Background: an optimization exercise with open tools, aiming at small area and a short achievable clock period. Do not read the settings as production practice.
In this exercise RTL edits were held to simulation tests only and were not proved equivalent to the original.
Not every run is shown, and edits may drop behaviour that the tests do not exercise.

--- flow/design.v: outline only ---
// module decompressor: 197 lines
// module control: 329 lines
// module imm_gen: 49 lines
// module registers: 18 lines
// module registers_float: 18 lines
// module instruction_fetch_stage: 36 lines
// module instruction_decode_stage: 84 lines
// module hazard_detection_unit: 20 lines
// module forwarding_unit: 41 lines
// module dsp_mul: 49 lines
// module mul32s_enc: 55 lines
// module mul32s: 2665 lines
// module mul24u_enc: 46 lines
// module mul24u: 1704 lines
// module dsp_div: 128 lines
// module dsp_float: 66 lines
// module fp_int_to_float: 75 lines
// module fp_float_to_int: 32 lines
// module fp_compare: 42 lines
// module fp_add_sub: 116 lines
// module fp_mul: 65 lines
// module fp_div: 125 lines
// module fp_sqrt: 77 lines
// module alu: 121 lines
// module bubble_counter: 34 lines
// module execute_stage: 82 lines
// module memory_stage: 29 lines
// module store_lanes: 38 lines
// module writeback_stage: 28 lines
// module quinta_core: 235 lines
module quinta_core (
    input  logic        clk,
    input  logic        rst,
    output logic [31:0] imem_addr,
    input  logic [31:0] imem_rdata,
    output logic [31:0] dmem_addr,
    output logic        dmem_we,
    output logic [ 3:0] dmem_be,
    output logic [31:0] dmem_wdata,
    output logic        dmem_re,
    input  logic [31:0] dmem_rdata
);
  // ...
==> flow/flow/run.sh <==
#!/bin/bash
# The standard layout (standard.sh), with timing repair aiming for
# SETUP_SLACK_MARGIN ns of slack beyond the clock constraint. make's full
# output goes to flow.log here; each ORFS step also keeps its own log under
# orfs/logs/.
set -euo pipefail
bash standard.sh SETUP_SLACK_MARGIN=7.0 finish > flow.log 2>&1
==> flow/standard.sh <==
#!/bin/bash
# synth_recipe.tcl (not shown) runs the flow's synth.tcl, then flattens the netlist and writes it again
# the make line also repeats each setting of config.mk as NAME=value (left out here)
make -C /OpenROAD-flow-scripts/flow DESIGN_CONFIG=/design/flow/config.mk WORK_HOME=/design/flow/orfs CLKGATE_MAP_FILE= SYNTH_SCRIPT=/design/flow/synth_recipe.tcl "${@:-finish}"
==> flow/config.mk <==
export PLATFORM = sky130hd
export DESIGN_NAME = quinta_core
export DESIGN_NICKNAME = quinta_core
export VERILOG_FILES = /design/flow/design.v
export SDC_FILE = /design/flow/constraint.sdc
export NUM_CORES = 8
export LEC_CHECK = 0
export ABC_AREA = 1
export CAP_MARGIN = 20
export CORE_MARGIN = 2
export CORE_UTILIZATION = 30
export SLEW_MARGIN = 20
==> flow/constraint.sdc <==
create_clock -name core_clock -period 11.5 [get_ports {clk}]
set_input_delay 2.3000 -clock core_clock [delete_from_list [all_inputs] [get_ports {clk}]]
set_output_delay 2.3000 -clock core_clock [all_outputs]
set_load 0.01 [all_outputs]
==> run_1/wires.png <==
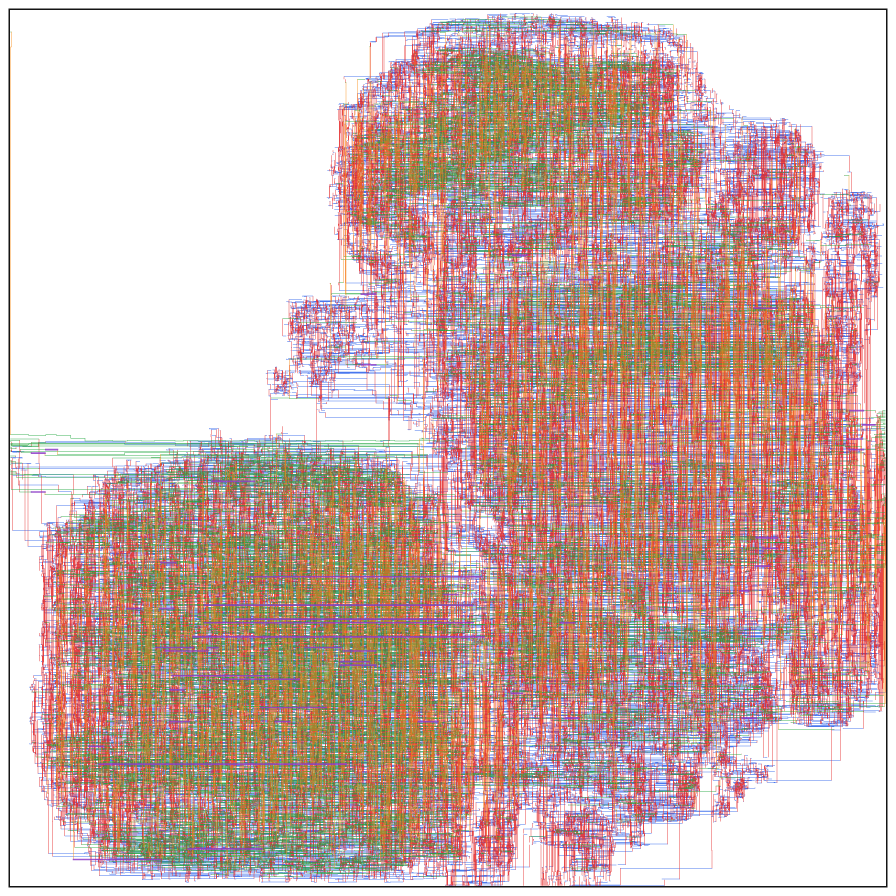
Key: orange = metal 4 [wire length 135 mm]; purple = metal 5 [wire length 2580 um]; red = metal 2 [wire length 506 mm]; blue = metal 1 [wire length 462 mm]; green = metal 3 [wire length 204 mm]

==> run_1/congestion.png <==
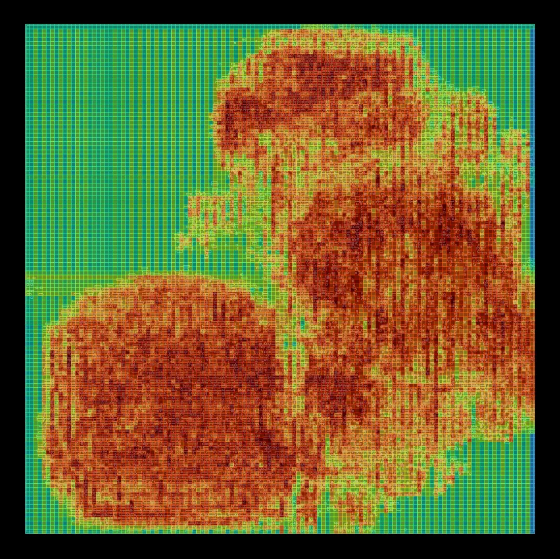
GRT Total Usage: 34.84%
global routing usage on met2: 47.87%
Top Usage Layer GRT: met2
fin util: 36.23%

==> run_1/power_grid.png <==
The bar under the picture is 200 um long. Pins as bars on the die edge. Tap cells in grey.
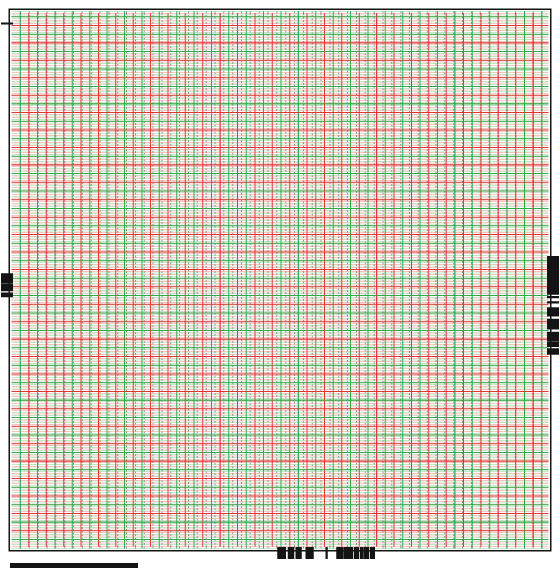
Key: green = VSS; red = VDD
9300 tap cells. The core has 308 rows. 61 straps on met4. 309 met1 rails follow the rows.
Die Y: 842.8 um
core region area: 702100 um^2

==> impl_metrics.env, run 1 <==
export IMPL_final_cell_mix="4291 x nand2_1, 2923 x inv_1, 2016 x edfxtp_1, 1514 x dfxtp_1, 1451 x o21ai_0"
export IMPL_hp_class="reg -> reg"
export IMPL_synth_xor_area_share_pct=4.027
export IMPL_vias=216512
export IMPL_final_min_clock_period_ps=4867
export IMPL_wl_met1_mm=461.9
export IMPL_yosys_area_share_simple_pct=14.99
export IMPL_crit_arrival_ps=5900
export IMPL_wl_per_cell_um=37.59
export IMPL_ctsHtreeMaxLevel=5
export IMPL_synth_top_area_cell="edfxtp_1"
export IMPL_fin_area_um2=254400
export IMPL_cts_buffer_depth=4
export IMPL_synth_area_top_cells="edfxtp_1 29%, dfxtp_1 16%, nand2_1 7.8%"
export IMPL_whs_path_depth=0
export IMPL_setup_viol=0
export IMPL_cts_sinks=3704
export IMPL_antenna_found_initial=191
export IMPL_pin_count=168
export IMPL_nMultiInputCombCells=16131
export IMPL_clockNetworkAreaShare_pct=5.688
export IMPL_use_met1_pct=42.00
export IMPL_drt_total_wl_mm=1309
export IMPL_synthAdderAreaFrac_pct=9.154
export IMPL_place_congestion=1.106
export IMPL_final_common_cell="nand2_1"
export IMPL_critPathKind="reg -> reg"
export IMPL_clock_skew_ps=201.0
export IMPL_synthCells=24404
export IMPL_diodes=284
export IMPL_dp_hpwl_mm=892.0
export IMPL_crit_chain="inv_1 -> nor2_1 -> inv_1 -> nor2_1 -> inv_1 -> nor2_4 -> buf_4 -> buf_6 -> a22o_1 -> a221oi_1 -> nand3_1 -> nor4_1 -> nand4_1 -> nand2_1 -> a31oi_2 -> o21bai_1 -> inv_1"
export IMPL_clkTransAtPathRegs_ps=60
export IMPL_violations="capacitance limit, slew limit"
export IMPL_drt_first_pass_iters=12
export IMPL_fin_ws_ps=6633
export IMPL_finalMaxSlewViolations=18
export IMPL_dieWidth_um=842.8
export IMPL_grt_pass1_vias=195195
export IMPL_grtUsageMet3_pct=15.66
export IMPL_fin_cells=34825
export IMPL_num_nonclk_buffers=1407
export IMPL_fin_crit_sh_pct=42.32
export IMPL_fin_setup_tns_ps=0
export IMPL_layout_nonclk_buf_share_pct=5.577
export IMPL_r2r_setup_slack_ps=6630
export IMPL_start_util_pct=30.06
export IMPL_maxCapViolCount=1
export IMPL_drt_iter0_drc=38701
export IMPL_seq_area_um2=94760
export IMPL_timing_slew_headroom_pct=-6.959
export IMPL_multi_input_area_um2=105700
export IMPL_cp_max_fo=24
export IMPL_cts_root_buf="clkbuf_16"
export IMPL_cp_top_family="buffers and inverters"
export IMPL_grt_start_max_net_pins=139
export IMPL_cts_resized_gates=1415
export IMPL_critPathCaptureType="flip-flop"
export IMPL_r2r_cells=17
export IMPL_rows=308
export IMPL_synth_top_family_by_area="compound AO/OA/AOI/OAI gates"
export IMPL_yosys_area_top_type_share_pct=28.68
export IMPL_wl_met3_mm=203.9
export IMPL_die_area_um2=710400
export IMPL_viasPerCell=6.217
export IMPL_cpMostUsedCell="inv_1"
export IMPL_slowest_delay_ps=610
export IMPL_fmax_ghz=0.2055
export IMPL_cp_depth=17
export IMPL_cts_tree="built"
export IMPL_n_sequential_cell=3704
export IMPL_outcome="failed layout checks"
export IMPL_multi_input_area_share_pct=41.56
export IMPL_syn_nets=25667
export IMPL_met2_length_mm=505.9
export IMPL_synth_common_cells="4386 x nand2_1, 3083 x inv_1, 2016 x edfxtp_1"
export IMPL_postRouteAntennaNets=0
export IMPL_synth_warning_count=29
export IMPL_rsz0062_at_grt="yes"
export IMPL_overflow=0
export IMPL_postCtsSetupBuffers=298
## Run 2: large edit since run 1, in outline
flow/design.v: 6677 -> 6731 lines; modules unchanged: 19
  instruction_decode_stage: edited, 84 -> 80 lines
  dsp_mul: edited, 49 -> 71 lines
  mul32s_lo: new, 1337 lines
  mul32s_hi: new, 1337 lines
  mul24u_lo: new, 922 lines
  mul24u_hi: new, 787 lines
  fp_add_sub: edited, 116 -> 97 lines
  fp_mul: edited, 65 -> 89 lines
  fp_div: edited, 125 -> 134 lines
  alu: edited, 121 -> 127 lines
  execute_stage: edited, 82 -> 65 lines
  writeback_stage: edited, 28 -> 23 lines
  quinta_core: edited, 235 -> 259 lines
  removed: mul32s, mul24u
==> module fp_add_sub as of run 2 <==
module fp_add_sub (
    input  logic           clk,
    input  logic           rst,
    input  alu_op_t        alu_op,
    input  logic    [31:0] left_operand,
    input  logic    [31:0] right_operand,
    input  logic    [31:0] left_operand_d,
    input  logic    [31:0] right_operand_d,
    output logic [31:0] float_add_res,
    output logic [31:0] float_sub_res
);
  logic        swap;   
  logic [23:0] big_mantissa;
  logic [23:0] small_mantissa;
  logic [ 7:0] exponent_difference;
  logic [ 7:0] exponent_shifted;
  logic [23:0] big_mantissa_dd;
  logic [23:0] small_mantissa_shifted_dd;
  logic [ 7:0] exponent_shifted_dd;
  logic        swap_dd;
  logic        left_sign_dd;
  logic        right_sign_dd;
  logic        left_greater_dd;
  always_comb begin
    swap = !(left_operand_d[30:23] > right_operand_d[30:23]);
    if (swap) begin
      big_mantissa        = {1'b1, right_operand_d[22:0]};
      small_mantissa      = {1'b1, left_operand_d[22:0]};
      exponent_difference = right_operand_d[30:23] - left_operand_d[30:23];
      exponent_shifted    = right_operand_d[30:23];
    end else begin
      big_mantissa        = {1'b1, left_operand_d[22:0]};
      small_mantissa      = {1'b1, right_operand_d[22:0]};
      exponent_difference = left_operand_d[30:23] - right_operand_d[30:23];
      exponent_shifted    = left_operand_d[30:23];
    end
  end
  always_ff @(posedge clk) begin
    big_mantissa_dd           <= big_mantissa;
    small_mantissa_shifted_dd <= small_mantissa >> exponent_difference;
    exponent_shifted_dd       <= exponent_shifted;
    swap_dd                   <= swap;
    left_sign_dd              <= left_operand_d[31];
    right_sign_dd             <= right_operand_d[31];
    left_greater_dd           <= left_operand_d[30:0] > right_operand_d[30:0];
  end
  logic [24:0] add_martisa_unshifted;
  logic [22:0] add_martisa;
  logic [ 7:0] add_exponent;
  logic [31:0] add_left_right;
  assign add_martisa_unshifted = big_mantissa_dd + small_mantissa_shifted_dd;
  always_comb begin
    if (add_martisa_unshifted[24] == 1) begin
      add_martisa  = add_martisa_unshifted[23:1];
      add_exponent = exponent_shifted_dd + 1;
    end else begin
      add_martisa  = add_martisa_unshifted[22:0];
      add_exponent = exponent_shifted_dd;
    end
  end
  assign add_left_right = {(left_sign_dd & right_sign_dd), add_exponent, add_martisa};
  logic [23:0] sub_minuend;
  logic [23:0] sub_subtrahend;
  logic [23:0] sub_martisa_unshifted;
  logic [22:0] sub_martisa;
  logic [ 7:0] sub_exponent;
  logic [30:0] sub_res;
  always_comb begin
    if (left_greater_dd != swap_dd) begin
      sub_minuend    = big_mantissa_dd;
      sub_subtrahend = small_mantissa_shifted_dd;
    end else begin
      sub_minuend    = small_mantissa_shifted_dd;
      sub_subtrahend = big_mantissa_dd;
    end
  end
  assign sub_martisa_unshifted = sub_minuend - sub_subtrahend;
  always_comb begin
    if (sub_martisa_unshifted[23] == 0) begin
      sub_martisa  = {sub_martisa_unshifted[21:0], 1'b0};   
      sub_exponent = exponent_shifted_dd - 1;
    end else begin
      sub_martisa  = sub_martisa_unshifted[22:0];
      sub_exponent = exponent_shifted_dd;
    end
  end
  assign sub_res = {sub_exponent, sub_martisa};
  always_comb begin
    if (left_sign_dd == right_sign_dd) begin
      float_add_res = add_left_right;   
      float_sub_res = {left_greater_dd ^ !left_sign_dd, sub_res};
    end else begin
      float_add_res = {left_greater_dd ^ !left_sign_dd, sub_res};
      float_sub_res = add_left_right;   
    end
  end
endmodule
==> module instruction_decode_stage as of run 2 <==
module instruction_decode_stage (
    input logic clk,
    input logic rst,
    input instruction_t instruction,
    input control_t control_in,   
    input logic [31:0] rs1_sel,   
    input logic [31:0] rs2_sel,   
    input logic [31:0] pc,
    input logic reg_write,
    input logic reg_write_float,
    input logic [4:0] write_id,
    input logic [31:0] write_data,
    output logic [31:0] immediate_data,
    output control_t control,
    output logic [31:0] read1_data,
    output logic [31:0] read2_data,
    output logic [4:0] rs1,
    output logic [4:0] rs2
);
  logic [1023:0] int_regs;
  logic [1023:0] float_regs;
  logic [31:0] read1_regs;
  logic [31:0] read2_regs;
  logic        read1_through;
  logic        read2_through;
  assign rs1 = instruction.block3;
  assign rs2 = instruction.block4;
  assign read1_through = write_id == rs1 &&
      ((reg_write == 1 && control.reg_read_float == 0) ||
       (reg_write_float == 1 && control.reg_read_float == 1));
  assign read2_through = write_id == rs2 &&
      ((reg_write == 1 && control.reg_read_float == 0) ||
       (reg_write_float == 1 && control.reg_read_float == 1));
  logic [31:0] sel1;
  logic [31:0] sel2;
  logic [31:0] read1_int;
  logic [31:0] read2_int;
  logic [31:0] read1_float;
  logic [31:0] read2_float;
  assign sel1 = rs1_sel;
  assign sel2 = rs2_sel;
  for (genvar b = 0; b < 32; b++) begin : gen_read_bit
    logic [31:0] int_column;
    logic [31:0] float_column;
    for (genvar k = 0; k < 32; k++) begin : gen_column
      assign int_column[k]   = int_regs[32*k+b];
      assign float_column[k] = float_regs[32*k+b];
    end
    assign read1_int[b]   = |(sel1[31:1] & int_column[31:1]);
    assign read2_int[b]   = |(sel2[31:1] & int_column[31:1]);
    assign read1_float[b] = |(sel1 & float_column);
    assign read2_float[b] = |(sel2 & float_column);
  end
  assign read1_regs = control.reg_read_float == 1 ? read1_float : read1_int;
  assign read2_regs = control.reg_read_float == 1 ? read2_float : read2_int;
  assign read1_data = read1_through ? write_data : read1_regs;
  assign read2_data = read2_through ? write_data : read2_regs;
  assign control = control_in;
  registers registers_normal_inst (
      .clk(clk),
      .rst(rst),
      .write_en(reg_write),
      .write_id(write_id),
      .write_data(write_data),
      .regs(int_regs)
  );
  registers_float registers_float_inst (
      .clk(clk),
      .rst(rst),
      .write_en(reg_write_float),
      .write_id(write_id),
      .write_data(write_data),
      .regs(float_regs)
  );
  imm_gen imm_gen_inst (
      .instruction(instruction),
      .control_encoding(control.encoding),
      .immediate_data(immediate_data)
  );
endmodule
==> module dsp_mul as of run 2 <==
module dsp_mul (
    input logic clk,
    input logic [31:0] left_operand,
    input logic [31:0] right_operand,
    output logic [63:0] mul_res
);
  logic [31:0] left_operand_d;
  logic [15:0] booth_one;
  logic [15:0] booth_two;
  logic [15:0] booth_neg;
  logic [15:0] booth_one_d;
  logic [15:0] booth_two_d;
  logic [15:0] booth_neg_d;
  logic [63:0] lo_s;
  logic [63:0] lo_c;
  logic [63:0] hi_s;
  logic [63:0] hi_c;
  logic [63:0] lo_s_d;
  logic [63:0] lo_c_d;
  logic [63:0] hi_s_d;
  logic [63:0] hi_c_d;
  logic [63:0] csa1_s;
  logic [63:0] csa1_c;
  logic [63:0] csa2_s;
  logic [63:0] csa2_c;
  logic [63:0] mul_res_internal_dd;
  logic [63:0] mul_res_internal_ddd;
  logic [63:0] mul_res_internal_dddd;
  logic [63:0] mul_res_internal_ddddd;
  mul32s_enc mul32s_enc_inst (
      .b  (right_operand),
      .one(booth_one),
      .two(booth_two),
      .neg(booth_neg)
  );
  mul32s_lo mul32s_lo_inst (
      .a  (left_operand_d),
      .one(booth_one_d),
      .two(booth_two_d),
      .neg(booth_neg_d),
      .s  (lo_s),
      .c  (lo_c)
  );
  mul32s_hi mul32s_hi_inst (
      .a  (left_operand_d),
      .one(booth_one_d),
      .two(booth_two_d),
      .neg(booth_neg_d),
      .s  (hi_s),
      .c  (hi_c)
  );
  assign csa1_s = lo_s_d ^ lo_c_d ^ hi_s_d;
  assign csa1_c = {(lo_s_d[62:0] & lo_c_d[62:0]) | (lo_s_d[62:0] & hi_s_d[62:0]) | (lo_c_d[62:0] & hi_s_d[62:0]), 1'b0};
  assign csa2_s = csa1_s ^ csa1_c ^ hi_c_d;
  assign csa2_c = {(csa1_s[62:0] & csa1_c[62:0]) | (csa1_s[62:0] & hi_c_d[62:0]) | (csa1_c[62:0] & hi_c_d[62:0]), 1'b0};
  always_ff @(posedge clk) begin
    left_operand_d         <= left_operand;
    booth_one_d            <= booth_one;
    booth_two_d            <= booth_two;
    booth_neg_d            <= booth_neg;
    lo_s_d                 <= lo_s;
    lo_c_d                 <= lo_c;
    hi_s_d                 <= hi_s;
    hi_c_d                 <= hi_c;
    mul_res_internal_dd    <= csa2_s + csa2_c;
    mul_res_internal_ddd   <= mul_res_internal_dd;
    mul_res_internal_dddd  <= mul_res_internal_ddd;
    mul_res_internal_ddddd <= mul_res_internal_dddd;
  end
  assign mul_res = mul_res_internal_ddddd;
endmodule
==> module fp_mul as of run 2 <==
module fp_mul (
    input  logic           clk,
    input  logic           rst,
    input  alu_op_t        alu_op,
    input  logic    [31:0] left_operand,
    input  logic    [31:0] right_operand,
    input  logic    [31:0] left_operand_d,
    input  logic    [31:0] right_operand_d,
    output logic [31:0] float_mul_res
);
  logic [47:0] fmul_s;
  logic [47:0] fmul_c;
  logic        fmul_sign_dd;
  logic [ 7:0] fmul_exp_dd;
  logic [47:0] fmul_sum;
  logic [24:0] fmul_m_ddd;
  logic        fmul_sign_ddd;
  logic [ 7:0] fmul_exp_ddd;
  logic [31:0] fmul_res_dddd;
  logic [31:0] fmul_res_ddddd;
  logic [12:0] fmul_one;
  logic [12:0] fmul_two;
  logic [12:0] fmul_neg;
  logic [12:0] fmul_one_d;
  logic [12:0] fmul_two_d;
  logic [12:0] fmul_neg_d;
  mul24u_enc mul24u_enc_inst (
      .b  ({1'b1, right_operand[22:0]}),
      .one(fmul_one),
      .two(fmul_two),
      .neg(fmul_neg)
  );
  always_ff @(posedge clk) begin
    fmul_one_d <= fmul_one;
    fmul_two_d <= fmul_two;
    fmul_neg_d <= fmul_neg;
  end
  logic [47:0] fmul_lo_s;
  logic [47:0] fmul_lo_c;
  logic [47:0] fmul_hi_s;
  logic [47:0] fmul_hi_c;
  logic [47:0] fmul_lo_s_dd;
  logic [47:0] fmul_lo_c_dd;
  logic [47:0] fmul_hi_s_dd;
  logic [47:0] fmul_hi_c_dd;
  logic [47:0] fmul_csa1_s;
  logic [47:0] fmul_csa1_c;
  mul24u_lo mul24u_lo_inst (
      .a  ({1'b1, left_operand_d[22:0]}),
      .one(fmul_one_d),
      .two(fmul_two_d),
      .neg(fmul_neg_d),
      .s  (fmul_lo_s),
      .c  (fmul_lo_c)
  );
  mul24u_hi mul24u_hi_inst (
      .a  ({1'b1, left_operand_d[22:0]}),
      .one(fmul_one_d),
      .two(fmul_two_d),
      .neg(fmul_neg_d),
      .s  (fmul_hi_s),
      .c  (fmul_hi_c)
  );
  assign fmul_csa1_s = fmul_lo_s_dd ^ fmul_lo_c_dd ^ fmul_hi_s_dd;
  assign fmul_csa1_c = {(fmul_lo_s_dd[46:0] & fmul_lo_c_dd[46:0]) | (fmul_lo_s_dd[46:0] & fmul_hi_s_dd[46:0])
      | (fmul_lo_c_dd[46:0] & fmul_hi_s_dd[46:0]), 1'b0};
  assign fmul_s = fmul_csa1_s ^ fmul_csa1_c ^ fmul_hi_c_dd;
  assign fmul_c = {(fmul_csa1_s[46:0] & fmul_csa1_c[46:0]) | (fmul_csa1_s[46:0] & fmul_hi_c_dd[46:0])
      | (fmul_csa1_c[46:0] & fmul_hi_c_dd[46:0]), 1'b0};
  assign fmul_sum = fmul_s + fmul_c;
  always_ff @(posedge clk) begin
    fmul_lo_s_dd  <= fmul_lo_s;
    fmul_lo_c_dd  <= fmul_lo_c;
    fmul_hi_s_dd  <= fmul_hi_s;
    fmul_hi_c_dd  <= fmul_hi_c;
    fmul_sign_dd  <= left_operand_d[31] ^ right_operand_d[31];
    fmul_exp_dd   <= left_operand_d[30:23] + right_operand_d[30:23] - 127;
    fmul_m_ddd    <= fmul_sum[47:23];
    fmul_sign_ddd <= fmul_sign_dd;
    fmul_exp_ddd  <= fmul_exp_dd;
    if (fmul_m_ddd[24] == 1) begin
      fmul_res_dddd <= {fmul_sign_ddd, fmul_exp_ddd + 8'd1, fmul_m_ddd[23:1]};
    end else begin
      fmul_res_dddd <= {fmul_sign_ddd, fmul_exp_ddd, fmul_m_ddd[22:0]};
    end
    fmul_res_ddddd <= fmul_res_dddd;
  end
  assign float_mul_res = fmul_res_ddddd;
endmodule
==> module execute_stage as of run 2 <==
module execute_stage (
    input logic clk,
    input logic rst,
    input logic [31:0] pc_execute,
    input logic [31:0] data1,
    input logic [31:0] data2,
    input logic [31:0] immediate_data,
    input control_t control,
    input logic [31:0] alu_sel,   
    input logic [31:0] res_sel,
    input logic [3:0] left_sel,   
    input logic [3:0] right_sel,   
    input logic [2:0] store_sel,   
    input logic [31:0] alu_res_mem,
    input logic [31:0] wb_fwd,
    output logic [31:0] alu_res,   
    output logic [31:0] mem_addr,   
    output logic branch_taken,
    output logic [3:0] store_be,
    output logic [31:0] store_wdata,
    output logic insert_bubble
);
  logic [31:0] left_operand;
  logic [31:0] right_operand;
  logic [31:0] mem_data;
  logic [31:0] alu_res_internal;
  logic        compare_res;
  assign left_operand = ({32{left_sel[3]}} & pc_execute) | ({32{left_sel[2]}} & alu_res_mem)
      | ({32{left_sel[1]}} & wb_fwd) | ({32{left_sel[0]}} & data1);
  assign right_operand = ({32{right_sel[3]}} & immediate_data) | ({32{right_sel[2]}} & alu_res_mem)
      | ({32{right_sel[1]}} & wb_fwd) | ({32{right_sel[0]}} & data2);
  assign mem_data = ({32{store_sel[2]}} & alu_res_mem) | ({32{store_sel[1]}} & wb_fwd)
      | ({32{store_sel[0]}} & data2);
  assign mem_addr = left_operand + right_operand;
  assign alu_res = (({32{control.alu_bypass}} & immediate_data)
      | ({32{control.is_branch}} & ({immediate_data[30:0], 1'b0} + pc_execute))) | alu_res_internal;
  always_comb begin
    if (alu_sel[ALU_EQUAL] == 1) begin
      compare_res = left_operand == right_operand;
    end else if (alu_sel[ALU_LESS_THAN_SIGNED] == 1) begin
      compare_res = $signed(left_operand) < $signed(right_operand);
    end else begin
      compare_res = left_operand < right_operand;
    end
  end
  assign branch_taken = ((compare_res ^ control.alu_inv_res) & control.is_branch) | control.alu_jump;
  store_lanes store_lanes_inst (
      .mem_write(control.mem_write),
      .byte_offset(left_operand[1:0] + right_operand[1:0]),
      .mem_data_in(mem_data),
      .be(store_be),
      .wdata(store_wdata)
  );
  alu alu_inst (
      .clk(clk),
      .rst(rst),
      .left_operand(left_operand),
      .right_operand(right_operand),
      .alu_op(control.alu_op),
      .alu_sel(alu_sel),
      .res_sel(res_sel),
      .alu_res(alu_res_internal),
      .insert_bubble(insert_bubble)
  );
endmodule
==> module writeback_stage as of run 2 <==
module writeback_stage (
    input logic clk,
    input logic rst,
    input control_t control,   
    input logic [31:0] pc4,
    input logic [31:0] alu_res,
    input logic [31:0] mem_data,
    output logic [31:0] wb_data,
    output logic [31:0] wb_fwd
);
  always_ff @(posedge clk) begin
    if (control.mem_read != MEM_NO_OP) begin
      wb_data <= mem_data;
      wb_fwd  <= mem_data;
    end else if (control.wb_pc == 1) begin
      wb_data <= pc4;
      wb_fwd  <= alu_res;
    end else begin
      wb_data <= alu_res;
      wb_fwd  <= alu_res;
    end
  end
endmodule
--- a/flow/config.mk
+++ b/flow/config.mk
@@ -7,6 +7,6 @@
 export LEC_CHECK = 0
 export ABC_AREA = 1
-export CAP_MARGIN = 20
+export CAP_MARGIN = 35
 export CORE_MARGIN = 2
-export CORE_UTILIZATION = 30
-export SLEW_MARGIN = 20
+export CORE_UTILIZATION = 35
+export SLEW_MARGIN = 35
==> run_2/wires.png <==
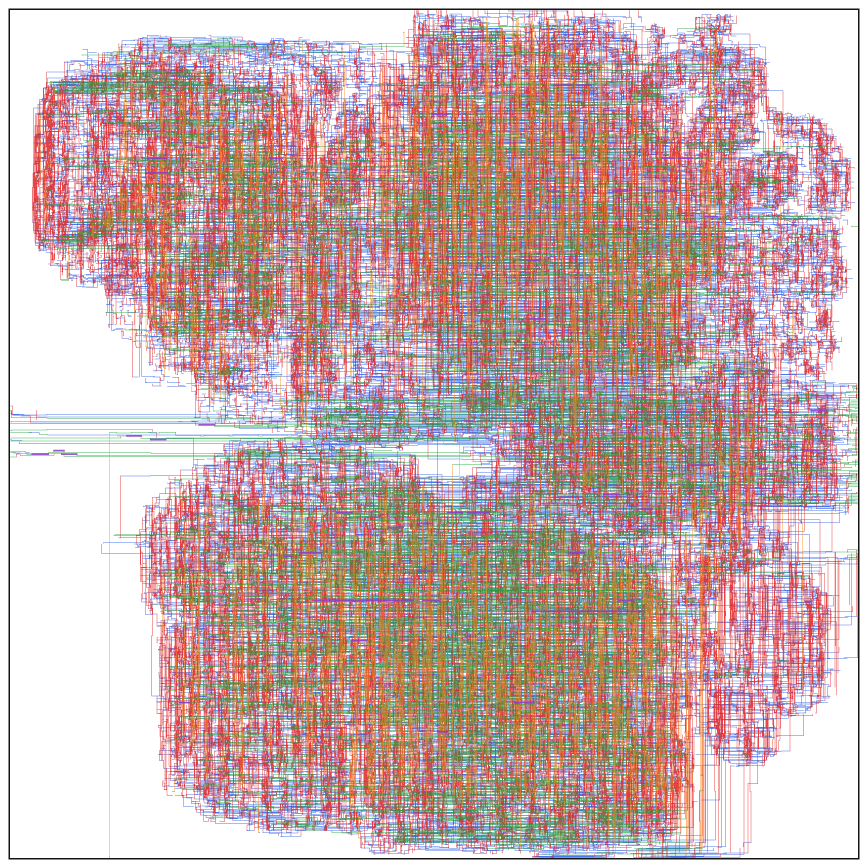
Key: orange = metal 4 [wire length 88.5 mm]; red = metal 2 [wire length 454 mm]; green = metal 3 [wire length 185 mm]; blue = metal 1 [wire length 442 mm]; purple = metal 5 [wire length 941 um]

==> run_2/power_grid.png <==
The bar under the picture is 200 um long. Pins as bars on the die edge. Tap cells in grey.
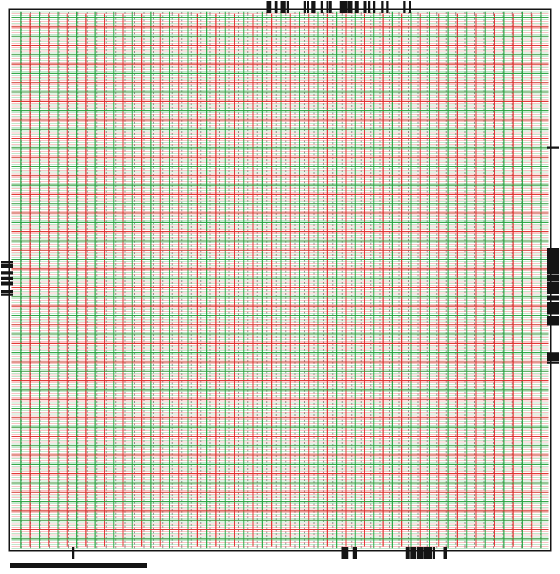
Key: red = VDD; green = VSS
57 straps on met4. The core has 288 rows.

==> impl_metrics.env, run 2 <==
export IMPL_grtUsageMet3_pct=16.19
export IMPL_drt_first_pass_iters=12
export IMPL_met2_length_mm=453.7
export IMPL_clkTransAtPathRegs_ps=60
export IMPL_cp_top_family="compound AO/OA/AOI/OAI gates"
export IMPL_diodes=174
export IMPL_fin_cells=32532
export IMPL_start_util_pct=35.10
export IMPL_hp_class="reg -> reg"
export IMPL_cp_max_fo=36
export IMPL_r2r_setup_slack_ps=6740
export IMPL_synth_top_area_cell="edfxtp_1"
export IMPL_timing_slew_headroom_pct=25.46
export IMPL_drt_total_wl_mm=1170
export IMPL_layout_nonclk_buf_share_pct=3.422
export IMPL_critPathCaptureType="flip-flop"
export IMPL_die_area_um2=622500
export IMPL_multi_input_area_um2=104000
export IMPL_vias=202640
export IMPL_n_sequential_cell=3930
export IMPL_synth_xor_area_share_pct=3.895
export IMPL_clockNetworkAreaShare_pct=5.912
export IMPL_clock_skew_ps=110.8
export IMPL_cp_depth=8
export IMPL_viasPerCell=6.229
export IMPL_cts_buffer_depth=4
export IMPL_syn_nets=25255
export IMPL_fin_ws_ps=6740
export IMPL_synth_area_top_cells="edfxtp_1 28%, dfxtp_1 18%, nand2_1 7.6%"
export IMPL_overflow=0
export IMPL_fin_crit_sh_pct=41.39
export IMPL_grt_pass1_vias=187398
export IMPL_critPathKind="reg -> reg"
export IMPL_whs_path_depth=0
export IMPL_fp_coreArea_um2=614400
export IMPL_antenna_found_initial=166
export IMPL_grt_start_max_net_pins=158
export IMPL_maxCapViolCount=0
export IMPL_wl_met3_mm=185.2
export IMPL_dieWidth_um=789.0
export IMPL_multi_input_area_share_pct=42.04
export IMPL_synthAdderAreaFrac_pct=10.13
export IMPL_synth_warning_count=28
export IMPL_use_met1_pct=46.31
export IMPL_postRouteAntennaNets=0
export IMPL_yosys_area_share_simple_pct=15.05
export IMPL_final_util_pct=40.25
export IMPL_synthCells=23847
export IMPL_final_cell_mix="4311 x nand2_1, 2401 x inv_1, 2016 x edfxtp_1, 1691 x dfxtp_1, 1383 x o21ai_0"
export IMPL_outcome="no timing/DRC/antenna violations"
export IMPL_die_y_um=789.0
export IMPL_cts_tree="built"
export IMPL_track_usage_pct=35.92
export IMPL_wl_per_cell_um=35.97
==> run_2/congestion.png <==
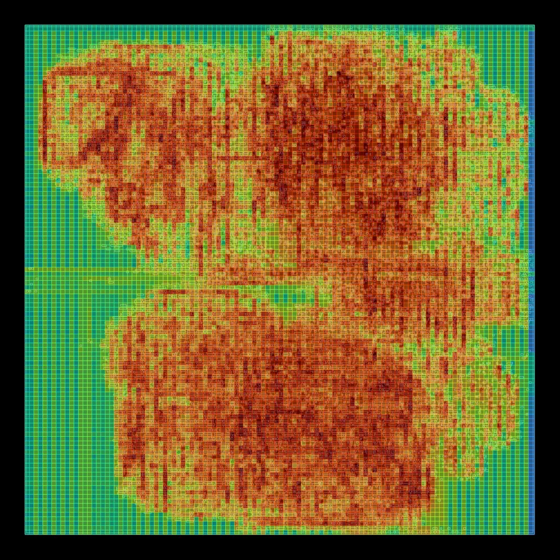

## Run 3: what changed since run 2
--- a/flow/design.v
+++ b/flow/design.v
@@ -5418,6 +5418,7 @@
     input logic clk,
     input logic rst,
     input alu_op_t alu_op,
+    input logic [31:0] alu_sel,   
     input logic signed [31:0] left_operand,
     input logic signed [31:0] right_operand,
     output logic [31:0] div_res_unsigned,
@@ -5458,8 +5459,8 @@
     left_operand_unsigned  = negate(left_operand);
     right_operand_unsigned = negate(right_operand);
   end
-  assign start_u = (alu_op == ALU_DIVU || alu_op == ALU_REMU) && run == 0;
-  assign start_s = (alu_op == ALU_DIV || alu_op == ALU_REM) && run == 0;
+  assign start_u = (alu_sel[ALU_DIVU] || alu_sel[ALU_REMU]) && run == 0;
+  assign start_s = (alu_sel[ALU_DIV] || alu_sel[ALU_REM]) && run == 0;
   logic [33:0] acc_diff;
   assign acc_diff = {1'b0, acc_n} - {2'b0, right_operand_d};
   always_comb begin
@@ -5546,6 +5547,7 @@
     input  logic           clk,
     input  logic           rst,
     input  alu_op_t        alu_op,
+    input  logic    [31:0] alu_sel,   
     input  logic    [31:0] left_operand,
     input  logic    [31:0] right_operand,
     output logic    [31:0] int_float_res,
@@ -5566,43 +5568,43 @@
     right_operand_d <= right_operand;
   end
   fp_int_to_float fp_int_to_float_inst (
-      .clk(clk), .rst(rst), .alu_op(alu_op),
+      .clk(clk), .rst(rst), .alu_op(alu_op), .alu_sel(alu_sel),
       .left_operand(left_operand), .right_operand(right_operand),
       .left_operand_d(left_operand_d), .right_operand_d(right_operand_d),
       .int_float_res(int_float_res)
   );
   fp_float_to_int fp_float_to_int_inst (
-      .clk(clk), .rst(rst), .alu_op(alu_op),
+      .clk(clk), .rst(rst), .alu_op(alu_op), .alu_sel(alu_sel),
       .left_operand(left_operand), .right_operand(right_operand),
       .left_operand_d(left_operand_d), .right_operand_d(right_operand_d),
       .float_int_res(float_int_res)
   );
   fp_compare fp_compare_inst (
-      .clk(clk), .rst(rst), .alu_op(alu_op),
+      .clk(clk), .rst(rst), .alu_op(alu_op), .alu_sel(alu_sel),
       .left_operand(left_operand), .right_operand(right_operand),
       .left_operand_d(left_operand_d), .right_operand_d(right_operand_d),
       .float_eq_res(float_eq_res), .float_lt_res(float_lt_res), .float_lte_res(float_lte_res)
   );
   fp_add_sub fp_add_sub_inst (
-      .clk(clk), .rst(rst), .alu_op(alu_op),
+      .clk(clk), .rst(rst), .alu_op(alu_op), .alu_sel(alu_sel),
       .left_operand(left_operand), .right_operand(right_operand),
       .left_operand_d(left_operand_d), .right_operand_d(right_operand_d),
       .float_add_res(float_add_res), .float_sub_res(float_sub_res)
   );
   fp_mul fp_mul_inst (
-      .clk(clk), .rst(rst), .alu_op(alu_op),
+      .clk(clk), .rst(rst), .alu_op(alu_op), .alu_sel(alu_sel),
       .left_operand(left_operand), .right_operand(right_operand),
       .left_operand_d(left_operand_d), .right_operand_d(right_operand_d),
       .float_mul_res(float_mul_res)
   );
   fp_div fp_div_inst (
-      .clk(clk), .rst(rst), .alu_op(alu_op),
+      .clk(clk), .rst(rst), .alu_op(alu_op), .alu_sel(alu_sel),
       .left_operand(left_operand), .right_operand(right_operand),
       .left_operand_d(left_operand_d), .right_operand_d(right_operand_d),
       .float_div_res(float_div_res)
   );
   fp_sqrt fp_sqrt_inst (
-      .clk(clk), .rst(rst), .alu_op(alu_op),
+      .clk(clk), .rst(rst), .alu_op(alu_op), .alu_sel(alu_sel),
       .left_operand(left_operand), .right_operand(right_operand),
       .left_operand_d(left_operand_d), .right_operand_d(right_operand_d),
       .float_sqrt_res(float_sqrt_res)
@@ -5612,6 +5614,7 @@
     input  logic           clk,
     input  logic           rst,
     input  alu_op_t        alu_op,
+    input  logic    [31:0] alu_sel,   
     input  logic    [31:0] left_operand,
     input  logic    [31:0] right_operand,
     input  logic    [31:0] left_operand_d,
@@ -5658,7 +5661,7 @@
       shift_point <= 0;
       left_operand_unsigned_d <= 0;
     end else begin
-      if ((alu_op == ALU_F_INT_FLOAT) && int_float_run == 0) begin
+      if (alu_sel[ALU_F_INT_FLOAT] && int_float_run == 0) begin
         int_float_run <= 1;
         int_float_i   <= 0;
         shift_point   <= 0;
@@ -5687,6 +5690,7 @@
     input  logic           clk,
     input  logic           rst,
     input  alu_op_t        alu_op,
+    input  logic    [31:0] alu_sel,   
     input  logic    [31:0] left_operand,
     input  logic    [31:0] right_operand,
     input  logic    [31:0] left_operand_d,
@@ -5719,6 +5723,7 @@
     input  logic           clk,
     input  logic           rst,
     input  alu_op_t        alu_op,
+    input  logic    [31:0] alu_sel,   
     input  logic    [31:0] left_operand,
     input  logic    [31:0] right_operand,
     input  logic    [31:0] left_operand_d,
@@ -5761,6 +5766,7 @@
     input  logic           clk,
     input  logic           rst,
     input  alu_op_t        alu_op,
+    input  logic    [31:0] alu_sel,   
     input  logic    [31:0] left_operand,
     input  logic    [31:0] right_operand,
     input  logic    [31:0] left_operand_d,
@@ -5858,6 +5864,7 @@
     input  logic           clk,
     input  logic           rst,
     input  alu_op_t        alu_op,
+    input  logic    [31:0] alu_sel,   
     input  logic    [31:0] left_operand,
     input  logic    [31:0] right_operand,
     input  logic    [31:0] left_operand_d,
@@ -5947,6 +5954,7 @@
     input  logic           clk,
     input  logic           rst,
     input  alu_op_t        alu_op,
+    input  logic    [31:0] alu_sel,   
     input  logic    [31:0] left_operand,
     input  logic    [31:0] right_operand,
     input  logic    [31:0] left_operand_d,
@@ -6018,7 +6026,7 @@
       acc <= 0;
       quo <= 0;
     end else begin
-      if ((alu_op == ALU_F_DIV) && div_run == 0) begin
+      if (alu_sel[ALU_F_DIV] && div_run == 0) begin
         div_run <= 1;
         div_i <= 0;
         div_mantissa_shift_point <= 0;
@@ -6081,6 +6089,7 @@
     input  logic           clk,
     input  logic           rst,
     input  alu_op_t        alu_op,
+    input  logic    [31:0] alu_sel,   
     input  logic    [31:0] left_operand,
     input  logic    [31:0] right_operand,
     input  logic    [31:0] left_operand_d,
@@ -6122,7 +6131,7 @@
       root_x <= 0;
       float_sqrt_res_q <= 0;
     end else begin
-      if ((alu_op == ALU_F_SQRT) && root_run == 0) begin
+      if (alu_sel[ALU_F_SQRT] && root_run == 0) begin
         root_run      <= 1;
         root_i        <= 0;
         root_exponent <= ((left_operand[30:23] - 127) >> 1) + 127;
@@ -6198,9 +6207,27 @@
       shift_left_res = left_operand << right_operand[4:0];
     end
   end
+  function automatic logic [1:0] compare_tree(input logic [31:0] l, input logic [31:0] r);
+    logic [31:0] lt;
+    logic [31:0] eq;
+    lt = ~l & r;
+    eq = ~(l ^ r);
+    for (int w = 1; w < 32; w = w * 2) begin
+      for (int k = 0; k < 32; k += 2 * w) begin
+        lt[k] = lt[k+w] | (eq[k+w] & lt[k]);
+        eq[k] = eq[k+w] & eq[k];
+      end
+    end
+    compare_tree = {lt[0], eq[0]};
+  endfunction
+  logic [1:0] compare_unsigned;   
+  logic [1:0] compare_signed;
+  assign compare_unsigned = compare_tree(left_operand, right_operand);
+  assign compare_signed = compare_tree(left_operand ^ 32'h80000000, right_operand ^ 32'h80000000);
   logic [31:0] res_units;
   logic [31:0] res_logic;
   logic [31:0] res_shift;
+  logic        res_float_compare;
   logic        res_compare;
   logic [31:0] res_arith;
   always_comb begin
@@ -6223,14 +6250,15 @@
         | ({32{res_sel[ALU_ADD_0]}} & left_operand));   
     res_shift = ({32{res_sel[ALU_SHIFT_LEFT]}} & shift_left_res)
         | ({32{res_sel[ALU_SHIFT_RIGHT] | res_sel[ALU_SHIFT_RIGHT_AR] | res_sel[ALU_SHIFT_RIGHT_AR_IMM]}} & shift_right_res);
-    res_compare = ((res_sel[ALU_F_EQ] & float_eq_res) | (res_sel[ALU_F_LT] & float_lt_res)
-        | (res_sel[ALU_F_LTEQ] & float_lte_res))
-        | ((res_sel[ALU_LESS_THAN_UNSIGNED] & (left_operand < right_operand))
-        | (res_sel[ALU_LESS_THAN_SIGNED] & ($signed(left_operand) < $signed(right_operand)))
-        | (res_sel[ALU_EQUAL] & (left_operand == right_operand)));
+    res_float_compare = (res_sel[ALU_F_EQ] & float_eq_res) | (res_sel[ALU_F_LT] & float_lt_res)
+        | (res_sel[ALU_F_LTEQ] & float_lte_res);
+    res_compare = (res_sel[ALU_LESS_THAN_UNSIGNED] & compare_unsigned[1])
+        | (res_sel[ALU_LESS_THAN_SIGNED] & compare_signed[1])
+        | (res_sel[ALU_EQUAL] & compare_unsigned[0]);
     res_arith = ({32{res_sel[ALU_ADD]}} & (left_operand + right_operand))
         | ({32{res_sel[ALU_SUB]}} & (left_operand - right_operand));
-    alu_res = ((res_units | res_logic) | (res_shift | {31'b0, res_compare})) | res_arith;
+    alu_res = ((res_units | res_logic) | (res_shift | {31'b0, res_float_compare}))
+        | (res_arith | {31'b0, res_compare});
   end
   dsp_mul dsp_mul_inst (   
       .clk(clk),
@@ -6242,6 +6270,7 @@
       .clk(clk),
       .rst(rst),
       .alu_op(alu_op),
+      .alu_sel(alu_sel),
       .left_operand(left_operand),
       .right_operand(right_operand),
       .div_res_unsigned(div_res_unsigned),
@@ -6253,6 +6282,7 @@
       .clk(clk),
       .rst(rst),
       .alu_op(alu_op),
+      .alu_sel(alu_sel),
       .left_operand(left_operand),
       .right_operand(right_operand),
       .int_float_res(int_float_res),
@@ -6351,13 +6381,30 @@
   assign mem_addr = left_operand + right_operand;
   assign alu_res = (({32{control.alu_bypass}} & immediate_data)
       | ({32{control.is_branch}} & ({immediate_data[30:0], 1'b0} + pc_execute))) | alu_res_internal;
+  function automatic logic [1:0] compare_tree(input logic [31:0] l, input logic [31:0] r);
+    logic [31:0] lt;
+    logic [31:0] eq;
+    lt = ~l & r;
+    eq = ~(l ^ r);
+    for (int w = 1; w < 32; w = w * 2) begin
+      for (int k = 0; k < 32; k += 2 * w) begin
+        lt[k] = lt[k+w] | (eq[k+w] & lt[k]);
+        eq[k] = eq[k+w] & eq[k];
+      end
+    end
+    compare_tree = {lt[0], eq[0]};
+  endfunction
+  logic [1:0] compare_unsigned;   
+  logic [1:0] compare_signed;
+  assign compare_unsigned = compare_tree(left_operand, right_operand);
+  assign compare_signed = compare_tree(left_operand ^ 32'h80000000, right_operand ^ 32'h80000000);
   always_comb begin
     if (alu_sel[ALU_EQUAL] == 1) begin
-      compare_res = left_operand == right_operand;
+      compare_res = compare_unsigned[0];
     end else if (alu_sel[ALU_LESS_THAN_SIGNED] == 1) begin
-      compare_res = $signed(left_operand) < $signed(right_operand);
+      compare_res = compare_signed[1];
     end else begin
-      compare_res = left_operand < right_operand;
+      compare_res = compare_unsigned[1];
     end
   end
   assign branch_taken = ((compare_res ^ control.alu_inv_res) & control.is_branch) | control.alu_jump;
==> flow/run.sh (new file) <==
#!/bin/bash
# synth_recipe.tcl (not shown) runs the flow's synth.tcl, then flattens the netlist and writes it again
# the make line also repeats each setting of config.mk as NAME=value (left out here)
make -C /OpenROAD-flow-scripts/flow DESIGN_CONFIG=/design/flow/config.mk WORK_HOME=/design/flow/orfs CLKGATE_MAP_FILE= SYNTH_SCRIPT=/design/flow/synth_recipe.tcl finish
--- a/flow/config.mk
+++ b/flow/config.mk
@@ -9,4 +9,5 @@
 export CAP_MARGIN = 35
 export CORE_MARGIN = 2
 export CORE_UTILIZATION = 35
+export SETUP_SLACK_MARGIN = 5
 export SLEW_MARGIN = 35
removed: flow/flow/run.sh
removed: flow/standard.sh
==> run_3/congestion.png <==
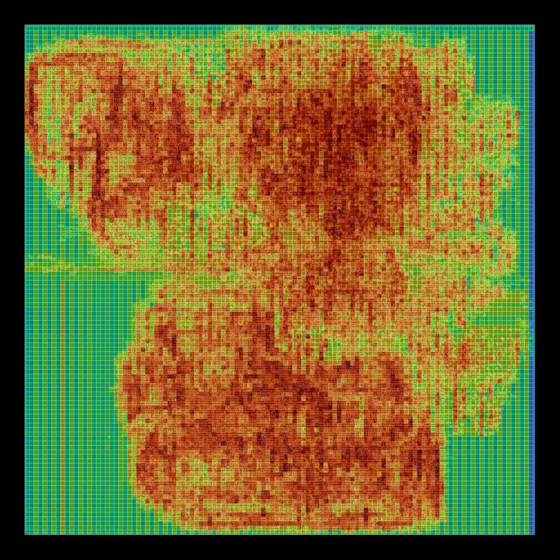
Global Route met1 Usage: 46.86%
GRT met3 Usage: 12.65%

==> run_3/wires.png <==
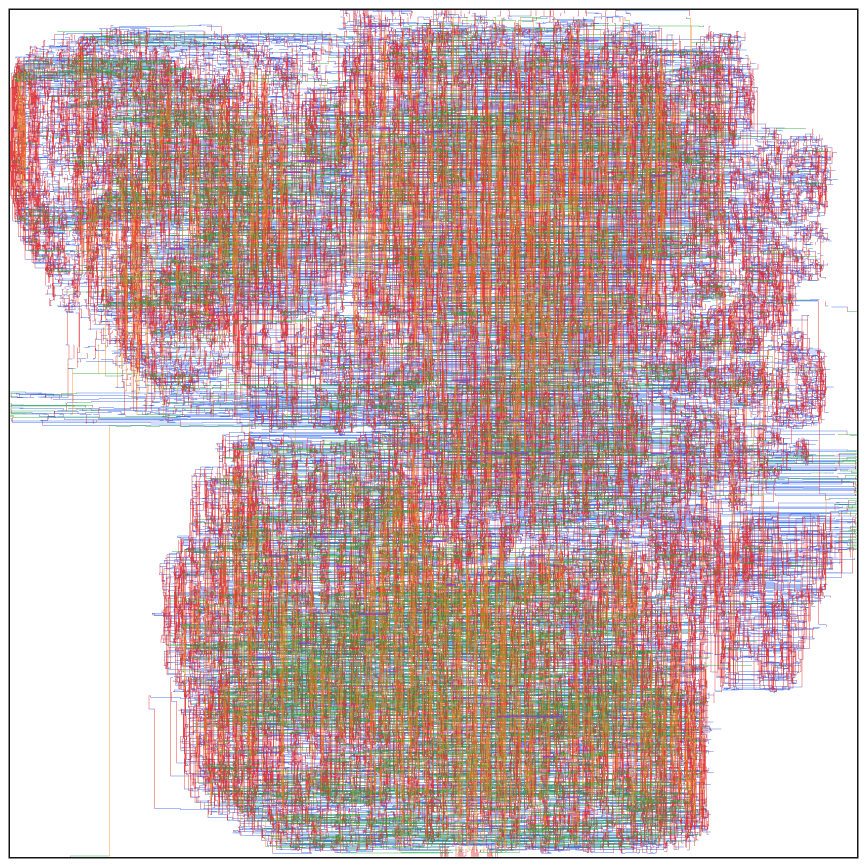
Final Routed Wirelength: 1141 mm
WL/cell: 35.21 um
GRT Total Usage: 35.06%

==> impl_metrics.env, run 3 <==
export IMPL_outcome="no timing/DRC/antenna violations"
export IMPL_yosys_area_top_type_share_pct=28.11
export IMPL_timing_slew_headroom_pct=26.30
export IMPL_multi_input_area_um2=102300
export IMPL_layout_nonclk_buf_share_pct=2.963
export IMPL_finalMaxSlewViolations=0
export IMPL_fin_area_um2=243300
export IMPL_cts_tree="built"
export IMPL_grt_pass1_vias=186133
export IMPL_cp_depth=20
export IMPL_fin_setup_tns_ps=0
export IMPL_cts_sinks=3925
export IMPL_critPathKind="reg -> reg"
export IMPL_fin_crit_sh_pct=57.49
export IMPL_slowest_delay_ps=620
export IMPL_worst_pin_slew_ps=1094
export IMPL_preCtsSetupSlack_ps=4882
export IMPL_diodes=132
export IMPL_start_util_pct=35.07
export IMPL_clockNetworkAreaShare_pct=5.895
export IMPL_synth_area_um2=215400
export IMPL_yosys_area_share_simple_pct=15.03
export IMPL_r2r_setup_slack_ps=4890
export IMPL_tap_cells=8120
export IMPL_nClkBuffers=551
export IMPL_ys_types=90
export IMPL_synth_top_family_by_area="compound AO/OA/AOI/OAI gates"
export IMPL_setup_viol=0
export IMPL_ys_seq_area_share_pct=45.86
export IMPL_fillers=61295
export IMPL_postRouteAntennaNets=0
export IMPL_placed_area_um2=228400
export IMPL_final_common_cell="nand2_1"
export IMPL_cp_num_buf_inv=4
export IMPL_fin_cells=32389
export IMPL_num_nonclk_buffers=865
export IMPL_cp_max_fo=32
export IMPL_vias=200592
export IMPL_ys_flop_type="edfxtp_1"
export IMPL_rsz0062_at_grt="no"
export IMPL_synthMuxAreaShare_pct=0.2533
export IMPL_top_layer_used="met5"
export IMPL_multi_input_area_share_pct=42.03
export IMPL_drt_iter0_drc=32697
export IMPL_yosysMostFrequentCell="nand2_1"
export IMPL_drcViolationCount=0
export IMPL_viasPerCell=6.193
export IMPL_final_util_pct=39.63
export IMPL_clk_latency_ps=1110
export IMPL_gr_usage_met2_pct=47.81
export IMPL_n_sequential_cell=3925
export IMPL_hp_class="reg -> reg"
export IMPL_async_flop_share_pct=0
export IMPL_synth_area_top_cells="edfxtp_1 28%, dfxtp_1 18%, nand2_1 7.6%"
export IMPL_critPathCaptureType="flip-flop"
export IMPL_wl_met3_mm=163.7
export IMPL_syn_area_per_cell_um2=9.030
export IMPL_rows=288
export IMPL_overflow=0
export IMPL_portBuffers=167
export IMPL_synth_top_area_cell="edfxtp_1"
export IMPL_dp_cells=31460
export IMPL_synth_xor_area_share_pct=3.888
export IMPL_hold_violations=0
export IMPL_final_cell_mix="4352 x nand2_1, 2491 x inv_1, 2016 x edfxtp_1, 1799 x dfxtp_1, 1446 x o21ai_0"
export IMPL_worstPathRequired_ps=12420
export IMPL_cts_root_buf="clkbuf_16"
export IMPL_drt_first_pass_iters=9
export IMPL_r2r_cells=20
export IMPL_grt_start_max_net_pins=172
export IMPL_antenna_found_initial=134
export IMPL_inv_count=2644
export IMPL_crit_path_start_kind="flip-flop"
export IMPL_seq_area_um2=99020
export IMPL_synth_warning_count=28
export IMPL_final_min_clock_period_ps=6612
export IMPL_cts_buffer_depth=4
export IMPL_synthAdderAreaFrac_pct=10.14
export IMPL_die_y_um=788.4
export IMPL_cts_made_buffers=429
export IMPL_area_delta_synth_final_pct=12.98
export IMPL_dp_hpwl_mm=815.8
export IMPL_whs_path_depth=0
export IMPL_nMultiInputCombCells=15911
export IMPL_die_area_um2=621600
export IMPL_grt_pass1_wl_mm=1534
export IMPL_syn_nets=25258
export IMPL_layout_nets=25184
export IMPL_postCtsSetupBuffers=0
export IMPL_cpMostUsedCell="a21boi_1"
export IMPL_met2_length_mm=443.6
export IMPL_place_congestion=1.083
export IMPL_fmax_ghz=0.1512
export IMPL_fp_coreArea_um2=614000
export IMPL_slowest_stage="ha_1"
export IMPL_clkTransAtPathRegs_ps=60
export IMPL_synthCells=23850
export IMPL_cp_top_family="compound AO/OA/AOI/OAI gates"
export IMPL_largestClassByArea="multi-input combinational cells"
export IMPL_fin_ws_ps=4888
export IMPL_maxCapViolCount=0
export IMPL_sh_seq_area_pct=40.70
export IMPL_clock_skew_ps=84.20
export IMPL_dieWidth_um=788.4
export IMPL_pin_count=168
==> run_3/power_grid.png <==
The bar under the picture is 200 um long. Pins as bars on the die edge. Tap cells in grey.
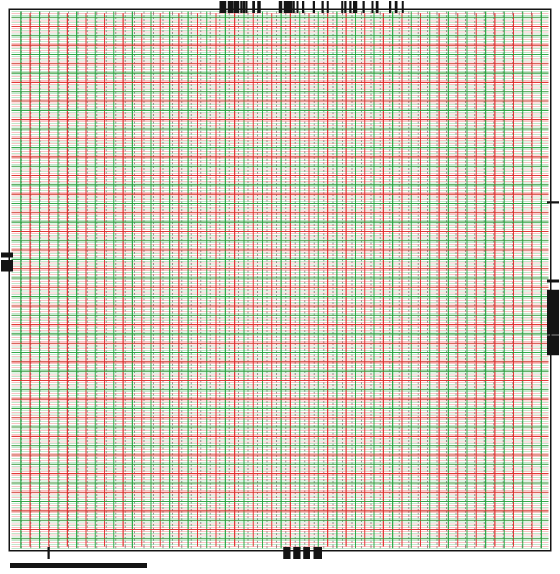

## Run 4: what changed since run 3
==> flow/flow/run.sh (new file) <==
#!/bin/bash
# The standard layout (standard.sh), with timing repair aiming for
# SETUP_SLACK_MARGIN ns of slack beyond the clock constraint. make's full
# output goes to flow.log here; each ORFS step also keeps its own log under
# orfs/logs/.
set -euo pipefail
bash standard.sh SETUP_SLACK_MARGIN=7.5 finish > flow.log 2>&1
==> flow/standard.sh (new file) <==
#!/bin/bash
# synth_recipe.tcl (not shown) runs the flow's synth.tcl, then flattens the netlist and writes it again
# the make line also repeats each setting of config.mk as NAME=value (left out here)
make -C /OpenROAD-flow-scripts/flow DESIGN_CONFIG=/design/flow/config.mk WORK_HOME=/design/flow/orfs CLKGATE_MAP_FILE= SYNTH_SCRIPT=/design/flow/synth_recipe.tcl "${@:-finish}"
--- a/flow/config.mk
+++ b/flow/config.mk
@@ -9,5 +9,6 @@
 export CAP_MARGIN = 35
 export CORE_MARGIN = 2
 export CORE_UTILIZATION = 35
-export SETUP_SLACK_MARGIN = 5
+export CTS_CLUSTER_DIAMETER = 80
+export CTS_CLUSTER_SIZE = 24
 export SLEW_MARGIN = 35
removed: flow/run.sh
==> run_4/power_grid.png <==
The bar under the picture is 200 um long. Pins as bars on the die edge. Tap cells in grey.
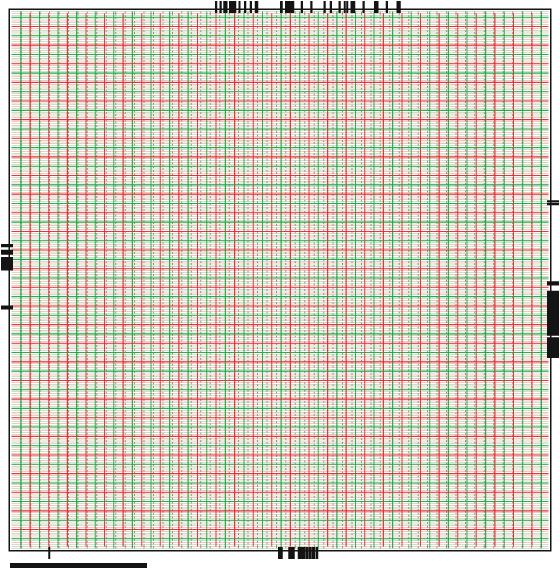
Die W: 788.4 um
core region area: 614000 um^2

==> impl_metrics.env, run 4 <==
export IMPL_pin_count=168
export IMPL_final_min_clock_period_ps=4419
export IMPL_synth_common_cells="4357 x nand2_1, 2517 x inv_1, 2016 x edfxtp_1"
export IMPL_synth_edf_count=2016
export IMPL_hold_buffers=0
export IMPL_ys_ff_latch=3925
export IMPL_use_met1_pct=48.17
export IMPL_place_congestion=1.056
export IMPL_synthAdderAreaFrac_pct=10.14
export IMPL_critPathCaptureType="flip-flop"
export IMPL_syn_nets=25258
export IMPL_cp_depth=29
export IMPL_placed_area_um2=228400
export IMPL_top_layer_used="met5"
export IMPL_synth_top_family_by_area="compound AO/OA/AOI/OAI gates"
export IMPL_grt_busiest_layer="met2"
export IMPL_cts_buffer_depth=4
export IMPL_outcome="no timing/DRC/antenna violations"
export IMPL_clock_skew_ps=123.4
export IMPL_hold_violations=0
export IMPL_synth_warning_count=28
export IMPL_yosys_area_share_simple_pct=15.03
export IMPL_met2_length_mm=453.3
export IMPL_fin_area_um2=250000
export IMPL_num_nonclk_buffers=1380
export IMPL_wl_met1_mm=453.3
export IMPL_grtUsageMet3_pct=13.35
export IMPL_sh_seq_area_pct=39.78
export IMPL_drcViolationCount=0
export IMPL_cts_resized_gates=1679
export IMPL_dp_cells=31424
export IMPL_final_cell_mix="4230 x nand2_1, 2364 x inv_1, 2016 x edfxtp_1, 1640 x dfxtp_1, 1355 x o21ai_0"
export IMPL_cpMostUsedCell="nand2_2"
export IMPL_ys_types=90
export IMPL_whs_path_depth=0
export IMPL_maxCapViolCount=0
export IMPL_worstPathRequired_ps=12320
export IMPL_slowest_stage="dfxtp_4"
export IMPL_synth_compound_area_share_pct=17.71
export IMPL_synthCells=23850
export IMPL_drt_first_pass_iters=9
export IMPL_diodes=117
export IMPL_inv_count=2651
export IMPL_layout_nonclk_buf_share_pct=5.077
export IMPL_viasPerCell=6.246
export IMPL_overflow=0
export IMPL_ctsHtreeMaxLevel=5
export IMPL_area_delta_synth_final_pct=16.07
export IMPL_yosys_area_top_type_share_pct=28.11
export IMPL_cts_sinks=3925
export IMPL_worst_pin_slew_ps=1177
export IMPL_rows=288
export IMPL_grt_pass1_vias=186030
export IMPL_syn_area_per_cell_um2=9.030
export IMPL_synth_area_top_cells="edfxtp_1 28%, dfxtp_1 18%, nand2_1 7.6%"
export IMPL_fmax_ghz=0.2263
export IMPL_fin_setup_tns_ps=0
export IMPL_async_flop_share_pct=0
export IMPL_drt_iter0_drc=33408
export IMPL_ys_seq_area_share_pct=45.86
export IMPL_slowest_delay_ps=400
export IMPL_gr_usage_met2_pct=48.66
export IMPL_clkTransAtPathRegs_ps=110
export IMPL_largestClassByArea="multi-input combinational cells"
export IMPL_cp_top_family="simple AND/OR/NAND/NOR gates"
export IMPL_timing_slew_headroom_pct=21.30
export IMPL_wl_met3_mm=173.0
export IMPL_cts_made_buffers=268
export IMPL_r2r_setup_slack_ps=7080
export IMPL_crit_path_start_kind="flip-flop"
export IMPL_synthMuxAreaShare_pct=0.2533
export IMPL_portBuffers=167
export IMPL_nClkBuffers=299
export IMPL_n_sequential_cell=3925
export IMPL_synth_xor_area_share_pct=3.888
export IMPL_fillers=60813
export IMPL_cts_root_buf="clkbuf_16"
export IMPL_critPathKind="reg -> reg"
export IMPL_grt_start_max_net_pins=146
export IMPL_ys_flop_type="edfxtp_1"
export IMPL_timing_hold_ws_ps=318.6
export IMPL_fin_cells=32575
export IMPL_drive_above_1_share_pct=13.58
export IMPL_postRouteAntennaNets=0
export IMPL_seq_area_um2=99440
export IMPL_multi_input_area_um2=107700
export IMPL_yosysMostFrequentCell="nand2_1"
export IMPL_clockNetworkAreaShare_pct=3.646
export IMPL_setup_viol=0
export IMPL_rsz0062_at_grt="yes"
export IMPL_final_util_pct=40.71
export IMPL_nMultiInputCombCells=15922
export IMPL_synth_top_area_cell="edfxtp_1"
export IMPL_die_area_um2=621600
export IMPL_hp_class="reg -> reg"
export IMPL_dp_hpwl_mm=820.7
export IMPL_grt_pass1_wl_mm=1562
export IMPL_finalMaxSlewViolations=0
export IMPL_final_common_cell="nand2_1"
export IMPL_cts_tree="built"
export IMPL_fin_ws_ps=7081
export IMPL_clk_latency_ps=1090
export IMPL_layout_nets=25556
export IMPL_cp_max_fo=4
export IMPL_cp_num_buf_inv=8
export IMPL_start_util_pct=35.07
export IMPL_r2r_cells=29
export IMPL_antenna_found_initial=153
export IMPL_postCtsSetupBuffers=334
export IMPL_synth_area_um2=215400
export IMPL_tap_cells=8120
export IMPL_fin_crit_sh_pct=38.42
export IMPL_multi_input_area_share_pct=43.08
export IMPL_preCtsSetupSlack_ps=4858
==> run_4/wires.png <==
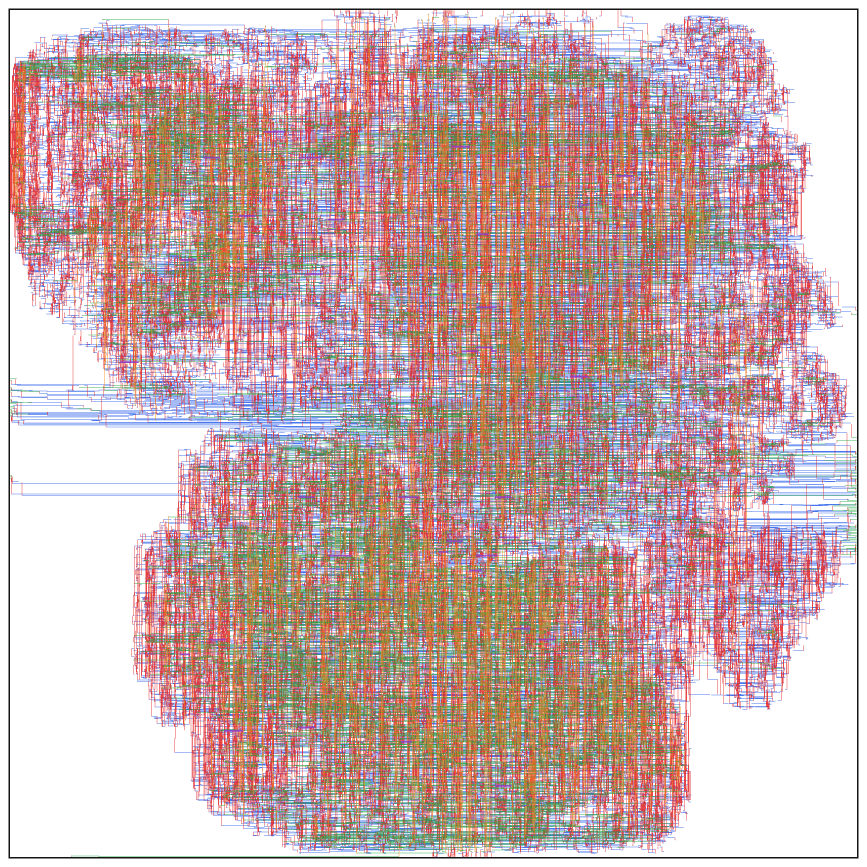
GRT Total Usage: 35.88%
Final Routed Wirelength: 1170 mm
routed vias: 203459
WL/cell: 35.92 um

## Run 5: what changed since run 4
--- a/flow/design.v
+++ b/flow/design.v
@@ -725,6 +725,8 @@
     input control_t control_in,   
     input logic [31:0] rs1_sel,   
     input logic [31:0] rs2_sel,   
+    input logic [31:0] rs1_sel_n,
+    input logic [31:0] rs2_sel_n,
     input logic [31:0] pc,
     input logic reg_write,
     input logic reg_write_float,
@@ -768,8 +770,8 @@
     end
     assign read1_int[b]   = |(sel1[31:1] & int_column[31:1]);
     assign read2_int[b]   = |(sel2[31:1] & int_column[31:1]);
-    assign read1_float[b] = |(sel1 & float_column);
-    assign read2_float[b] = |(sel2 & float_column);
+    assign read1_float[b] = |(~rs1_sel_n & float_column);
+    assign read2_float[b] = |(~rs2_sel_n & float_column);
   end
   assign read1_regs = control.reg_read_float == 1 ? read1_float : read1_int;
   assign read2_regs = control.reg_read_float == 1 ? read2_float : read2_int;
@@ -830,8 +832,12 @@
     input logic alu_src_next,
     output logic [3:0] left_sel,
     output logic [3:0] right_sel,
-    output logic [2:0] store_sel
+    output logic [2:0] store_sel,
+    output logic [3:0] left_sel_hi_n,
+    output logic [3:0] right_sel_hi_n
 );
+  logic [3:0] left_sel_next;
+  logic [3:0] right_sel_next;
   logic wb_1_next;
   logic wb_2_next;
   logic mem_forward;
@@ -847,15 +853,21 @@
   assign mem_2_next = mem_forward && control_mem_next.write_back_id == rs_2_next;
   assign wb_1_next = !mem_1_next && wb_forward && control_wb_next.write_back_id == rs_1_next;
   assign wb_2_next = !mem_2_next && wb_forward && control_wb_next.write_back_id == rs_2_next;
+  assign left_sel_next  = alu_pc_next ? 4'b1000 : {1'b0, mem_1_next, wb_1_next, !mem_1_next && !wb_1_next};
+  assign right_sel_next = alu_src_next ? 4'b1000 : {1'b0, mem_2_next, wb_2_next, !mem_2_next && !wb_2_next};
   always_ff @(posedge clk) begin
     if (rst == 1) begin
       left_sel  <= 4'b0001;
       right_sel <= 4'b0001;
       store_sel <= 3'b001;
+      left_sel_hi_n  <= 4'b1110;
+      right_sel_hi_n <= 4'b1110;
     end else begin
-      left_sel  <= alu_pc_next ? 4'b1000 : {1'b0, mem_1_next, wb_1_next, !mem_1_next && !wb_1_next};
-      right_sel <= alu_src_next ? 4'b1000 : {1'b0, mem_2_next, wb_2_next, !mem_2_next && !wb_2_next};
+      left_sel  <= left_sel_next;
+      right_sel <= right_sel_next;
       store_sel <= {mem_2_next, wb_2_next, !mem_2_next && !wb_2_next};
+      left_sel_hi_n  <= ~left_sel_next;
+      right_sel_hi_n <= ~right_sel_next;
     end
   end
 endmodule
@@ -6171,6 +6183,7 @@
     input alu_op_t alu_op,
     input logic [31:0] alu_sel,   
     input logic [31:0] res_sel,   
+    input logic [31:0] res_sel_hi_n,   
     output logic [31:0] alu_res,
     output logic insert_bubble
 );
@@ -6230,33 +6243,37 @@
   logic        res_float_compare;
   logic        res_compare;
   logic [31:0] res_arith;
+  logic [31:0][31:0] res_mask;
+  for (genvar k = 0; k < 32; k++) begin : gen_res_mask
+    assign res_mask[k] = {{16{!res_sel_hi_n[k]}}, {16{res_sel[k]}}};
+  end
   always_comb begin
-    res_units = ({32{res_sel[ALU_MUL]}} & mul_res[31:0])
-        | ({32{res_sel[ALU_MULH]}} & mul_res[63:32])
-        | ({32{res_sel[ALU_DIV]}} & div_res_signed)
-        | ({32{res_sel[ALU_DIVU]}} & div_res_unsigned)
-        | ({32{res_sel[ALU_REM]}} & rem_res_signed)
-        | ({32{res_sel[ALU_REMU]}} & rem_res_unsigned)
-        | ({32{res_sel[ALU_F_INT_FLOAT]}} & int_float_res)
-        | ({32{res_sel[ALU_F_FLOAT_INT]}} & float_int_res)
-        | ({32{res_sel[ALU_F_ADD]}} & float_add_res)
-        | ({32{res_sel[ALU_F_SUB]}} & float_sub_res)
-        | ({32{res_sel[ALU_F_MUL]}} & float_mul_res)
-        | ({32{res_sel[ALU_F_DIV]}} & float_div_res)
-        | ({32{res_sel[ALU_F_SQRT]}} & float_sqrt_res);
-    res_logic = (({32{res_sel[ALU_AND]}} & (left_operand & right_operand))
-        | ({32{res_sel[ALU_OR]}} & (left_operand | right_operand)))
-        | (({32{res_sel[ALU_XOR]}} & (left_operand ^ right_operand))
-        | ({32{res_sel[ALU_ADD_0]}} & left_operand));   
-    res_shift = ({32{res_sel[ALU_SHIFT_LEFT]}} & shift_left_res)
-        | ({32{res_sel[ALU_SHIFT_RIGHT] | res_sel[ALU_SHIFT_RIGHT_AR] | res_sel[ALU_SHIFT_RIGHT_AR_IMM]}} & shift_right_res);
+    res_units = (res_mask[ALU_MUL] & mul_res[31:0])
+        | (res_mask[ALU_MULH] & mul_res[63:32])
+        | (res_mask[ALU_DIV] & div_res_signed)
+        | (res_mask[ALU_DIVU] & div_res_unsigned)
+        | (res_mask[ALU_REM] & rem_res_signed)
+        | (res_mask[ALU_REMU] & rem_res_unsigned)
+        | (res_mask[ALU_F_INT_FLOAT] & int_float_res)
+        | (res_mask[ALU_F_FLOAT_INT] & float_int_res)
+        | (res_mask[ALU_F_ADD] & float_add_res)
+        | (res_mask[ALU_F_SUB] & float_sub_res)
+        | (res_mask[ALU_F_MUL] & float_mul_res)
+        | (res_mask[ALU_F_DIV] & float_div_res)
+        | (res_mask[ALU_F_SQRT] & float_sqrt_res);
+    res_logic = ((res_mask[ALU_AND] & (left_operand & right_operand))
+        | (res_mask[ALU_OR] & (left_operand | right_operand)))
+        | ((res_mask[ALU_XOR] & (left_operand ^ right_operand))
+        | (res_mask[ALU_ADD_0] & left_operand));   
+    res_shift = (res_mask[ALU_SHIFT_LEFT] & shift_left_res)
+        | ((res_mask[ALU_SHIFT_RIGHT] | res_mask[ALU_SHIFT_RIGHT_AR] | res_mask[ALU_SHIFT_RIGHT_AR_IMM]) & shift_right_res);
     res_float_compare = (res_sel[ALU_F_EQ] & float_eq_res) | (res_sel[ALU_F_LT] & float_lt_res)
         | (res_sel[ALU_F_LTEQ] & float_lte_res);
     res_compare = (res_sel[ALU_LESS_THAN_UNSIGNED] & compare_unsigned[1])
         | (res_sel[ALU_LESS_THAN_SIGNED] & compare_signed[1])
         | (res_sel[ALU_EQUAL] & compare_unsigned[0]);
-    res_arith = ({32{res_sel[ALU_ADD]}} & (left_operand + right_operand))
-        | ({32{res_sel[ALU_SUB]}} & (left_operand - right_operand));
+    res_arith = (res_mask[ALU_ADD] & (left_operand + right_operand))
+        | (res_mask[ALU_SUB] & (left_operand - right_operand));
     alu_res = ((res_units | res_logic) | (res_shift | {31'b0, res_float_compare}))
         | (res_arith | {31'b0, res_compare});
   end
@@ -6355,9 +6372,12 @@
     input control_t control,
     input logic [31:0] alu_sel,   
     input logic [31:0] res_sel,
+    input logic [31:0] res_sel_hi_n,   
     input logic [3:0] left_sel,   
     input logic [3:0] right_sel,   
     input logic [2:0] store_sel,   
+    input logic [3:0] left_sel_hi_n,   
+    input logic [3:0] right_sel_hi_n,   
     input logic [31:0] alu_res_mem,
     input logic [31:0] wb_fwd,
     output logic [31:0] alu_res,   
@@ -6372,10 +6392,16 @@
   logic [31:0] mem_data;
   logic [31:0] alu_res_internal;
   logic        compare_res;
-  assign left_operand = ({32{left_sel[3]}} & pc_execute) | ({32{left_sel[2]}} & alu_res_mem)
-      | ({32{left_sel[1]}} & wb_fwd) | ({32{left_sel[0]}} & data1);
-  assign right_operand = ({32{right_sel[3]}} & immediate_data) | ({32{right_sel[2]}} & alu_res_mem)
-      | ({32{right_sel[1]}} & wb_fwd) | ({32{right_sel[0]}} & data2);
+  logic [3:0][31:0] left_mask;
+  logic [3:0][31:0] right_mask;
+  for (genvar k = 0; k < 4; k++) begin : gen_operand_mask
+    assign left_mask[k]  = {{16{!left_sel_hi_n[k]}}, {16{left_sel[k]}}};
+    assign right_mask[k] = {{16{!right_sel_hi_n[k]}}, {16{right_sel[k]}}};
+  end
+  assign left_operand = (left_mask[3] & pc_execute) | (left_mask[2] & alu_res_mem)
+      | (left_mask[1] & wb_fwd) | (left_mask[0] & data1);
+  assign right_operand = (right_mask[3] & immediate_data) | (right_mask[2] & alu_res_mem)
+      | (right_mask[1] & wb_fwd) | (right_mask[0] & data2);
   assign mem_data = ({32{store_sel[2]}} & alu_res_mem) | ({32{store_sel[1]}} & wb_fwd)
       | ({32{store_sel[0]}} & data2);
   assign mem_addr = left_operand + right_operand;
@@ -6423,6 +6449,7 @@
       .alu_op(control.alu_op),
       .alu_sel(alu_sel),
       .res_sel(res_sel),
+      .res_sel_hi_n(res_sel_hi_n),
       .alu_res(alu_res_internal),
       .insert_bubble(insert_bubble)
   );
@@ -6540,6 +6567,8 @@
   control_t            control_decode_q;   
   logic         [31:0] rs1_sel_decode;   
   logic         [31:0] rs2_sel_decode;
+  logic         [31:0] rs1_sel_n_decode;   
+  logic         [31:0] rs2_sel_n_decode;
   logic         [31:0] pc_decode;
   control_t            control_decode;
   logic         [31:0] read1_data_decode;
@@ -6551,6 +6580,7 @@
   control_t            control_execute;
   logic         [31:0] alu_sel_execute;   
   logic         [31:0] res_sel_execute;   
+  logic         [31:0] res_sel_hi_n_execute;   
   logic         [31:0] data1_execute;
   logic         [31:0] data2_execute;
   logic         [31:0] immediate_data_execute;
@@ -6570,6 +6600,8 @@
   logic         [ 3:0] left_sel;
   logic         [ 3:0] right_sel;
   logic         [ 2:0] store_sel;
+  logic         [ 3:0] left_sel_hi_n;
+  logic         [ 3:0] right_sel_hi_n;
   logic                alu_pc_execute_next;
   logic                alu_src_execute_next;
   logic         [31:0] mem_addr_execute;
@@ -6620,6 +6652,8 @@
     control_decode_q   <= control_decode_next;
     rs1_sel_decode     <= 32'd1 << instruction_decode_next.block3;
     rs2_sel_decode     <= 32'd1 << instruction_decode_next.block4;
+    rs1_sel_n_decode   <= ~(32'd1 << instruction_decode_next.block3);
+    rs2_sel_n_decode   <= ~(32'd1 << instruction_decode_next.block4);
   end
   always_ff @(posedge sys_clk) begin
     if (rst == 1) begin
@@ -6633,6 +6667,7 @@
       control_execute <= 'b0;
       alu_sel_execute <= 32'd1;
       res_sel_execute <= 32'd1;
+      res_sel_hi_n_execute <= ~32'd1;
       branch_taken_mem <= 0;
       control_mem <= 'b0;
       dmem_we_mem <= 0;
@@ -6654,8 +6689,10 @@
         if (control_decode.alu_bypass == 1 || (control_decode.is_branch == 1 &&
             hazard_detected_decode == 0 && branch_taken_mem == 0)) begin
           res_sel_execute <= 32'd0;
+          res_sel_hi_n_execute <= ~32'd0;
         end else begin
           res_sel_execute <= 32'd1 << control_decode.alu_op;
+          res_sel_hi_n_execute <= ~(32'd1 << control_decode.alu_op);
         end
         if (hazard_detected_decode == 1 || branch_taken_mem == 1) begin
           control_execute.reg_write <= 0;   
@@ -6701,6 +6738,8 @@
       .control_in(control_decode_q),
       .rs1_sel(rs1_sel_decode),
       .rs2_sel(rs2_sel_decode),
+      .rs1_sel_n(rs1_sel_n_decode),
+      .rs2_sel_n(rs2_sel_n_decode),
       .pc(pc_decode),
       .reg_write(control_wb.reg_write),
       .reg_write_float(control_wb.reg_write_float),
@@ -6733,7 +6772,9 @@
       .alu_src_next(alu_src_execute_next),
       .left_sel(left_sel),
       .right_sel(right_sel),
-      .store_sel(store_sel)
+      .store_sel(store_sel),
+      .left_sel_hi_n(left_sel_hi_n),
+      .right_sel_hi_n(right_sel_hi_n)
   );
   execute_stage execute_stage_inst (
       .clk(sys_clk),
@@ -6745,9 +6786,12 @@
       .control(control_execute),
       .alu_sel(alu_sel_execute),
       .res_sel(res_sel_execute),
+      .res_sel_hi_n(res_sel_hi_n_execute),
       .left_sel(left_sel),
       .right_sel(right_sel),
       .store_sel(store_sel),
+      .left_sel_hi_n(left_sel_hi_n),
+      .right_sel_hi_n(right_sel_hi_n),
       .alu_res_mem(alu_res_in_mem),
       .wb_fwd(wb_fwd_wb),
       .alu_res(alu_res_execute),
==> impl_metrics.env, run 5 <==
export IMPL_slowest_stage="nand4_1"
export IMPL_drcViolationCount=0
export IMPL_dp_cells=32071
export IMPL_whs_path_depth=0
export IMPL_drt_iter0_drc=31021
export IMPL_layout_nonclk_buf_share_pct=5.018
export IMPL_dp_hpwl_mm=778.9
export IMPL_clockNetworkAreaShare_pct=3.754
export IMPL_place_congestion=1.097
export IMPL_preCtsSetupSlack_ps=4482
export IMPL_slowest_delay_ps=520
export IMPL_async_flop_share_pct=0
export IMPL_drive_above_1_share_pct=13.24
export IMPL_yosysMostFrequentCell="nand2_1"
export IMPL_start_util_pct=35.17
export IMPL_cts_tree="built"
export IMPL_multi_input_area_share_pct=42.32
export IMPL_outcome="no timing/DRC/antenna violations"
export IMPL_synth_xor_area_share_pct=3.867
export IMPL_top_layer_used="met5"
export IMPL_final_common_cell="nand2_1"
export IMPL_wl_met1_mm=430.0
export IMPL_ctsHtreeMaxLevel=5
export IMPL_syn_nets=25625
export IMPL_synthMuxAreaShare_pct=0.1675
export IMPL_synth_edf_count=2016
export IMPL_synth_top_area_cell="edfxtp_1"
export IMPL_synth_top_family_by_area="compound AO/OA/AOI/OAI gates"
export IMPL_fmax_ghz=0.2269
export IMPL_placed_area_um2=231700
export IMPL_rsz0062_at_grt="yes"
export IMPL_rows=289
export IMPL_grt_start_max_net_pins=156
export IMPL_area_delta_synth_final_pct=16.18
export IMPL_pin_count=168
export IMPL_fin_ws_ps=7093
export IMPL_inv_count=3115
export IMPL_diodes=74
export IMPL_fin_cells=33154
export IMPL_crit_arrival_ps=5100
export IMPL_synth_warning_count=28
export IMPL_tap_cells=8293
export IMPL_drt_first_pass_iters=9
export IMPL_met2_length_mm=431.7
export IMPL_largestClassByArea="multi-input combinational cells"
export IMPL_portBuffers=167
export IMPL_clock_skew_ps=64.45
export IMPL_final_min_clock_period_ps=4407
export IMPL_fin_area_um2=253400
export IMPL_ys_seq_area_share_pct=46.14
export IMPL_worst_pin_slew_ps=1132
export IMPL_synth_area_top_cells="edfxtp_1 28%, dfxtp_1 18%, nand2_1 6.8%"
export IMPL_fp_coreArea_um2=620100
export IMPL_drt_total_wl_mm=1092
export IMPL_synthAdderAreaFrac_pct=10.02
export IMPL_fin_crit_sh_pct=38.33
export IMPL_nClkBuffers=296
export IMPL_hp_class="reg -> reg"
export IMPL_nMultiInputCombCells=15798
export IMPL_die_area_um2=629400
export IMPL_crit_path_start_kind="flip-flop"
export IMPL_cpMostUsedCell="o21ai_0"
export IMPL_fillers=61420
export IMPL_n_sequential_cell=4018
export IMPL_clkTransAtPathRegs_ps=90
export IMPL_dieWidth_um=793.4
export IMPL_r2r_setup_slack_ps=7090
export IMPL_synth_compound_area_share_pct=17.63
export IMPL_yosys_area_share_simple_pct=14.52
export IMPL_cp_depth=14
export IMPL_antenna_found_initial=140
export IMPL_num_nonclk_buffers=1384
export IMPL_critPathKind="reg -> reg"
export IMPL_ys_types=87
export IMPL_cts_made_buffers=275
export IMPL_timing_hold_ws_ps=310.4
export IMPL_cp_max_fo=62
export IMPL_grt_busiest_layer="met2"
export IMPL_postCtsSetupBuffers=270
export IMPL_yosys_area_top_type_share_pct=27.76
export IMPL_cts_sinks=4018
export IMPL_cts_buffer_depth=4
export IMPL_timing_slew_headroom_pct=24.55
export IMPL_fin_setup_tns_ps=0
export IMPL_layout_nets=26000
export IMPL_critPathCaptureType="flip-flop"
export IMPL_sh_seq_area_pct=39.87
export IMPL_cp_top_family="compound AO/OA/AOI/OAI gates"
export IMPL_postRouteAntennaNets=0
export IMPL_overflow=0
export IMPL_synth_area_um2=218100
export IMPL_grt_pass1_wl_mm=1476
export IMPL_worstPathRequired_ps=12190
export IMPL_r2r_cells=14
export IMPL_final_cell_mix="3834 x nand2_1, 2818 x inv_1, 2016 x edfxtp_1, 1815 x dfxtp_1, 1326 x o21ai_0"
export IMPL_syn_area_per_cell_um2=9.006
export IMPL_clk_latency_ps=1060
export IMPL_hold_violations=0
export IMPL_ys_flop_type="edfxtp_1"
export IMPL_setup_viol=0
export IMPL_cts_root_buf="clkbuf_16"
export IMPL_finalMaxSlewViolations=0
export IMPL_synthCells=24217
export IMPL_viasPerCell=6.044
export IMPL_die_y_um=793.4
export IMPL_cp_num_buf_inv=2
export IMPL_ys_ff_latch=4018
export IMPL_crit_chain="buf_6 -> o21ai_0 -> inv_1 -> nor2_1 -> o21ai_0 -> nor2_1 -> a31oi_2 -> a21oi_1 -> o21ai_0 -> o211ai_1 -> nor2_2 -> nand3_1 -> nor2_2 -> nand4_1"
export IMPL_seq_area_um2=101000
export IMPL_hold_buffers=0
export IMPL_wl_met3_mm=150.4
export IMPL_multi_input_area_um2=107200
export IMPL_synth_common_cells="3958 x nand2_1, 2972 x inv_1, 2016 x edfxtp_1"
export IMPL_grt_pass1_vias=183434
export IMPL_maxCapViolCount=0
export IMPL_cts_resized_gates=1649
==> run_5/wires.png <==
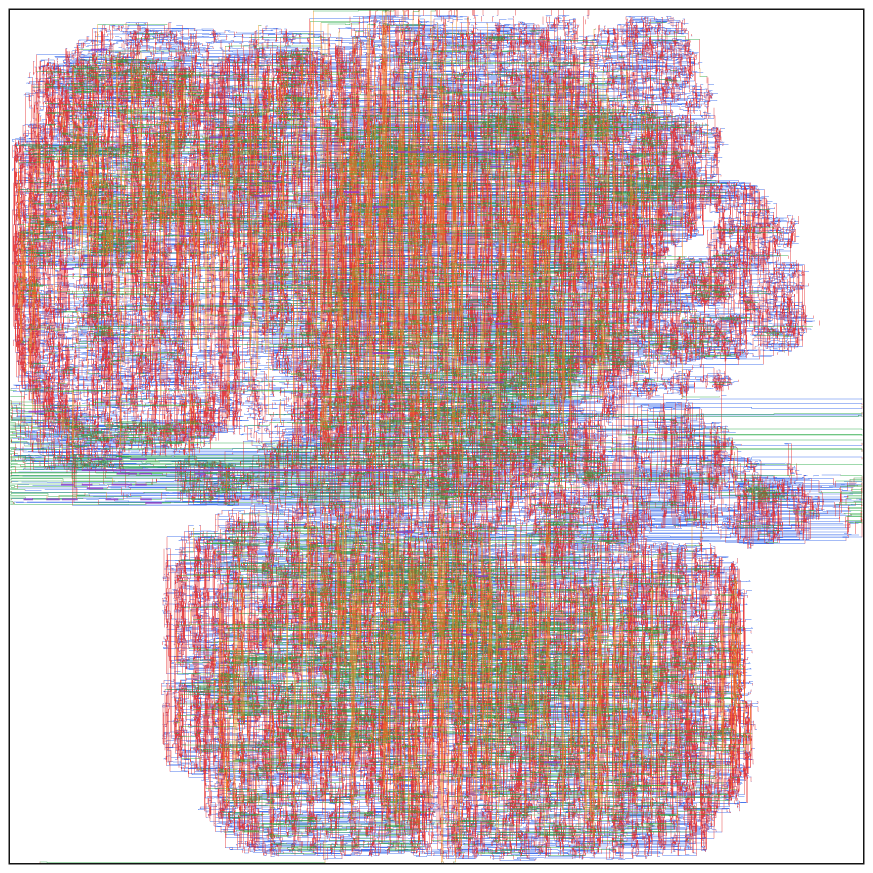
Key: blue = metal 1 [wire length 430 mm]; purple = metal 5 [wire length 1000 um]; red = metal 2 [wire length 432 mm]; green = metal 3 [wire length 150 mm]; orange = metal 4 [wire length 78.9 mm]
WL/cell: 32.94 um
GRT Total Usage: 33.16%
routed vias: 200394

==> run_5/congestion.png <==
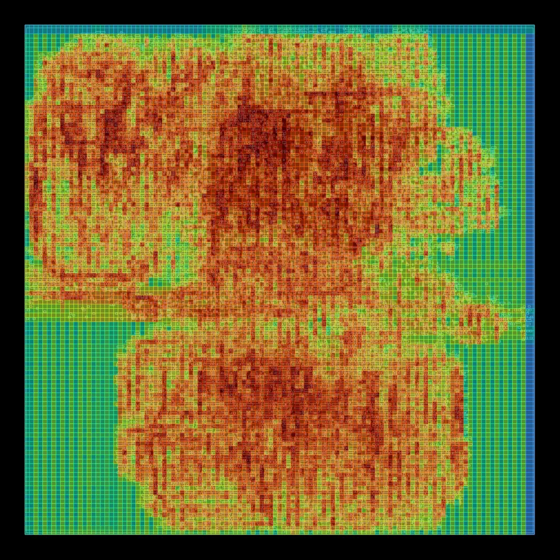
Global Route met1 Usage: 44.58%
global routing usage on met2: 46.07%
GRT met3 Usage: 11.37%
fin util: 40.86%

## Run 6: what changed since run 5
--- a/flow/design.v
+++ b/flow/design.v
@@ -722,7 +722,6 @@
     input logic clk,
     input logic rst,
     input instruction_t instruction,
-    input control_t control_in,   
     input logic [31:0] rs1_sel,   
     input logic [31:0] rs2_sel,   
     input logic [31:0] rs1_sel_n,
@@ -777,7 +776,10 @@
   assign read2_regs = control.reg_read_float == 1 ? read2_float : read2_int;
   assign read1_data = read1_through ? write_data : read1_regs;
   assign read2_data = read2_through ? write_data : read2_regs;
-  assign control = control_in;
+  control control_inst (
+      .instruction(instruction),
+      .control(control)
+  );
   registers registers_normal_inst (
       .clk(clk),
       .rst(rst),
@@ -5638,11 +5640,7 @@
   logic        sign;
   logic [31:0] left_operand_unsigned_d;
   logic [ 7:0] shift_point;
-  logic [ 7:0] shift_point_biased;
   logic [31:0] left_operand_unsigned;
-  logic [54:0] mantissa_long;
-  logic [54:0] mantissa_long_shifted;
-  logic [22:0] mantissa;
   function automatic logic [31:0] negate(input logic [31:0] x);
     logic [31:0] p;   
     p = x;
@@ -5654,17 +5652,28 @@
     negate = x ^ {p[30:0], 1'b0};
   endfunction
   assign left_operand_unsigned = negate(left_operand);
-  assign shift_point_biased = shift_point + 127;   
-  assign mantissa_long = {left_operand_unsigned_d, 23'b00000000_00000000_0000000};
-  assign mantissa_long_shifted = mantissa_long >> shift_point[4:0];
-  assign mantissa = mantissa_long_shifted[22:0];
-  always_comb begin
-    if (left_operand_unsigned_d == 0) begin
-      int_float_res = 32'h00_00_00_00;
+  logic [ 7:0] shift_point_next;
+  logic [31:0] int_float_res_q;
+  function automatic logic [31:0] int_float_value(input logic [31:0] u, input logic s,
+                                                  input logic [7:0] point);
+    logic [54:0] shifted;
+    logic [ 7:0] biased;
+    biased  = point + 127;   
+    shifted = {u, 23'b00000000_00000000_0000000} >> point[4:0];
+    if (u == 0) begin
+      int_float_value = 32'h00_00_00_00;
     end else begin
-      int_float_res = {sign, shift_point_biased[7:0], mantissa};
+      int_float_value = {s, biased, shifted[22:0]};
+    end
+  endfunction
+  always_comb begin
+    shift_point_next = shift_point;
+    if (int_float_i != 32 - 1 && int_float_run == 1 &&
+        left_operand_unsigned_d[int_float_i[4:0]] == 1) begin
+      shift_point_next = int_float_i;
     end
   end
+  assign int_float_res = int_float_res_q;
   always_ff @(posedge clk) begin
     if (rst == 1) begin
       int_float_run  <= 0;
@@ -5672,6 +5681,7 @@
       sign <= 0;
       shift_point <= 0;
       left_operand_unsigned_d <= 0;
+      int_float_res_q <= 0;
     end else begin
       if (alu_sel[ALU_F_INT_FLOAT] && int_float_run == 0) begin
         int_float_run <= 1;
@@ -5684,16 +5694,20 @@
           sign <= 0;
           left_operand_unsigned_d <= left_operand;
         end
+        if (left_operand == 0) begin
+          int_float_res_q <= 32'h00_00_00_00;
+        end else begin
+          int_float_res_q <= {left_operand[31], 8'd127, 23'd0};
+        end
       end else begin
         if (int_float_i == 32 - 1) begin   
           int_float_run <= 0;
           int_float_i   <= 0;
         end else begin   
           int_float_i <= int_float_i + 1;
-          if (int_float_run == 1 && left_operand_unsigned_d[int_float_i[4:0]] == 1) begin
-            shift_point <= int_float_i;
-          end
         end
+        shift_point <= shift_point_next;
+        int_float_res_q <= int_float_value(left_operand_unsigned_d, sign, shift_point_next);
       end
     end
   end
@@ -5981,6 +5995,8 @@
   logic [23:0] div_left_mantissa_shifted;
   logic        div_sign;
   logic [ 7:0] div_exponent_unshifted;
+  logic [ 7:0] div_left_exponent;   
+  logic [ 7:0] div_right_exponent;
   logic [ 7:0] div_exponent;
   logic [ 4:0] div_right_shift_point;
   logic [ 4:0] div_left_shift_point;
@@ -6034,7 +6050,8 @@
       div_right_mantissa_unshifted <= 0;
       div_left_mantissa_unshifted <= 0;
       div_sign <= 0;
-      div_exponent_unshifted <= 0;
+      div_left_exponent <= 0;
+      div_right_exponent <= 8'd127;   
       acc <= 0;
       quo <= 0;
     end else begin
@@ -6045,7 +6062,8 @@
         div_right_mantissa_unshifted <= {1'b1, right_operand[22:0]};
         div_left_mantissa_unshifted <= {1'b1, left_operand[22:0]};
         div_sign <= left_operand[31] ^ right_operand[31];
-        div_exponent_unshifted <= left_operand[30:23] - right_operand[30:23] + 127;
+        div_left_exponent <= left_operand[30:23];
+        div_right_exponent <= right_operand[30:23];
       end else begin
         if (div_i == 36 - 1) begin   
           div_run <= 0;
@@ -6088,6 +6106,7 @@
   end
   assign div_mantissa_unshifted = quo_next[23:0];
   assign div_mantissa = quo[22:0] << div_mantissa_shift_point[4:0];
+  assign div_exponent_unshifted = div_left_exponent - div_right_exponent + 127;
   always_comb begin
     if (div_right_mantissa_unshifted > div_left_mantissa_unshifted) begin
       div_exponent = div_exponent_unshifted - 1;
@@ -6238,6 +6257,7 @@
   assign compare_unsigned = compare_tree(left_operand, right_operand);
   assign compare_signed = compare_tree(left_operand ^ 32'h80000000, right_operand ^ 32'h80000000);
   logic [31:0] res_units;
+  logic [31:0] res_units_late;
   logic [31:0] res_logic;
   logic [31:0] res_shift;
   logic        res_float_compare;
@@ -6250,17 +6270,15 @@
   always_comb begin
     res_units = (res_mask[ALU_MUL] & mul_res[31:0])
         | (res_mask[ALU_MULH] & mul_res[63:32])
-        | (res_mask[ALU_DIV] & div_res_signed)
         | (res_mask[ALU_DIVU] & div_res_unsigned)
-        | (res_mask[ALU_REM] & rem_res_signed)
         | (res_mask[ALU_REMU] & rem_res_unsigned)
         | (res_mask[ALU_F_INT_FLOAT] & int_float_res)
         | (res_mask[ALU_F_FLOAT_INT] & float_int_res)
-        | (res_mask[ALU_F_ADD] & float_add_res)
-        | (res_mask[ALU_F_SUB] & float_sub_res)
         | (res_mask[ALU_F_MUL] & float_mul_res)
-        | (res_mask[ALU_F_DIV] & float_div_res)
         | (res_mask[ALU_F_SQRT] & float_sqrt_res);
+    res_units_late = ((res_mask[ALU_DIV] & div_res_signed) | (res_mask[ALU_REM] & rem_res_signed))
+        | ((res_mask[ALU_F_ADD] & float_add_res) | (res_mask[ALU_F_SUB] & float_sub_res))
+        | (res_mask[ALU_F_DIV] & float_div_res);
     res_logic = ((res_mask[ALU_AND] & (left_operand & right_operand))
         | (res_mask[ALU_OR] & (left_operand | right_operand)))
         | ((res_mask[ALU_XOR] & (left_operand ^ right_operand))
@@ -6275,7 +6293,7 @@
     res_arith = (res_mask[ALU_ADD] & (left_operand + right_operand))
         | (res_mask[ALU_SUB] & (left_operand - right_operand));
     alu_res = ((res_units | res_logic) | (res_shift | {31'b0, res_float_compare}))
-        | (res_arith | {31'b0, res_compare});
+        | (res_units_late | (res_arith | {31'b0, res_compare}));
   end
   dsp_mul dsp_mul_inst (   
       .clk(clk),
@@ -6563,8 +6581,6 @@
   logic                pc_pause_fetch;
   instruction_t        instruction_decode;
   instruction_t        instruction_decode_next;
-  control_t            control_decode_next;
-  control_t            control_decode_q;   
   logic         [31:0] rs1_sel_decode;   
   logic         [31:0] rs2_sel_decode;
   logic         [31:0] rs1_sel_n_decode;   
@@ -6643,13 +6659,8 @@
       instruction_decode_next = instruction_fetch;
     end
   end
-  control control_next_inst (
-      .instruction(instruction_decode_next),
-      .control(control_decode_next)
-  );
   always_ff @(posedge sys_clk) begin
     instruction_decode <= instruction_decode_next;
-    control_decode_q   <= control_decode_next;
     rs1_sel_decode     <= 32'd1 << instruction_decode_next.block3;
     rs2_sel_decode     <= 32'd1 << instruction_decode_next.block4;
     rs1_sel_n_decode   <= ~(32'd1 << instruction_decode_next.block3);
@@ -6735,7 +6746,6 @@
       .clk(sys_clk),
       .rst(rst),
       .instruction(instruction_decode),
-      .control_in(control_decode_q),
       .rs1_sel(rs1_sel_decode),
       .rs2_sel(rs2_sel_decode),
       .rs1_sel_n(rs1_sel_n_decode),
==> run_6/congestion.png <==
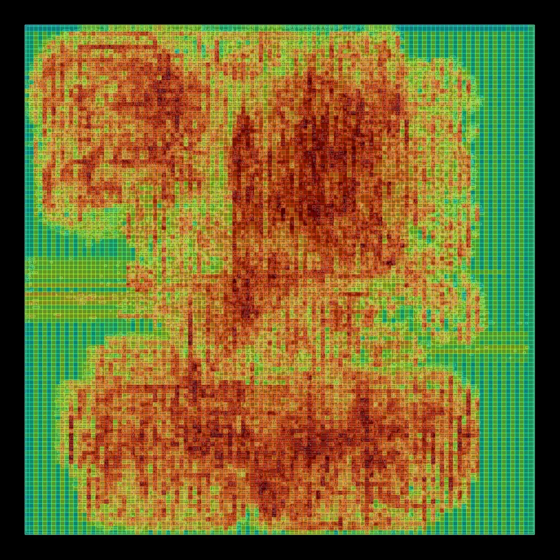
Top Usage Layer GRT: met1
global routing usage on met2: 47.11%
GRT met3 Usage: 12.33%

==> run_6/power_grid.png <==
The bar under the picture is 200 um long. Pins as bars on the die edge. Tap cells in grey.
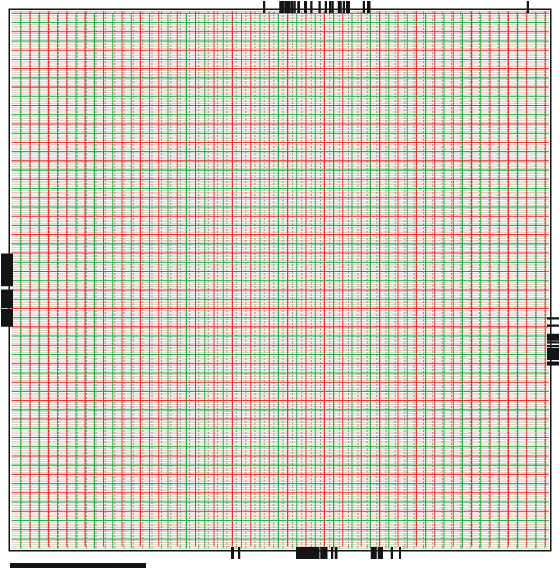
Key: red = VDD; green = VSS
168 signal pins sit on the boundary. 292 met1 rails follow the rows. 58 straps on met5.
Die W: 796.4 um
Die Y: 796.4 um

==> impl_metrics.env, run 6 <==
export IMPL_antenna_found_initial=161
export IMPL_cts_made_buffers=298
export IMPL_cts_sinks=4036
export IMPL_pin_count=168
export IMPL_drive_above_1_share_pct=12.58
export IMPL_dp_hpwl_mm=820.5
export IMPL_met2_length_mm=446.5
export IMPL_viasPerCell=6.047
export IMPL_syn_area_per_cell_um2=8.816
export IMPL_outcome="no timing/DRC/antenna violations"
export IMPL_hp_class="reg -> reg"
export IMPL_slowest_stage="o41ai_1"
export IMPL_nClkBuffers=325
export IMPL_top_layer_used="met5"
export IMPL_synth_common_cells="4852 x nand2_1, 3127 x inv_1, 2020 x dfxtp_1"
export IMPL_cts_resized_gates=1532
export IMPL_rows=291
export IMPL_wl_per_cell_um=34.21
export IMPL_fin_ws_ps=7044
export IMPL_cp_num_buf_inv=3
export IMPL_cp_depth=12
export IMPL_hold_violations=0
export IMPL_whs_path_depth=0
export IMPL_preCtsSetupSlack_ps=4530
export IMPL_r2r_setup_slack_ps=7040
export IMPL_fp_coreArea_um2=627000
export IMPL_sh_seq_area_pct=39.83
export IMPL_fin_cells=33914
export IMPL_nMultiInputCombCells=16339
export IMPL_layout_nets=26637
export IMPL_fin_setup_tns_ps=0
export IMPL_fillers=62229
export IMPL_async_flop_share_pct=0
export IMPL_critPathCaptureType="flip-flop"
export IMPL_clkTransAtPathRegs_ps=90
export IMPL_drt_total_wl_mm=1160
export IMPL_critPathKind="reg -> reg"
export IMPL_clk_latency_ps=1120
export IMPL_rsz0062_at_grt="yes"
export IMPL_ys_seq_area_share_pct=45.94
export IMPL_portBuffers=167
export IMPL_overflow=0
export IMPL_timing_hold_ws_ps=301.9
export IMPL_clockNetworkAreaShare_pct=4.124
export IMPL_n_sequential_cell=4036
export IMPL_slowest_delay_ps=850
export IMPL_ys_types=87
export IMPL_postRouteAntennaNets=0
export IMPL_seq_area_um2=101400
export IMPL_layout_nonclk_buf_share_pct=4.650
export IMPL_grt_pass1_vias=187228
export IMPL_grt_pass1_wl_mm=1551
export IMPL_synth_top_family_by_area="compound AO/OA/AOI/OAI gates"
export IMPL_yosys_area_top_type_share_pct=27.55
export IMPL_largestClassByArea="multi-input combinational cells"
export IMPL_track_usage_pct=34.92
export IMPL_cp_max_fo=9
export IMPL_finalMaxSlewViolations=0
export IMPL_syn_nets=26326
export IMPL_synth_area_um2=219800
export IMPL_die_area_um2=634300
export IMPL_drt_first_pass_iters=8
export IMPL_hold_buffers=0
export IMPL_place_congestion=1.106
export IMPL_final_common_cell="nand2_1"
export IMPL_maxCapViolCount=0
export IMPL_fin_area_um2=254700
export IMPL_final_min_clock_period_ps=4456
export IMPL_synth_edf_count=2016
export IMPL_worst_pin_slew_ps=1142
export IMPL_setup_viol=0
export IMPL_inv_count=3264
export IMPL_fmax_ghz=0.2244
export IMPL_cts_buffer_depth=4
export IMPL_multi_input_area_um2=107300
export IMPL_final_util_pct=40.62
export IMPL_tap_cells=8350
export IMPL_synthMuxAreaShare_pct=0.09337
export IMPL_area_delta_synth_final_pct=15.88
export IMPL_ys_ff_latch=4036
export IMPL_ys_flop_type="dfxtp_1"
export IMPL_final_cell_mix="4746 x nand2_1, 2994 x inv_1, 2016 x edfxtp_1, 1808 x dfxtp_1, 1275 x o21ai_0"
export IMPL_yosys_area_share_simple_pct=16.10
export IMPL_drcViolationCount=0
export IMPL_clock_skew_ps=129.6
export IMPL_wl_met3_mm=164.8
export IMPL_cts_tree="built"
export IMPL_placed_area_um2=233500
export IMPL_wl_met1_mm=460.3
export IMPL_r2r_cells=12
export IMPL_synthCells=24929
export IMPL_synth_area_top_cells="edfxtp_1 28%, dfxtp_1 18%, nand2_1 8.3%"
export IMPL_postCtsSetupBuffers=240
export IMPL_num_nonclk_buffers=1301
export IMPL_synthAdderAreaFrac_pct=9.852
export IMPL_drt_iter0_drc=31792
export IMPL_crit_path_start_kind="flip-flop"
export IMPL_crit_arrival_ps=5390
export IMPL_cp_top_family="simple AND/OR/NAND/NOR gates"
export IMPL_synth_top_area_cell="edfxtp_1"
export IMPL_start_util_pct=35.05
export IMPL_multi_input_area_share_pct=42.15
export IMPL_worstPathRequired_ps=12430
export IMPL_vias=205084
export IMPL_diodes=105
export IMPL_grt_start_max_net_pins=109
export IMPL_cts_root_buf="clkbuf_16"
export IMPL_ctsHtreeMaxLevel=5
export IMPL_fin_crit_sh_pct=38.75
export IMPL_timing_slew_headroom_pct=23.08
export IMPL_dp_cells=32836
export IMPL_synth_warning_count=28
export IMPL_crit_chain="inv_2 -> o22ai_1 -> nor2_1 -> buf_4 -> nor2_1 -> inv_1 -> nor3_1 -> nand3_1 -> o41ai_1 -> o22ai_2 -> nand2_1 -> nand2_1"
export IMPL_synth_compound_area_share_pct=16.24
## Run 7: what changed since run 6
--- a/flow/flow/run.sh
+++ b/flow/flow/run.sh
@@ -4,4 +4,4 @@
 # output goes to flow.log here; each ORFS step also keeps its own log under
 # orfs/logs/.
 set -euo pipefail
-bash standard.sh SETUP_SLACK_MARGIN=7.5 finish > flow.log 2>&1
+bash standard.sh SETUP_SLACK_MARGIN=8.0 finish > flow.log 2>&1
==> run_7/power_grid.png <==
The bar under the picture is 200 um long. Pins as bars on the die edge. Tap cells in grey.
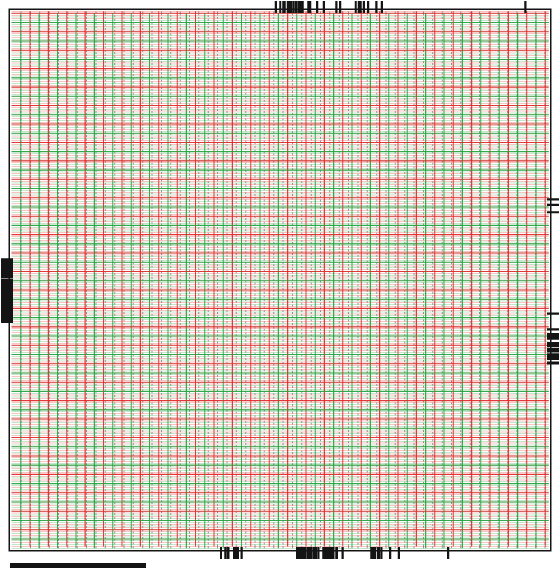
Key: green = VSS; red = VDD
The core has 291 rows. 8350 tap cells. 292 met1 rails follow the rows. 58 straps on met4. 58 straps on met5.

==> impl_metrics.env, run 7 <==
export IMPL_outcome="no timing/DRC/antenna violations"
export IMPL_cts_tree="built"
export IMPL_grt_pass1_vias=192966
export IMPL_crit_path_start_kind="flip-flop"
export IMPL_slowest_delay_ps=610
export IMPL_final_min_clock_period_ps=4130
export IMPL_drt_total_wl_mm=1202
export IMPL_largestClassByArea="multi-input combinational cells"
export IMPL_wl_met1_mm=457.4
export IMPL_fmax_ghz=0.2421
export IMPL_dieWidth_um=796.4
export IMPL_grt_busiest_layer="met2"
export IMPL_cp_depth=16
export IMPL_area_delta_synth_final_pct=23.29
export IMPL_sh_seq_area_pct=37.53
export IMPL_r2r_setup_slack_ps=7370
export IMPL_hp_class="reg -> reg"
export IMPL_critPathKind="reg -> reg"
export IMPL_top_layer_used="met5"
export IMPL_die_y_um=796.4
export IMPL_diodes=85
export IMPL_finalMaxSlewViolations=0
export IMPL_nMultiInputCombCells=16344
export IMPL_cts_sinks=4036
export IMPL_rsz0062_at_grt="yes"
export IMPL_grt_pass1_wl_mm=1593
export IMPL_cts_made_buffers=274
export IMPL_antenna_found_initial=158
export IMPL_ys_flop_type="dfxtp_1"
export IMPL_clk_latency_ps=1090
export IMPL_syn_area_per_cell_um2=8.816
export IMPL_placed_area_um2=233700
export IMPL_dp_cells=32826
export IMPL_clkTransAtPathRegs_ps=90
export IMPL_track_usage_pct=35.87
export IMPL_multi_input_area_share_pct=42.53
export IMPL_num_nonclk_buffers=1913
export IMPL_synthCells=24929
export IMPL_drt_first_pass_iters=14
export IMPL_fin_crit_sh_pct=35.91
export IMPL_fin_ws_ps=7370
export IMPL_synthAdderAreaFrac_pct=9.852
export IMPL_async_flop_share_pct=0
export IMPL_inv_count=3272
export IMPL_cp_num_buf_inv=4
export IMPL_rows=291
export IMPL_cp_max_fo=6
export IMPL_synth_area_um2=219800
export IMPL_critPathCaptureType="flip-flop"
export IMPL_ys_types=87
export IMPL_grt_start_max_net_pins=92
export IMPL_met2_length_mm=457.7
export IMPL_ys_ff_latch=4036
export IMPL_seq_area_um2=101700
export IMPL_yosys_area_top_type_share_pct=27.55
export IMPL_timing_hold_ws_ps=298.3
export IMPL_ctsHtreeMaxLevel=5
export IMPL_place_congestion=1.129
export IMPL_final_common_cell="nand2_1"
export IMPL_viasPerCell=6.142
export IMPL_drt_iter0_drc=32880
export IMPL_whs_path_depth=0
export IMPL_drcViolationCount=0
export IMPL_ys_seq_area_share_pct=45.94
export IMPL_slowest_stage="a311oi_4"
export IMPL_tap_cells=8350
export IMPL_start_util_pct=35.05
export IMPL_synth_compound_area_share_pct=16.24
export IMPL_fin_setup_tns_ps=0
export IMPL_cp_top_family="compound AO/OA/AOI/OAI gates"
export IMPL_gr_usage_met2_pct=47.77
export IMPL_synth_top_family_by_area="compound AO/OA/AOI/OAI gates"
export IMPL_overflow=0
export IMPL_wl_per_cell_um=34.87
export IMPL_synth_edf_count=2016
export IMPL_yosys_area_share_simple_pct=16.10
export IMPL_r2r_cells=16
export IMPL_fp_coreArea_um2=627000
export IMPL_wl_met3_mm=182.5
export IMPL_timing_slew_headroom_pct=20.72
export IMPL_synthMuxAreaShare_pct=0.09337
export IMPL_final_util_pct=43.22
export IMPL_fin_cells=34473
export IMPL_vias=211749
export IMPL_worstPathRequired_ps=12430
export IMPL_synth_common_cells="4852 x nand2_1, 3127 x inv_1, 2020 x dfxtp_1"
export IMPL_syn_nets=26326
export IMPL_clockNetworkAreaShare_pct=3.482
export IMPL_fin_area_um2=271000
export IMPL_dp_hpwl_mm=808.5
export IMPL_preCtsSetupSlack_ps=4621
export IMPL_final_cell_mix="4591 x nand2_1, 2860 x inv_1, 2016 x edfxtp_1, 1715 x dfxtp_1, 1213 x buf_4"
export IMPL_die_area_um2=634300
export IMPL_cts_root_buf="clkbuf_16"
export IMPL_hold_buffers=0
export IMPL_drive_above_1_share_pct=19.54
export IMPL_crit_chain="buf_12 -> clkinv_8 -> o22ai_4 -> nor2_4 -> buf_12 -> clkinv_8 -> ha_4 -> a21oi_4 -> nand3_2 -> nor4_4 -> o221ai_2 -> a311oi_4 -> o221a_2 -> nand4_1 -> a21oi_1 -> nand2_1"
export IMPL_synth_warning_count=28
export IMPL_clock_skew_ps=91.45
export IMPL_synth_area_top_cells="edfxtp_1 28%, dfxtp_1 18%, nand2_1 8.3%"
export IMPL_layout_nets=27238
export IMPL_postCtsSetupBuffers=639
export IMPL_worst_pin_slew_ps=1179
export IMPL_synth_xor_area_share_pct=3.860
export IMPL_postRouteAntennaNets=0
export IMPL_hold_violations=0
export IMPL_fillers=60496
export IMPL_setup_viol=0
export IMPL_pin_count=168
export IMPL_cts_resized_gates=3322
export IMPL_grtUsageMet3_pct=15.25
export IMPL_nClkBuffers=311
export IMPL_multi_input_area_um2=115200
==> run_7/wires.png <==
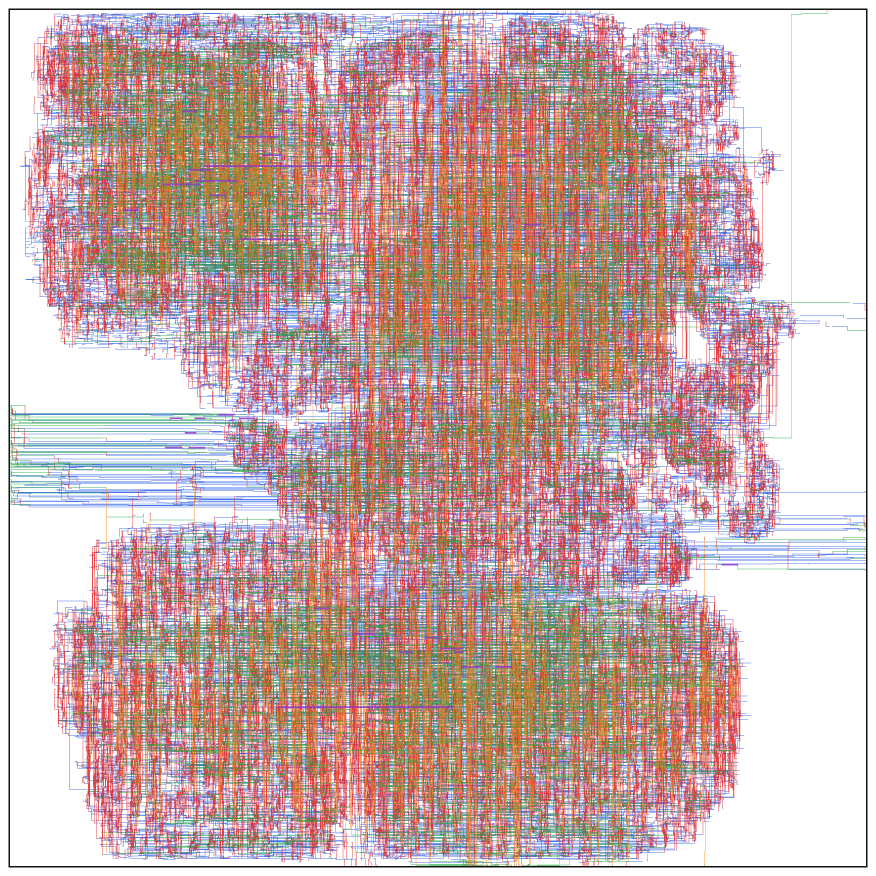
Key: purple = metal 5 [wire length 990 um]; blue = metal 1 [wire length 457 mm]; red = metal 2 [wire length 458 mm]; orange = metal 4 [wire length 104 mm]; green = metal 3 [wire length 183 mm]

## Run 8: what changed since run 7
--- a/flow/design.v
+++ b/flow/design.v
@@ -5459,20 +5459,14 @@
   logic        y_is_1;
   logic [32:0] acc_start;
   logic [31:0] quo_start;
-  function automatic logic [31:0] negate(input logic [31:0] x);
-    logic [31:0] p;   
-    p = x;
-    for (int l = 0; l < 5; l++) begin
-      for (int k = 0; k < 32; k++) begin
-        if (((k >> l) & 1) == 1) p[k] = p[k] | p[((k>>l)<<l)-1];
-      end
-    end
-    negate = x ^ {p[30:0], 1'b0};
-  endfunction
-  always_comb begin
-    left_operand_unsigned  = negate(left_operand);
-    right_operand_unsigned = negate(right_operand);
-  end
+  negate_32 negate_left_inst (
+      .x  (left_operand),
+      .neg(left_operand_unsigned)
+  );
+  negate_32 negate_right_inst (
+      .x  (right_operand),
+      .neg(right_operand_unsigned)
+  );
   assign start_u = (alu_sel[ALU_DIVU] || alu_sel[ALU_REMU]) && run == 0;
   assign start_s = (alu_sel[ALU_DIV] || alu_sel[ALU_REM]) && run == 0;
   logic [33:0] acc_diff;
@@ -5557,6 +5551,12 @@
     end
   end
 endmodule
+module negate_32 (
+    input  logic [31:0] x,
+    output logic [31:0] neg
+);
+  assign neg = ~x + 1;
+endmodule
 module dsp_float (
     input  logic           clk,
     input  logic           rst,
@@ -6199,11 +6199,16 @@
     input logic rst,
     input logic [31:0] left_operand,
     input logic [31:0] right_operand,
+    input logic [31:0] operand_sum,   
+    input logic [31:0] operand_difference,   
     input alu_op_t alu_op,
     input logic [31:0] alu_sel,   
     input logic [31:0] res_sel,   
     input logic [31:0] res_sel_hi_n,   
     output logic [31:0] alu_res,
+    output logic [31:0] alu_res_other,
+    output logic [31:0] add_mask,
+    output logic [31:0] sub_mask,
     output logic insert_bubble
 );
   logic [63:0] mul_res;
@@ -6263,6 +6268,8 @@
   logic        res_float_compare;
   logic        res_compare;
   logic [31:0] res_arith;
+  assign add_mask = res_mask[ALU_ADD];
+  assign sub_mask = res_mask[ALU_SUB];
   logic [31:0][31:0] res_mask;
   for (genvar k = 0; k < 32; k++) begin : gen_res_mask
     assign res_mask[k] = {{16{!res_sel_hi_n[k]}}, {16{res_sel[k]}}};
@@ -6290,10 +6297,11 @@
     res_compare = (res_sel[ALU_LESS_THAN_UNSIGNED] & compare_unsigned[1])
         | (res_sel[ALU_LESS_THAN_SIGNED] & compare_signed[1])
         | (res_sel[ALU_EQUAL] & compare_unsigned[0]);
-    res_arith = (res_mask[ALU_ADD] & (left_operand + right_operand))
-        | (res_mask[ALU_SUB] & (left_operand - right_operand));
-    alu_res = ((res_units | res_logic) | (res_shift | {31'b0, res_float_compare}))
-        | (res_units_late | (res_arith | {31'b0, res_compare}));
+    res_arith = (res_mask[ALU_ADD] & operand_sum)
+        | (res_mask[ALU_SUB] & operand_difference);
+    alu_res_other = ((res_units | res_logic) | (res_shift | {31'b0, res_float_compare}))
+        | (res_units_late | {31'b0, res_compare});
+    alu_res = alu_res_other | res_arith;
   end
   dsp_mul dsp_mul_inst (   
       .clk(clk),
@@ -6422,9 +6430,23 @@
       | (right_mask[1] & wb_fwd) | (right_mask[0] & data2);
   assign mem_data = ({32{store_sel[2]}} & alu_res_mem) | ({32{store_sel[1]}} & wb_fwd)
       | ({32{store_sel[0]}} & data2);
-  assign mem_addr = left_operand + right_operand;
-  assign alu_res = (({32{control.alu_bypass}} & immediate_data)
-      | ({32{control.is_branch}} & ({immediate_data[30:0], 1'b0} + pc_execute))) | alu_res_internal;
+  logic [31:0] operand_sum;
+  logic [31:0] operand_difference;
+  logic [31:0] alu_res_other;
+  logic [31:0] add_mask;
+  logic [31:0] sub_mask;
+  add_sub add_sub_inst (
+      .a(left_operand),
+      .b(right_operand),
+      .add_mask(add_mask),
+      .sub_mask(sub_mask),
+      .other(alu_res_other | (({32{control.alu_bypass}} & immediate_data)
+          | ({32{control.is_branch}} & ({immediate_data[30:0], 1'b0} + pc_execute)))),
+      .sum(operand_sum),
+      .difference(operand_difference),
+      .result(alu_res)
+  );
+  assign mem_addr = operand_sum;
   function automatic logic [1:0] compare_tree(input logic [31:0] l, input logic [31:0] r);
     logic [31:0] lt;
     logic [31:0] eq;
@@ -6464,14 +6486,33 @@
       .rst(rst),
       .left_operand(left_operand),
       .right_operand(right_operand),
+      .operand_sum(operand_sum),
+      .operand_difference(operand_difference),
       .alu_op(control.alu_op),
       .alu_sel(alu_sel),
       .res_sel(res_sel),
       .res_sel_hi_n(res_sel_hi_n),
       .alu_res(alu_res_internal),
+      .alu_res_other(alu_res_other),
+      .add_mask(add_mask),
+      .sub_mask(sub_mask),
       .insert_bubble(insert_bubble)
   );
 endmodule
+module add_sub (
+    input logic [31:0] a,
+    input logic [31:0] b,
+    input logic [31:0] add_mask,
+    input logic [31:0] sub_mask,
+    input logic [31:0] other,
+    output logic [31:0] sum,
+    output logic [31:0] difference,
+    output logic [31:0] result
+);
+  assign sum = a + b;
+  assign difference = a - b;
+  assign result = other | ((add_mask & sum) | (sub_mask & difference));
+endmodule
 module memory_stage (
     input logic clk,
     input logic rst,
==> flow/flow/run.sh (replaced) <==
#!/bin/bash
# The standard layout (standard.sh), with two changes:
#  - timing repair aims for SETUP_SLACK_MARGIN ns of slack beyond the clock
#    constraint;
#  - synthesis is the standard flow's script, except that two combinational modules are
#    mapped apart from the rest before the final flatten (synth_recipe_keep.tcl).
# make's full output goes to flow.log here; each ORFS step also keeps its own
# log under orfs/logs/.
set -euo pipefail
bash standard.sh SETUP_SLACK_MARGIN=7.5 SYNTH_SCRIPT="$PWD/flow/synth_recipe_keep.tcl" finish > flow.log 2>&1
==> flow/flow/synth_recipe_keep.tcl (new file) <==
# synth_recipe.tcl (the standard synthesis script), except that the
# purely combinational modules add_sub and negate_32 keep their own hierarchy
# until the final flatten, so that ABC maps each of them on its own (for its
# own critical path) rather than as part of the whole design. They contain no
# registers, so the registers are the same as in the standard synthesis.
proc synth {args} {
  yosys setattr -mod -set keep_hierarchy 1 add_sub negate_32
  yosys synth -nofsm -noshare {*}$args
}
source $::env(SCRIPTS_DIR)/synth.tcl
# left out here: clear keep_hierarchy, flatten, clean up, hide names made inside functions, write 1_2_yosys.v
==> impl_metrics.env, run 8 <==
export IMPL_cts_resized_gates=1156
export IMPL_wl_met1_mm=450.6
export IMPL_placed_area_um2=237300
export IMPL_grt_pass1_vias=190974
export IMPL_met2_length_mm=450.0
export IMPL_fin_ws_ps=7103
export IMPL_outcome="no timing/DRC/antenna violations"
export IMPL_syn_nets=27032
export IMPL_worstPathRequired_ps=12430
export IMPL_fin_area_um2=256500
export IMPL_grt_pass1_wl_mm=1567
export IMPL_seq_area_um2=101400
export IMPL_synthCells=25601
export IMPL_grtUsageMet3_pct=14.27
export IMPL_timing_hold_ws_ps=307.7
export IMPL_start_util_pct=35.10
export IMPL_multi_input_area_um2=108900
export IMPL_largestClassByArea="multi-input combinational cells"
export IMPL_dp_hpwl_mm=826.4
export IMPL_drt_first_pass_iters=9
export IMPL_crit_path_start_kind="flip-flop"
export IMPL_area_delta_synth_final_pct=14.92
export IMPL_postRouteAntennaNets=0
export IMPL_cp_top_family="compound AO/OA/AOI/OAI gates"
export IMPL_r2r_setup_slack_ps=7100
export IMPL_wl_met3_mm=178.8
export IMPL_clkTransAtPathRegs_ps=100
export IMPL_cp_max_fo=4
export IMPL_hp_class="reg -> reg"
export IMPL_ctsHtreeMaxLevel=5
export IMPL_top_layer_used="met5"
export IMPL_slowest_delay_ps=450
export IMPL_place_congestion=1.103
export IMPL_cts_made_buffers=282
export IMPL_cp_num_buf_inv=9
export IMPL_clock_skew_ps=122.9
export IMPL_dieWidth_um=802.6
export IMPL_gr_usage_met2_pct=46.71
export IMPL_fmax_ghz=0.2274
export IMPL_final_common_cell="nand2_1"
export IMPL_antenna_found_initial=195
export IMPL_cp_depth=20
export IMPL_rsz0062_at_grt="yes"
export IMPL_drive_above_1_share_pct=11.54
export IMPL_final_min_clock_period_ps=4397
export IMPL_grt_busiest_layer="met2"
export IMPL_slowest_stage="a221oi_4"
export IMPL_synth_area_um2=223200
export IMPL_rows=293
export IMPL_r2r_cells=20
export IMPL_clk_latency_ps=1100
export IMPL_final_cell_mix="5072 x nand2_1, 3226 x inv_1, 2016 x edfxtp_1, 1841 x dfxtp_1, 1228 x o22ai_1"
export IMPL_postCtsSetupBuffers=181
export IMPL_fin_crit_sh_pct=38.24
export IMPL_grt_start_max_net_pins=172
==> run_8/wires.png <==
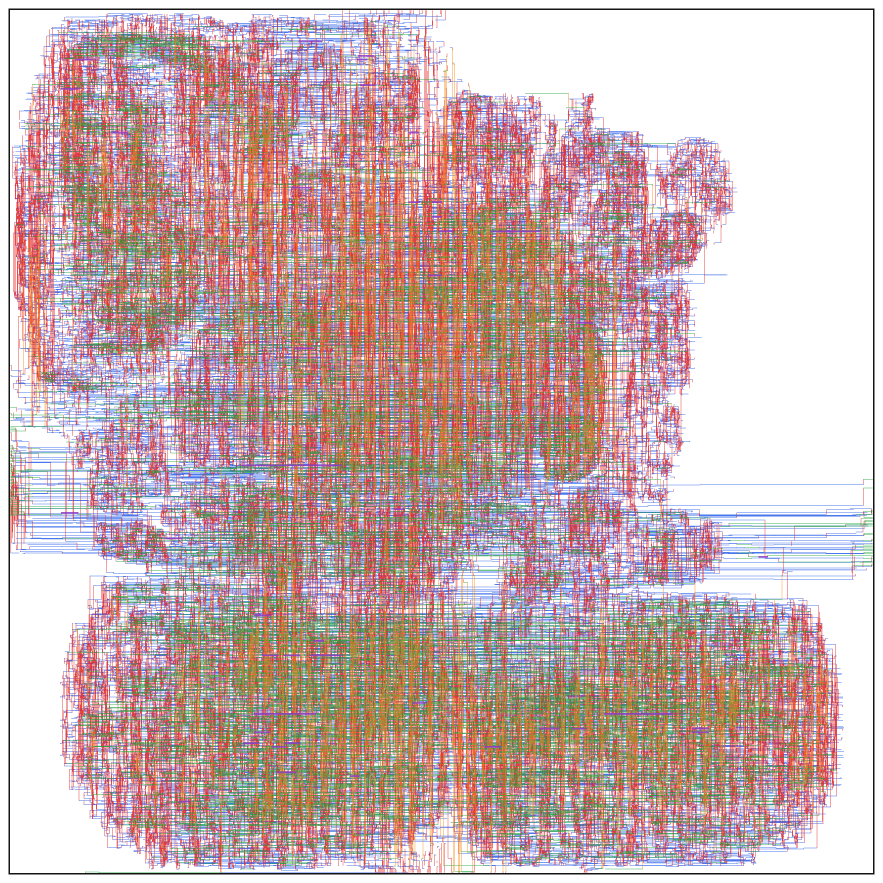
Key: red = metal 2 [wire length 450 mm]; purple = metal 5 [wire length 763 um]; green = metal 3 [wire length 179 mm]; blue = metal 1 [wire length 451 mm]; orange = metal 4 [wire length 91.6 mm]
Final Routed Wirelength: 1172 mm
routed vias: 210873
WL/cell: 33.83 um

==> run_8/congestion.png <==
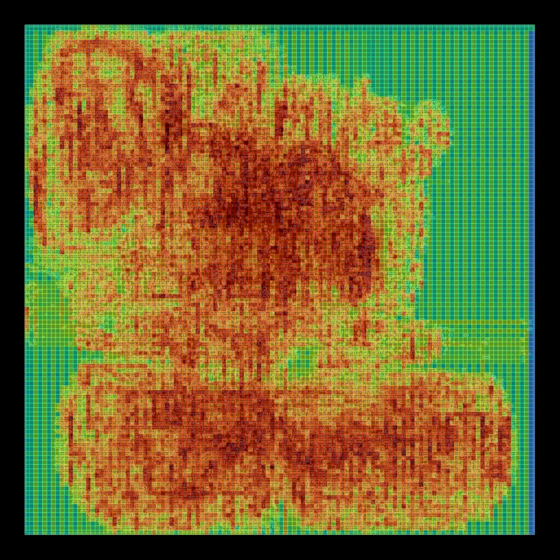
fin util: 40.33%
GRT Total Usage: 34.59%

[re-timing with driven ports]
The results above use ideal ports. As a check the final layouts listed here were re-extracted and re-timed, cells and wires unchanged. Step 1: set_driving_cell puts a clkbuf_16 on clk and a buf_2 on each other input, an assumption about the parent block. Step 2 also shifts input and output timing later by t, the mid clock arrival at the registers, as if the neighbouring blocks saw the same clock. Slacks: ideal / step 1 / step 2; pairs: ideal / step 1.
| run | t (ns) | slack for setup (ns) | worst setup path after step 2 | slew at the worst register clock pin (ns) | cell pins on the clock port's net |
|---|---|---|---|---|---|
| run 1 | 1.212 | 6.633 / 6.633 / 5.545 | input to register | 0.08 / 0.08 | 1 |
| run 2 | 1.220 | 6.740 / 6.740 / 6.050 | input to register | 0.08 / 0.08 | 1 |
| run 3 | 1.196 | 4.888 / 4.888 / 4.813 | input to register | 0.08 / 0.08 | 1 |
| run 4 | 1.177 | 7.081 / 7.081 / 6.282 | input to register | 0.11 / 0.11 | 1 |
| run 5 | 1.165 | 7.093 / 7.093 / 6.175 | input to register | 0.10 / 0.10 | 1 |
| run 6 | 1.196 | 7.044 / 7.044 / 6.337 | input to register | 0.11 / 0.11 | 1 |
| run 7 | 1.192 | 7.370 / 7.356 / 6.323 | input to register | 0.11 / 0.11 | 1 |
| run 8 | 1.204 | 7.103 / 7.103 / 6.428 | input to register | 0.11 / 0.11 | 1 |
For run 1, which loses most, drivers alone change the setup slack by 0.000 ns; drivers and shift together by -1.088 ns.
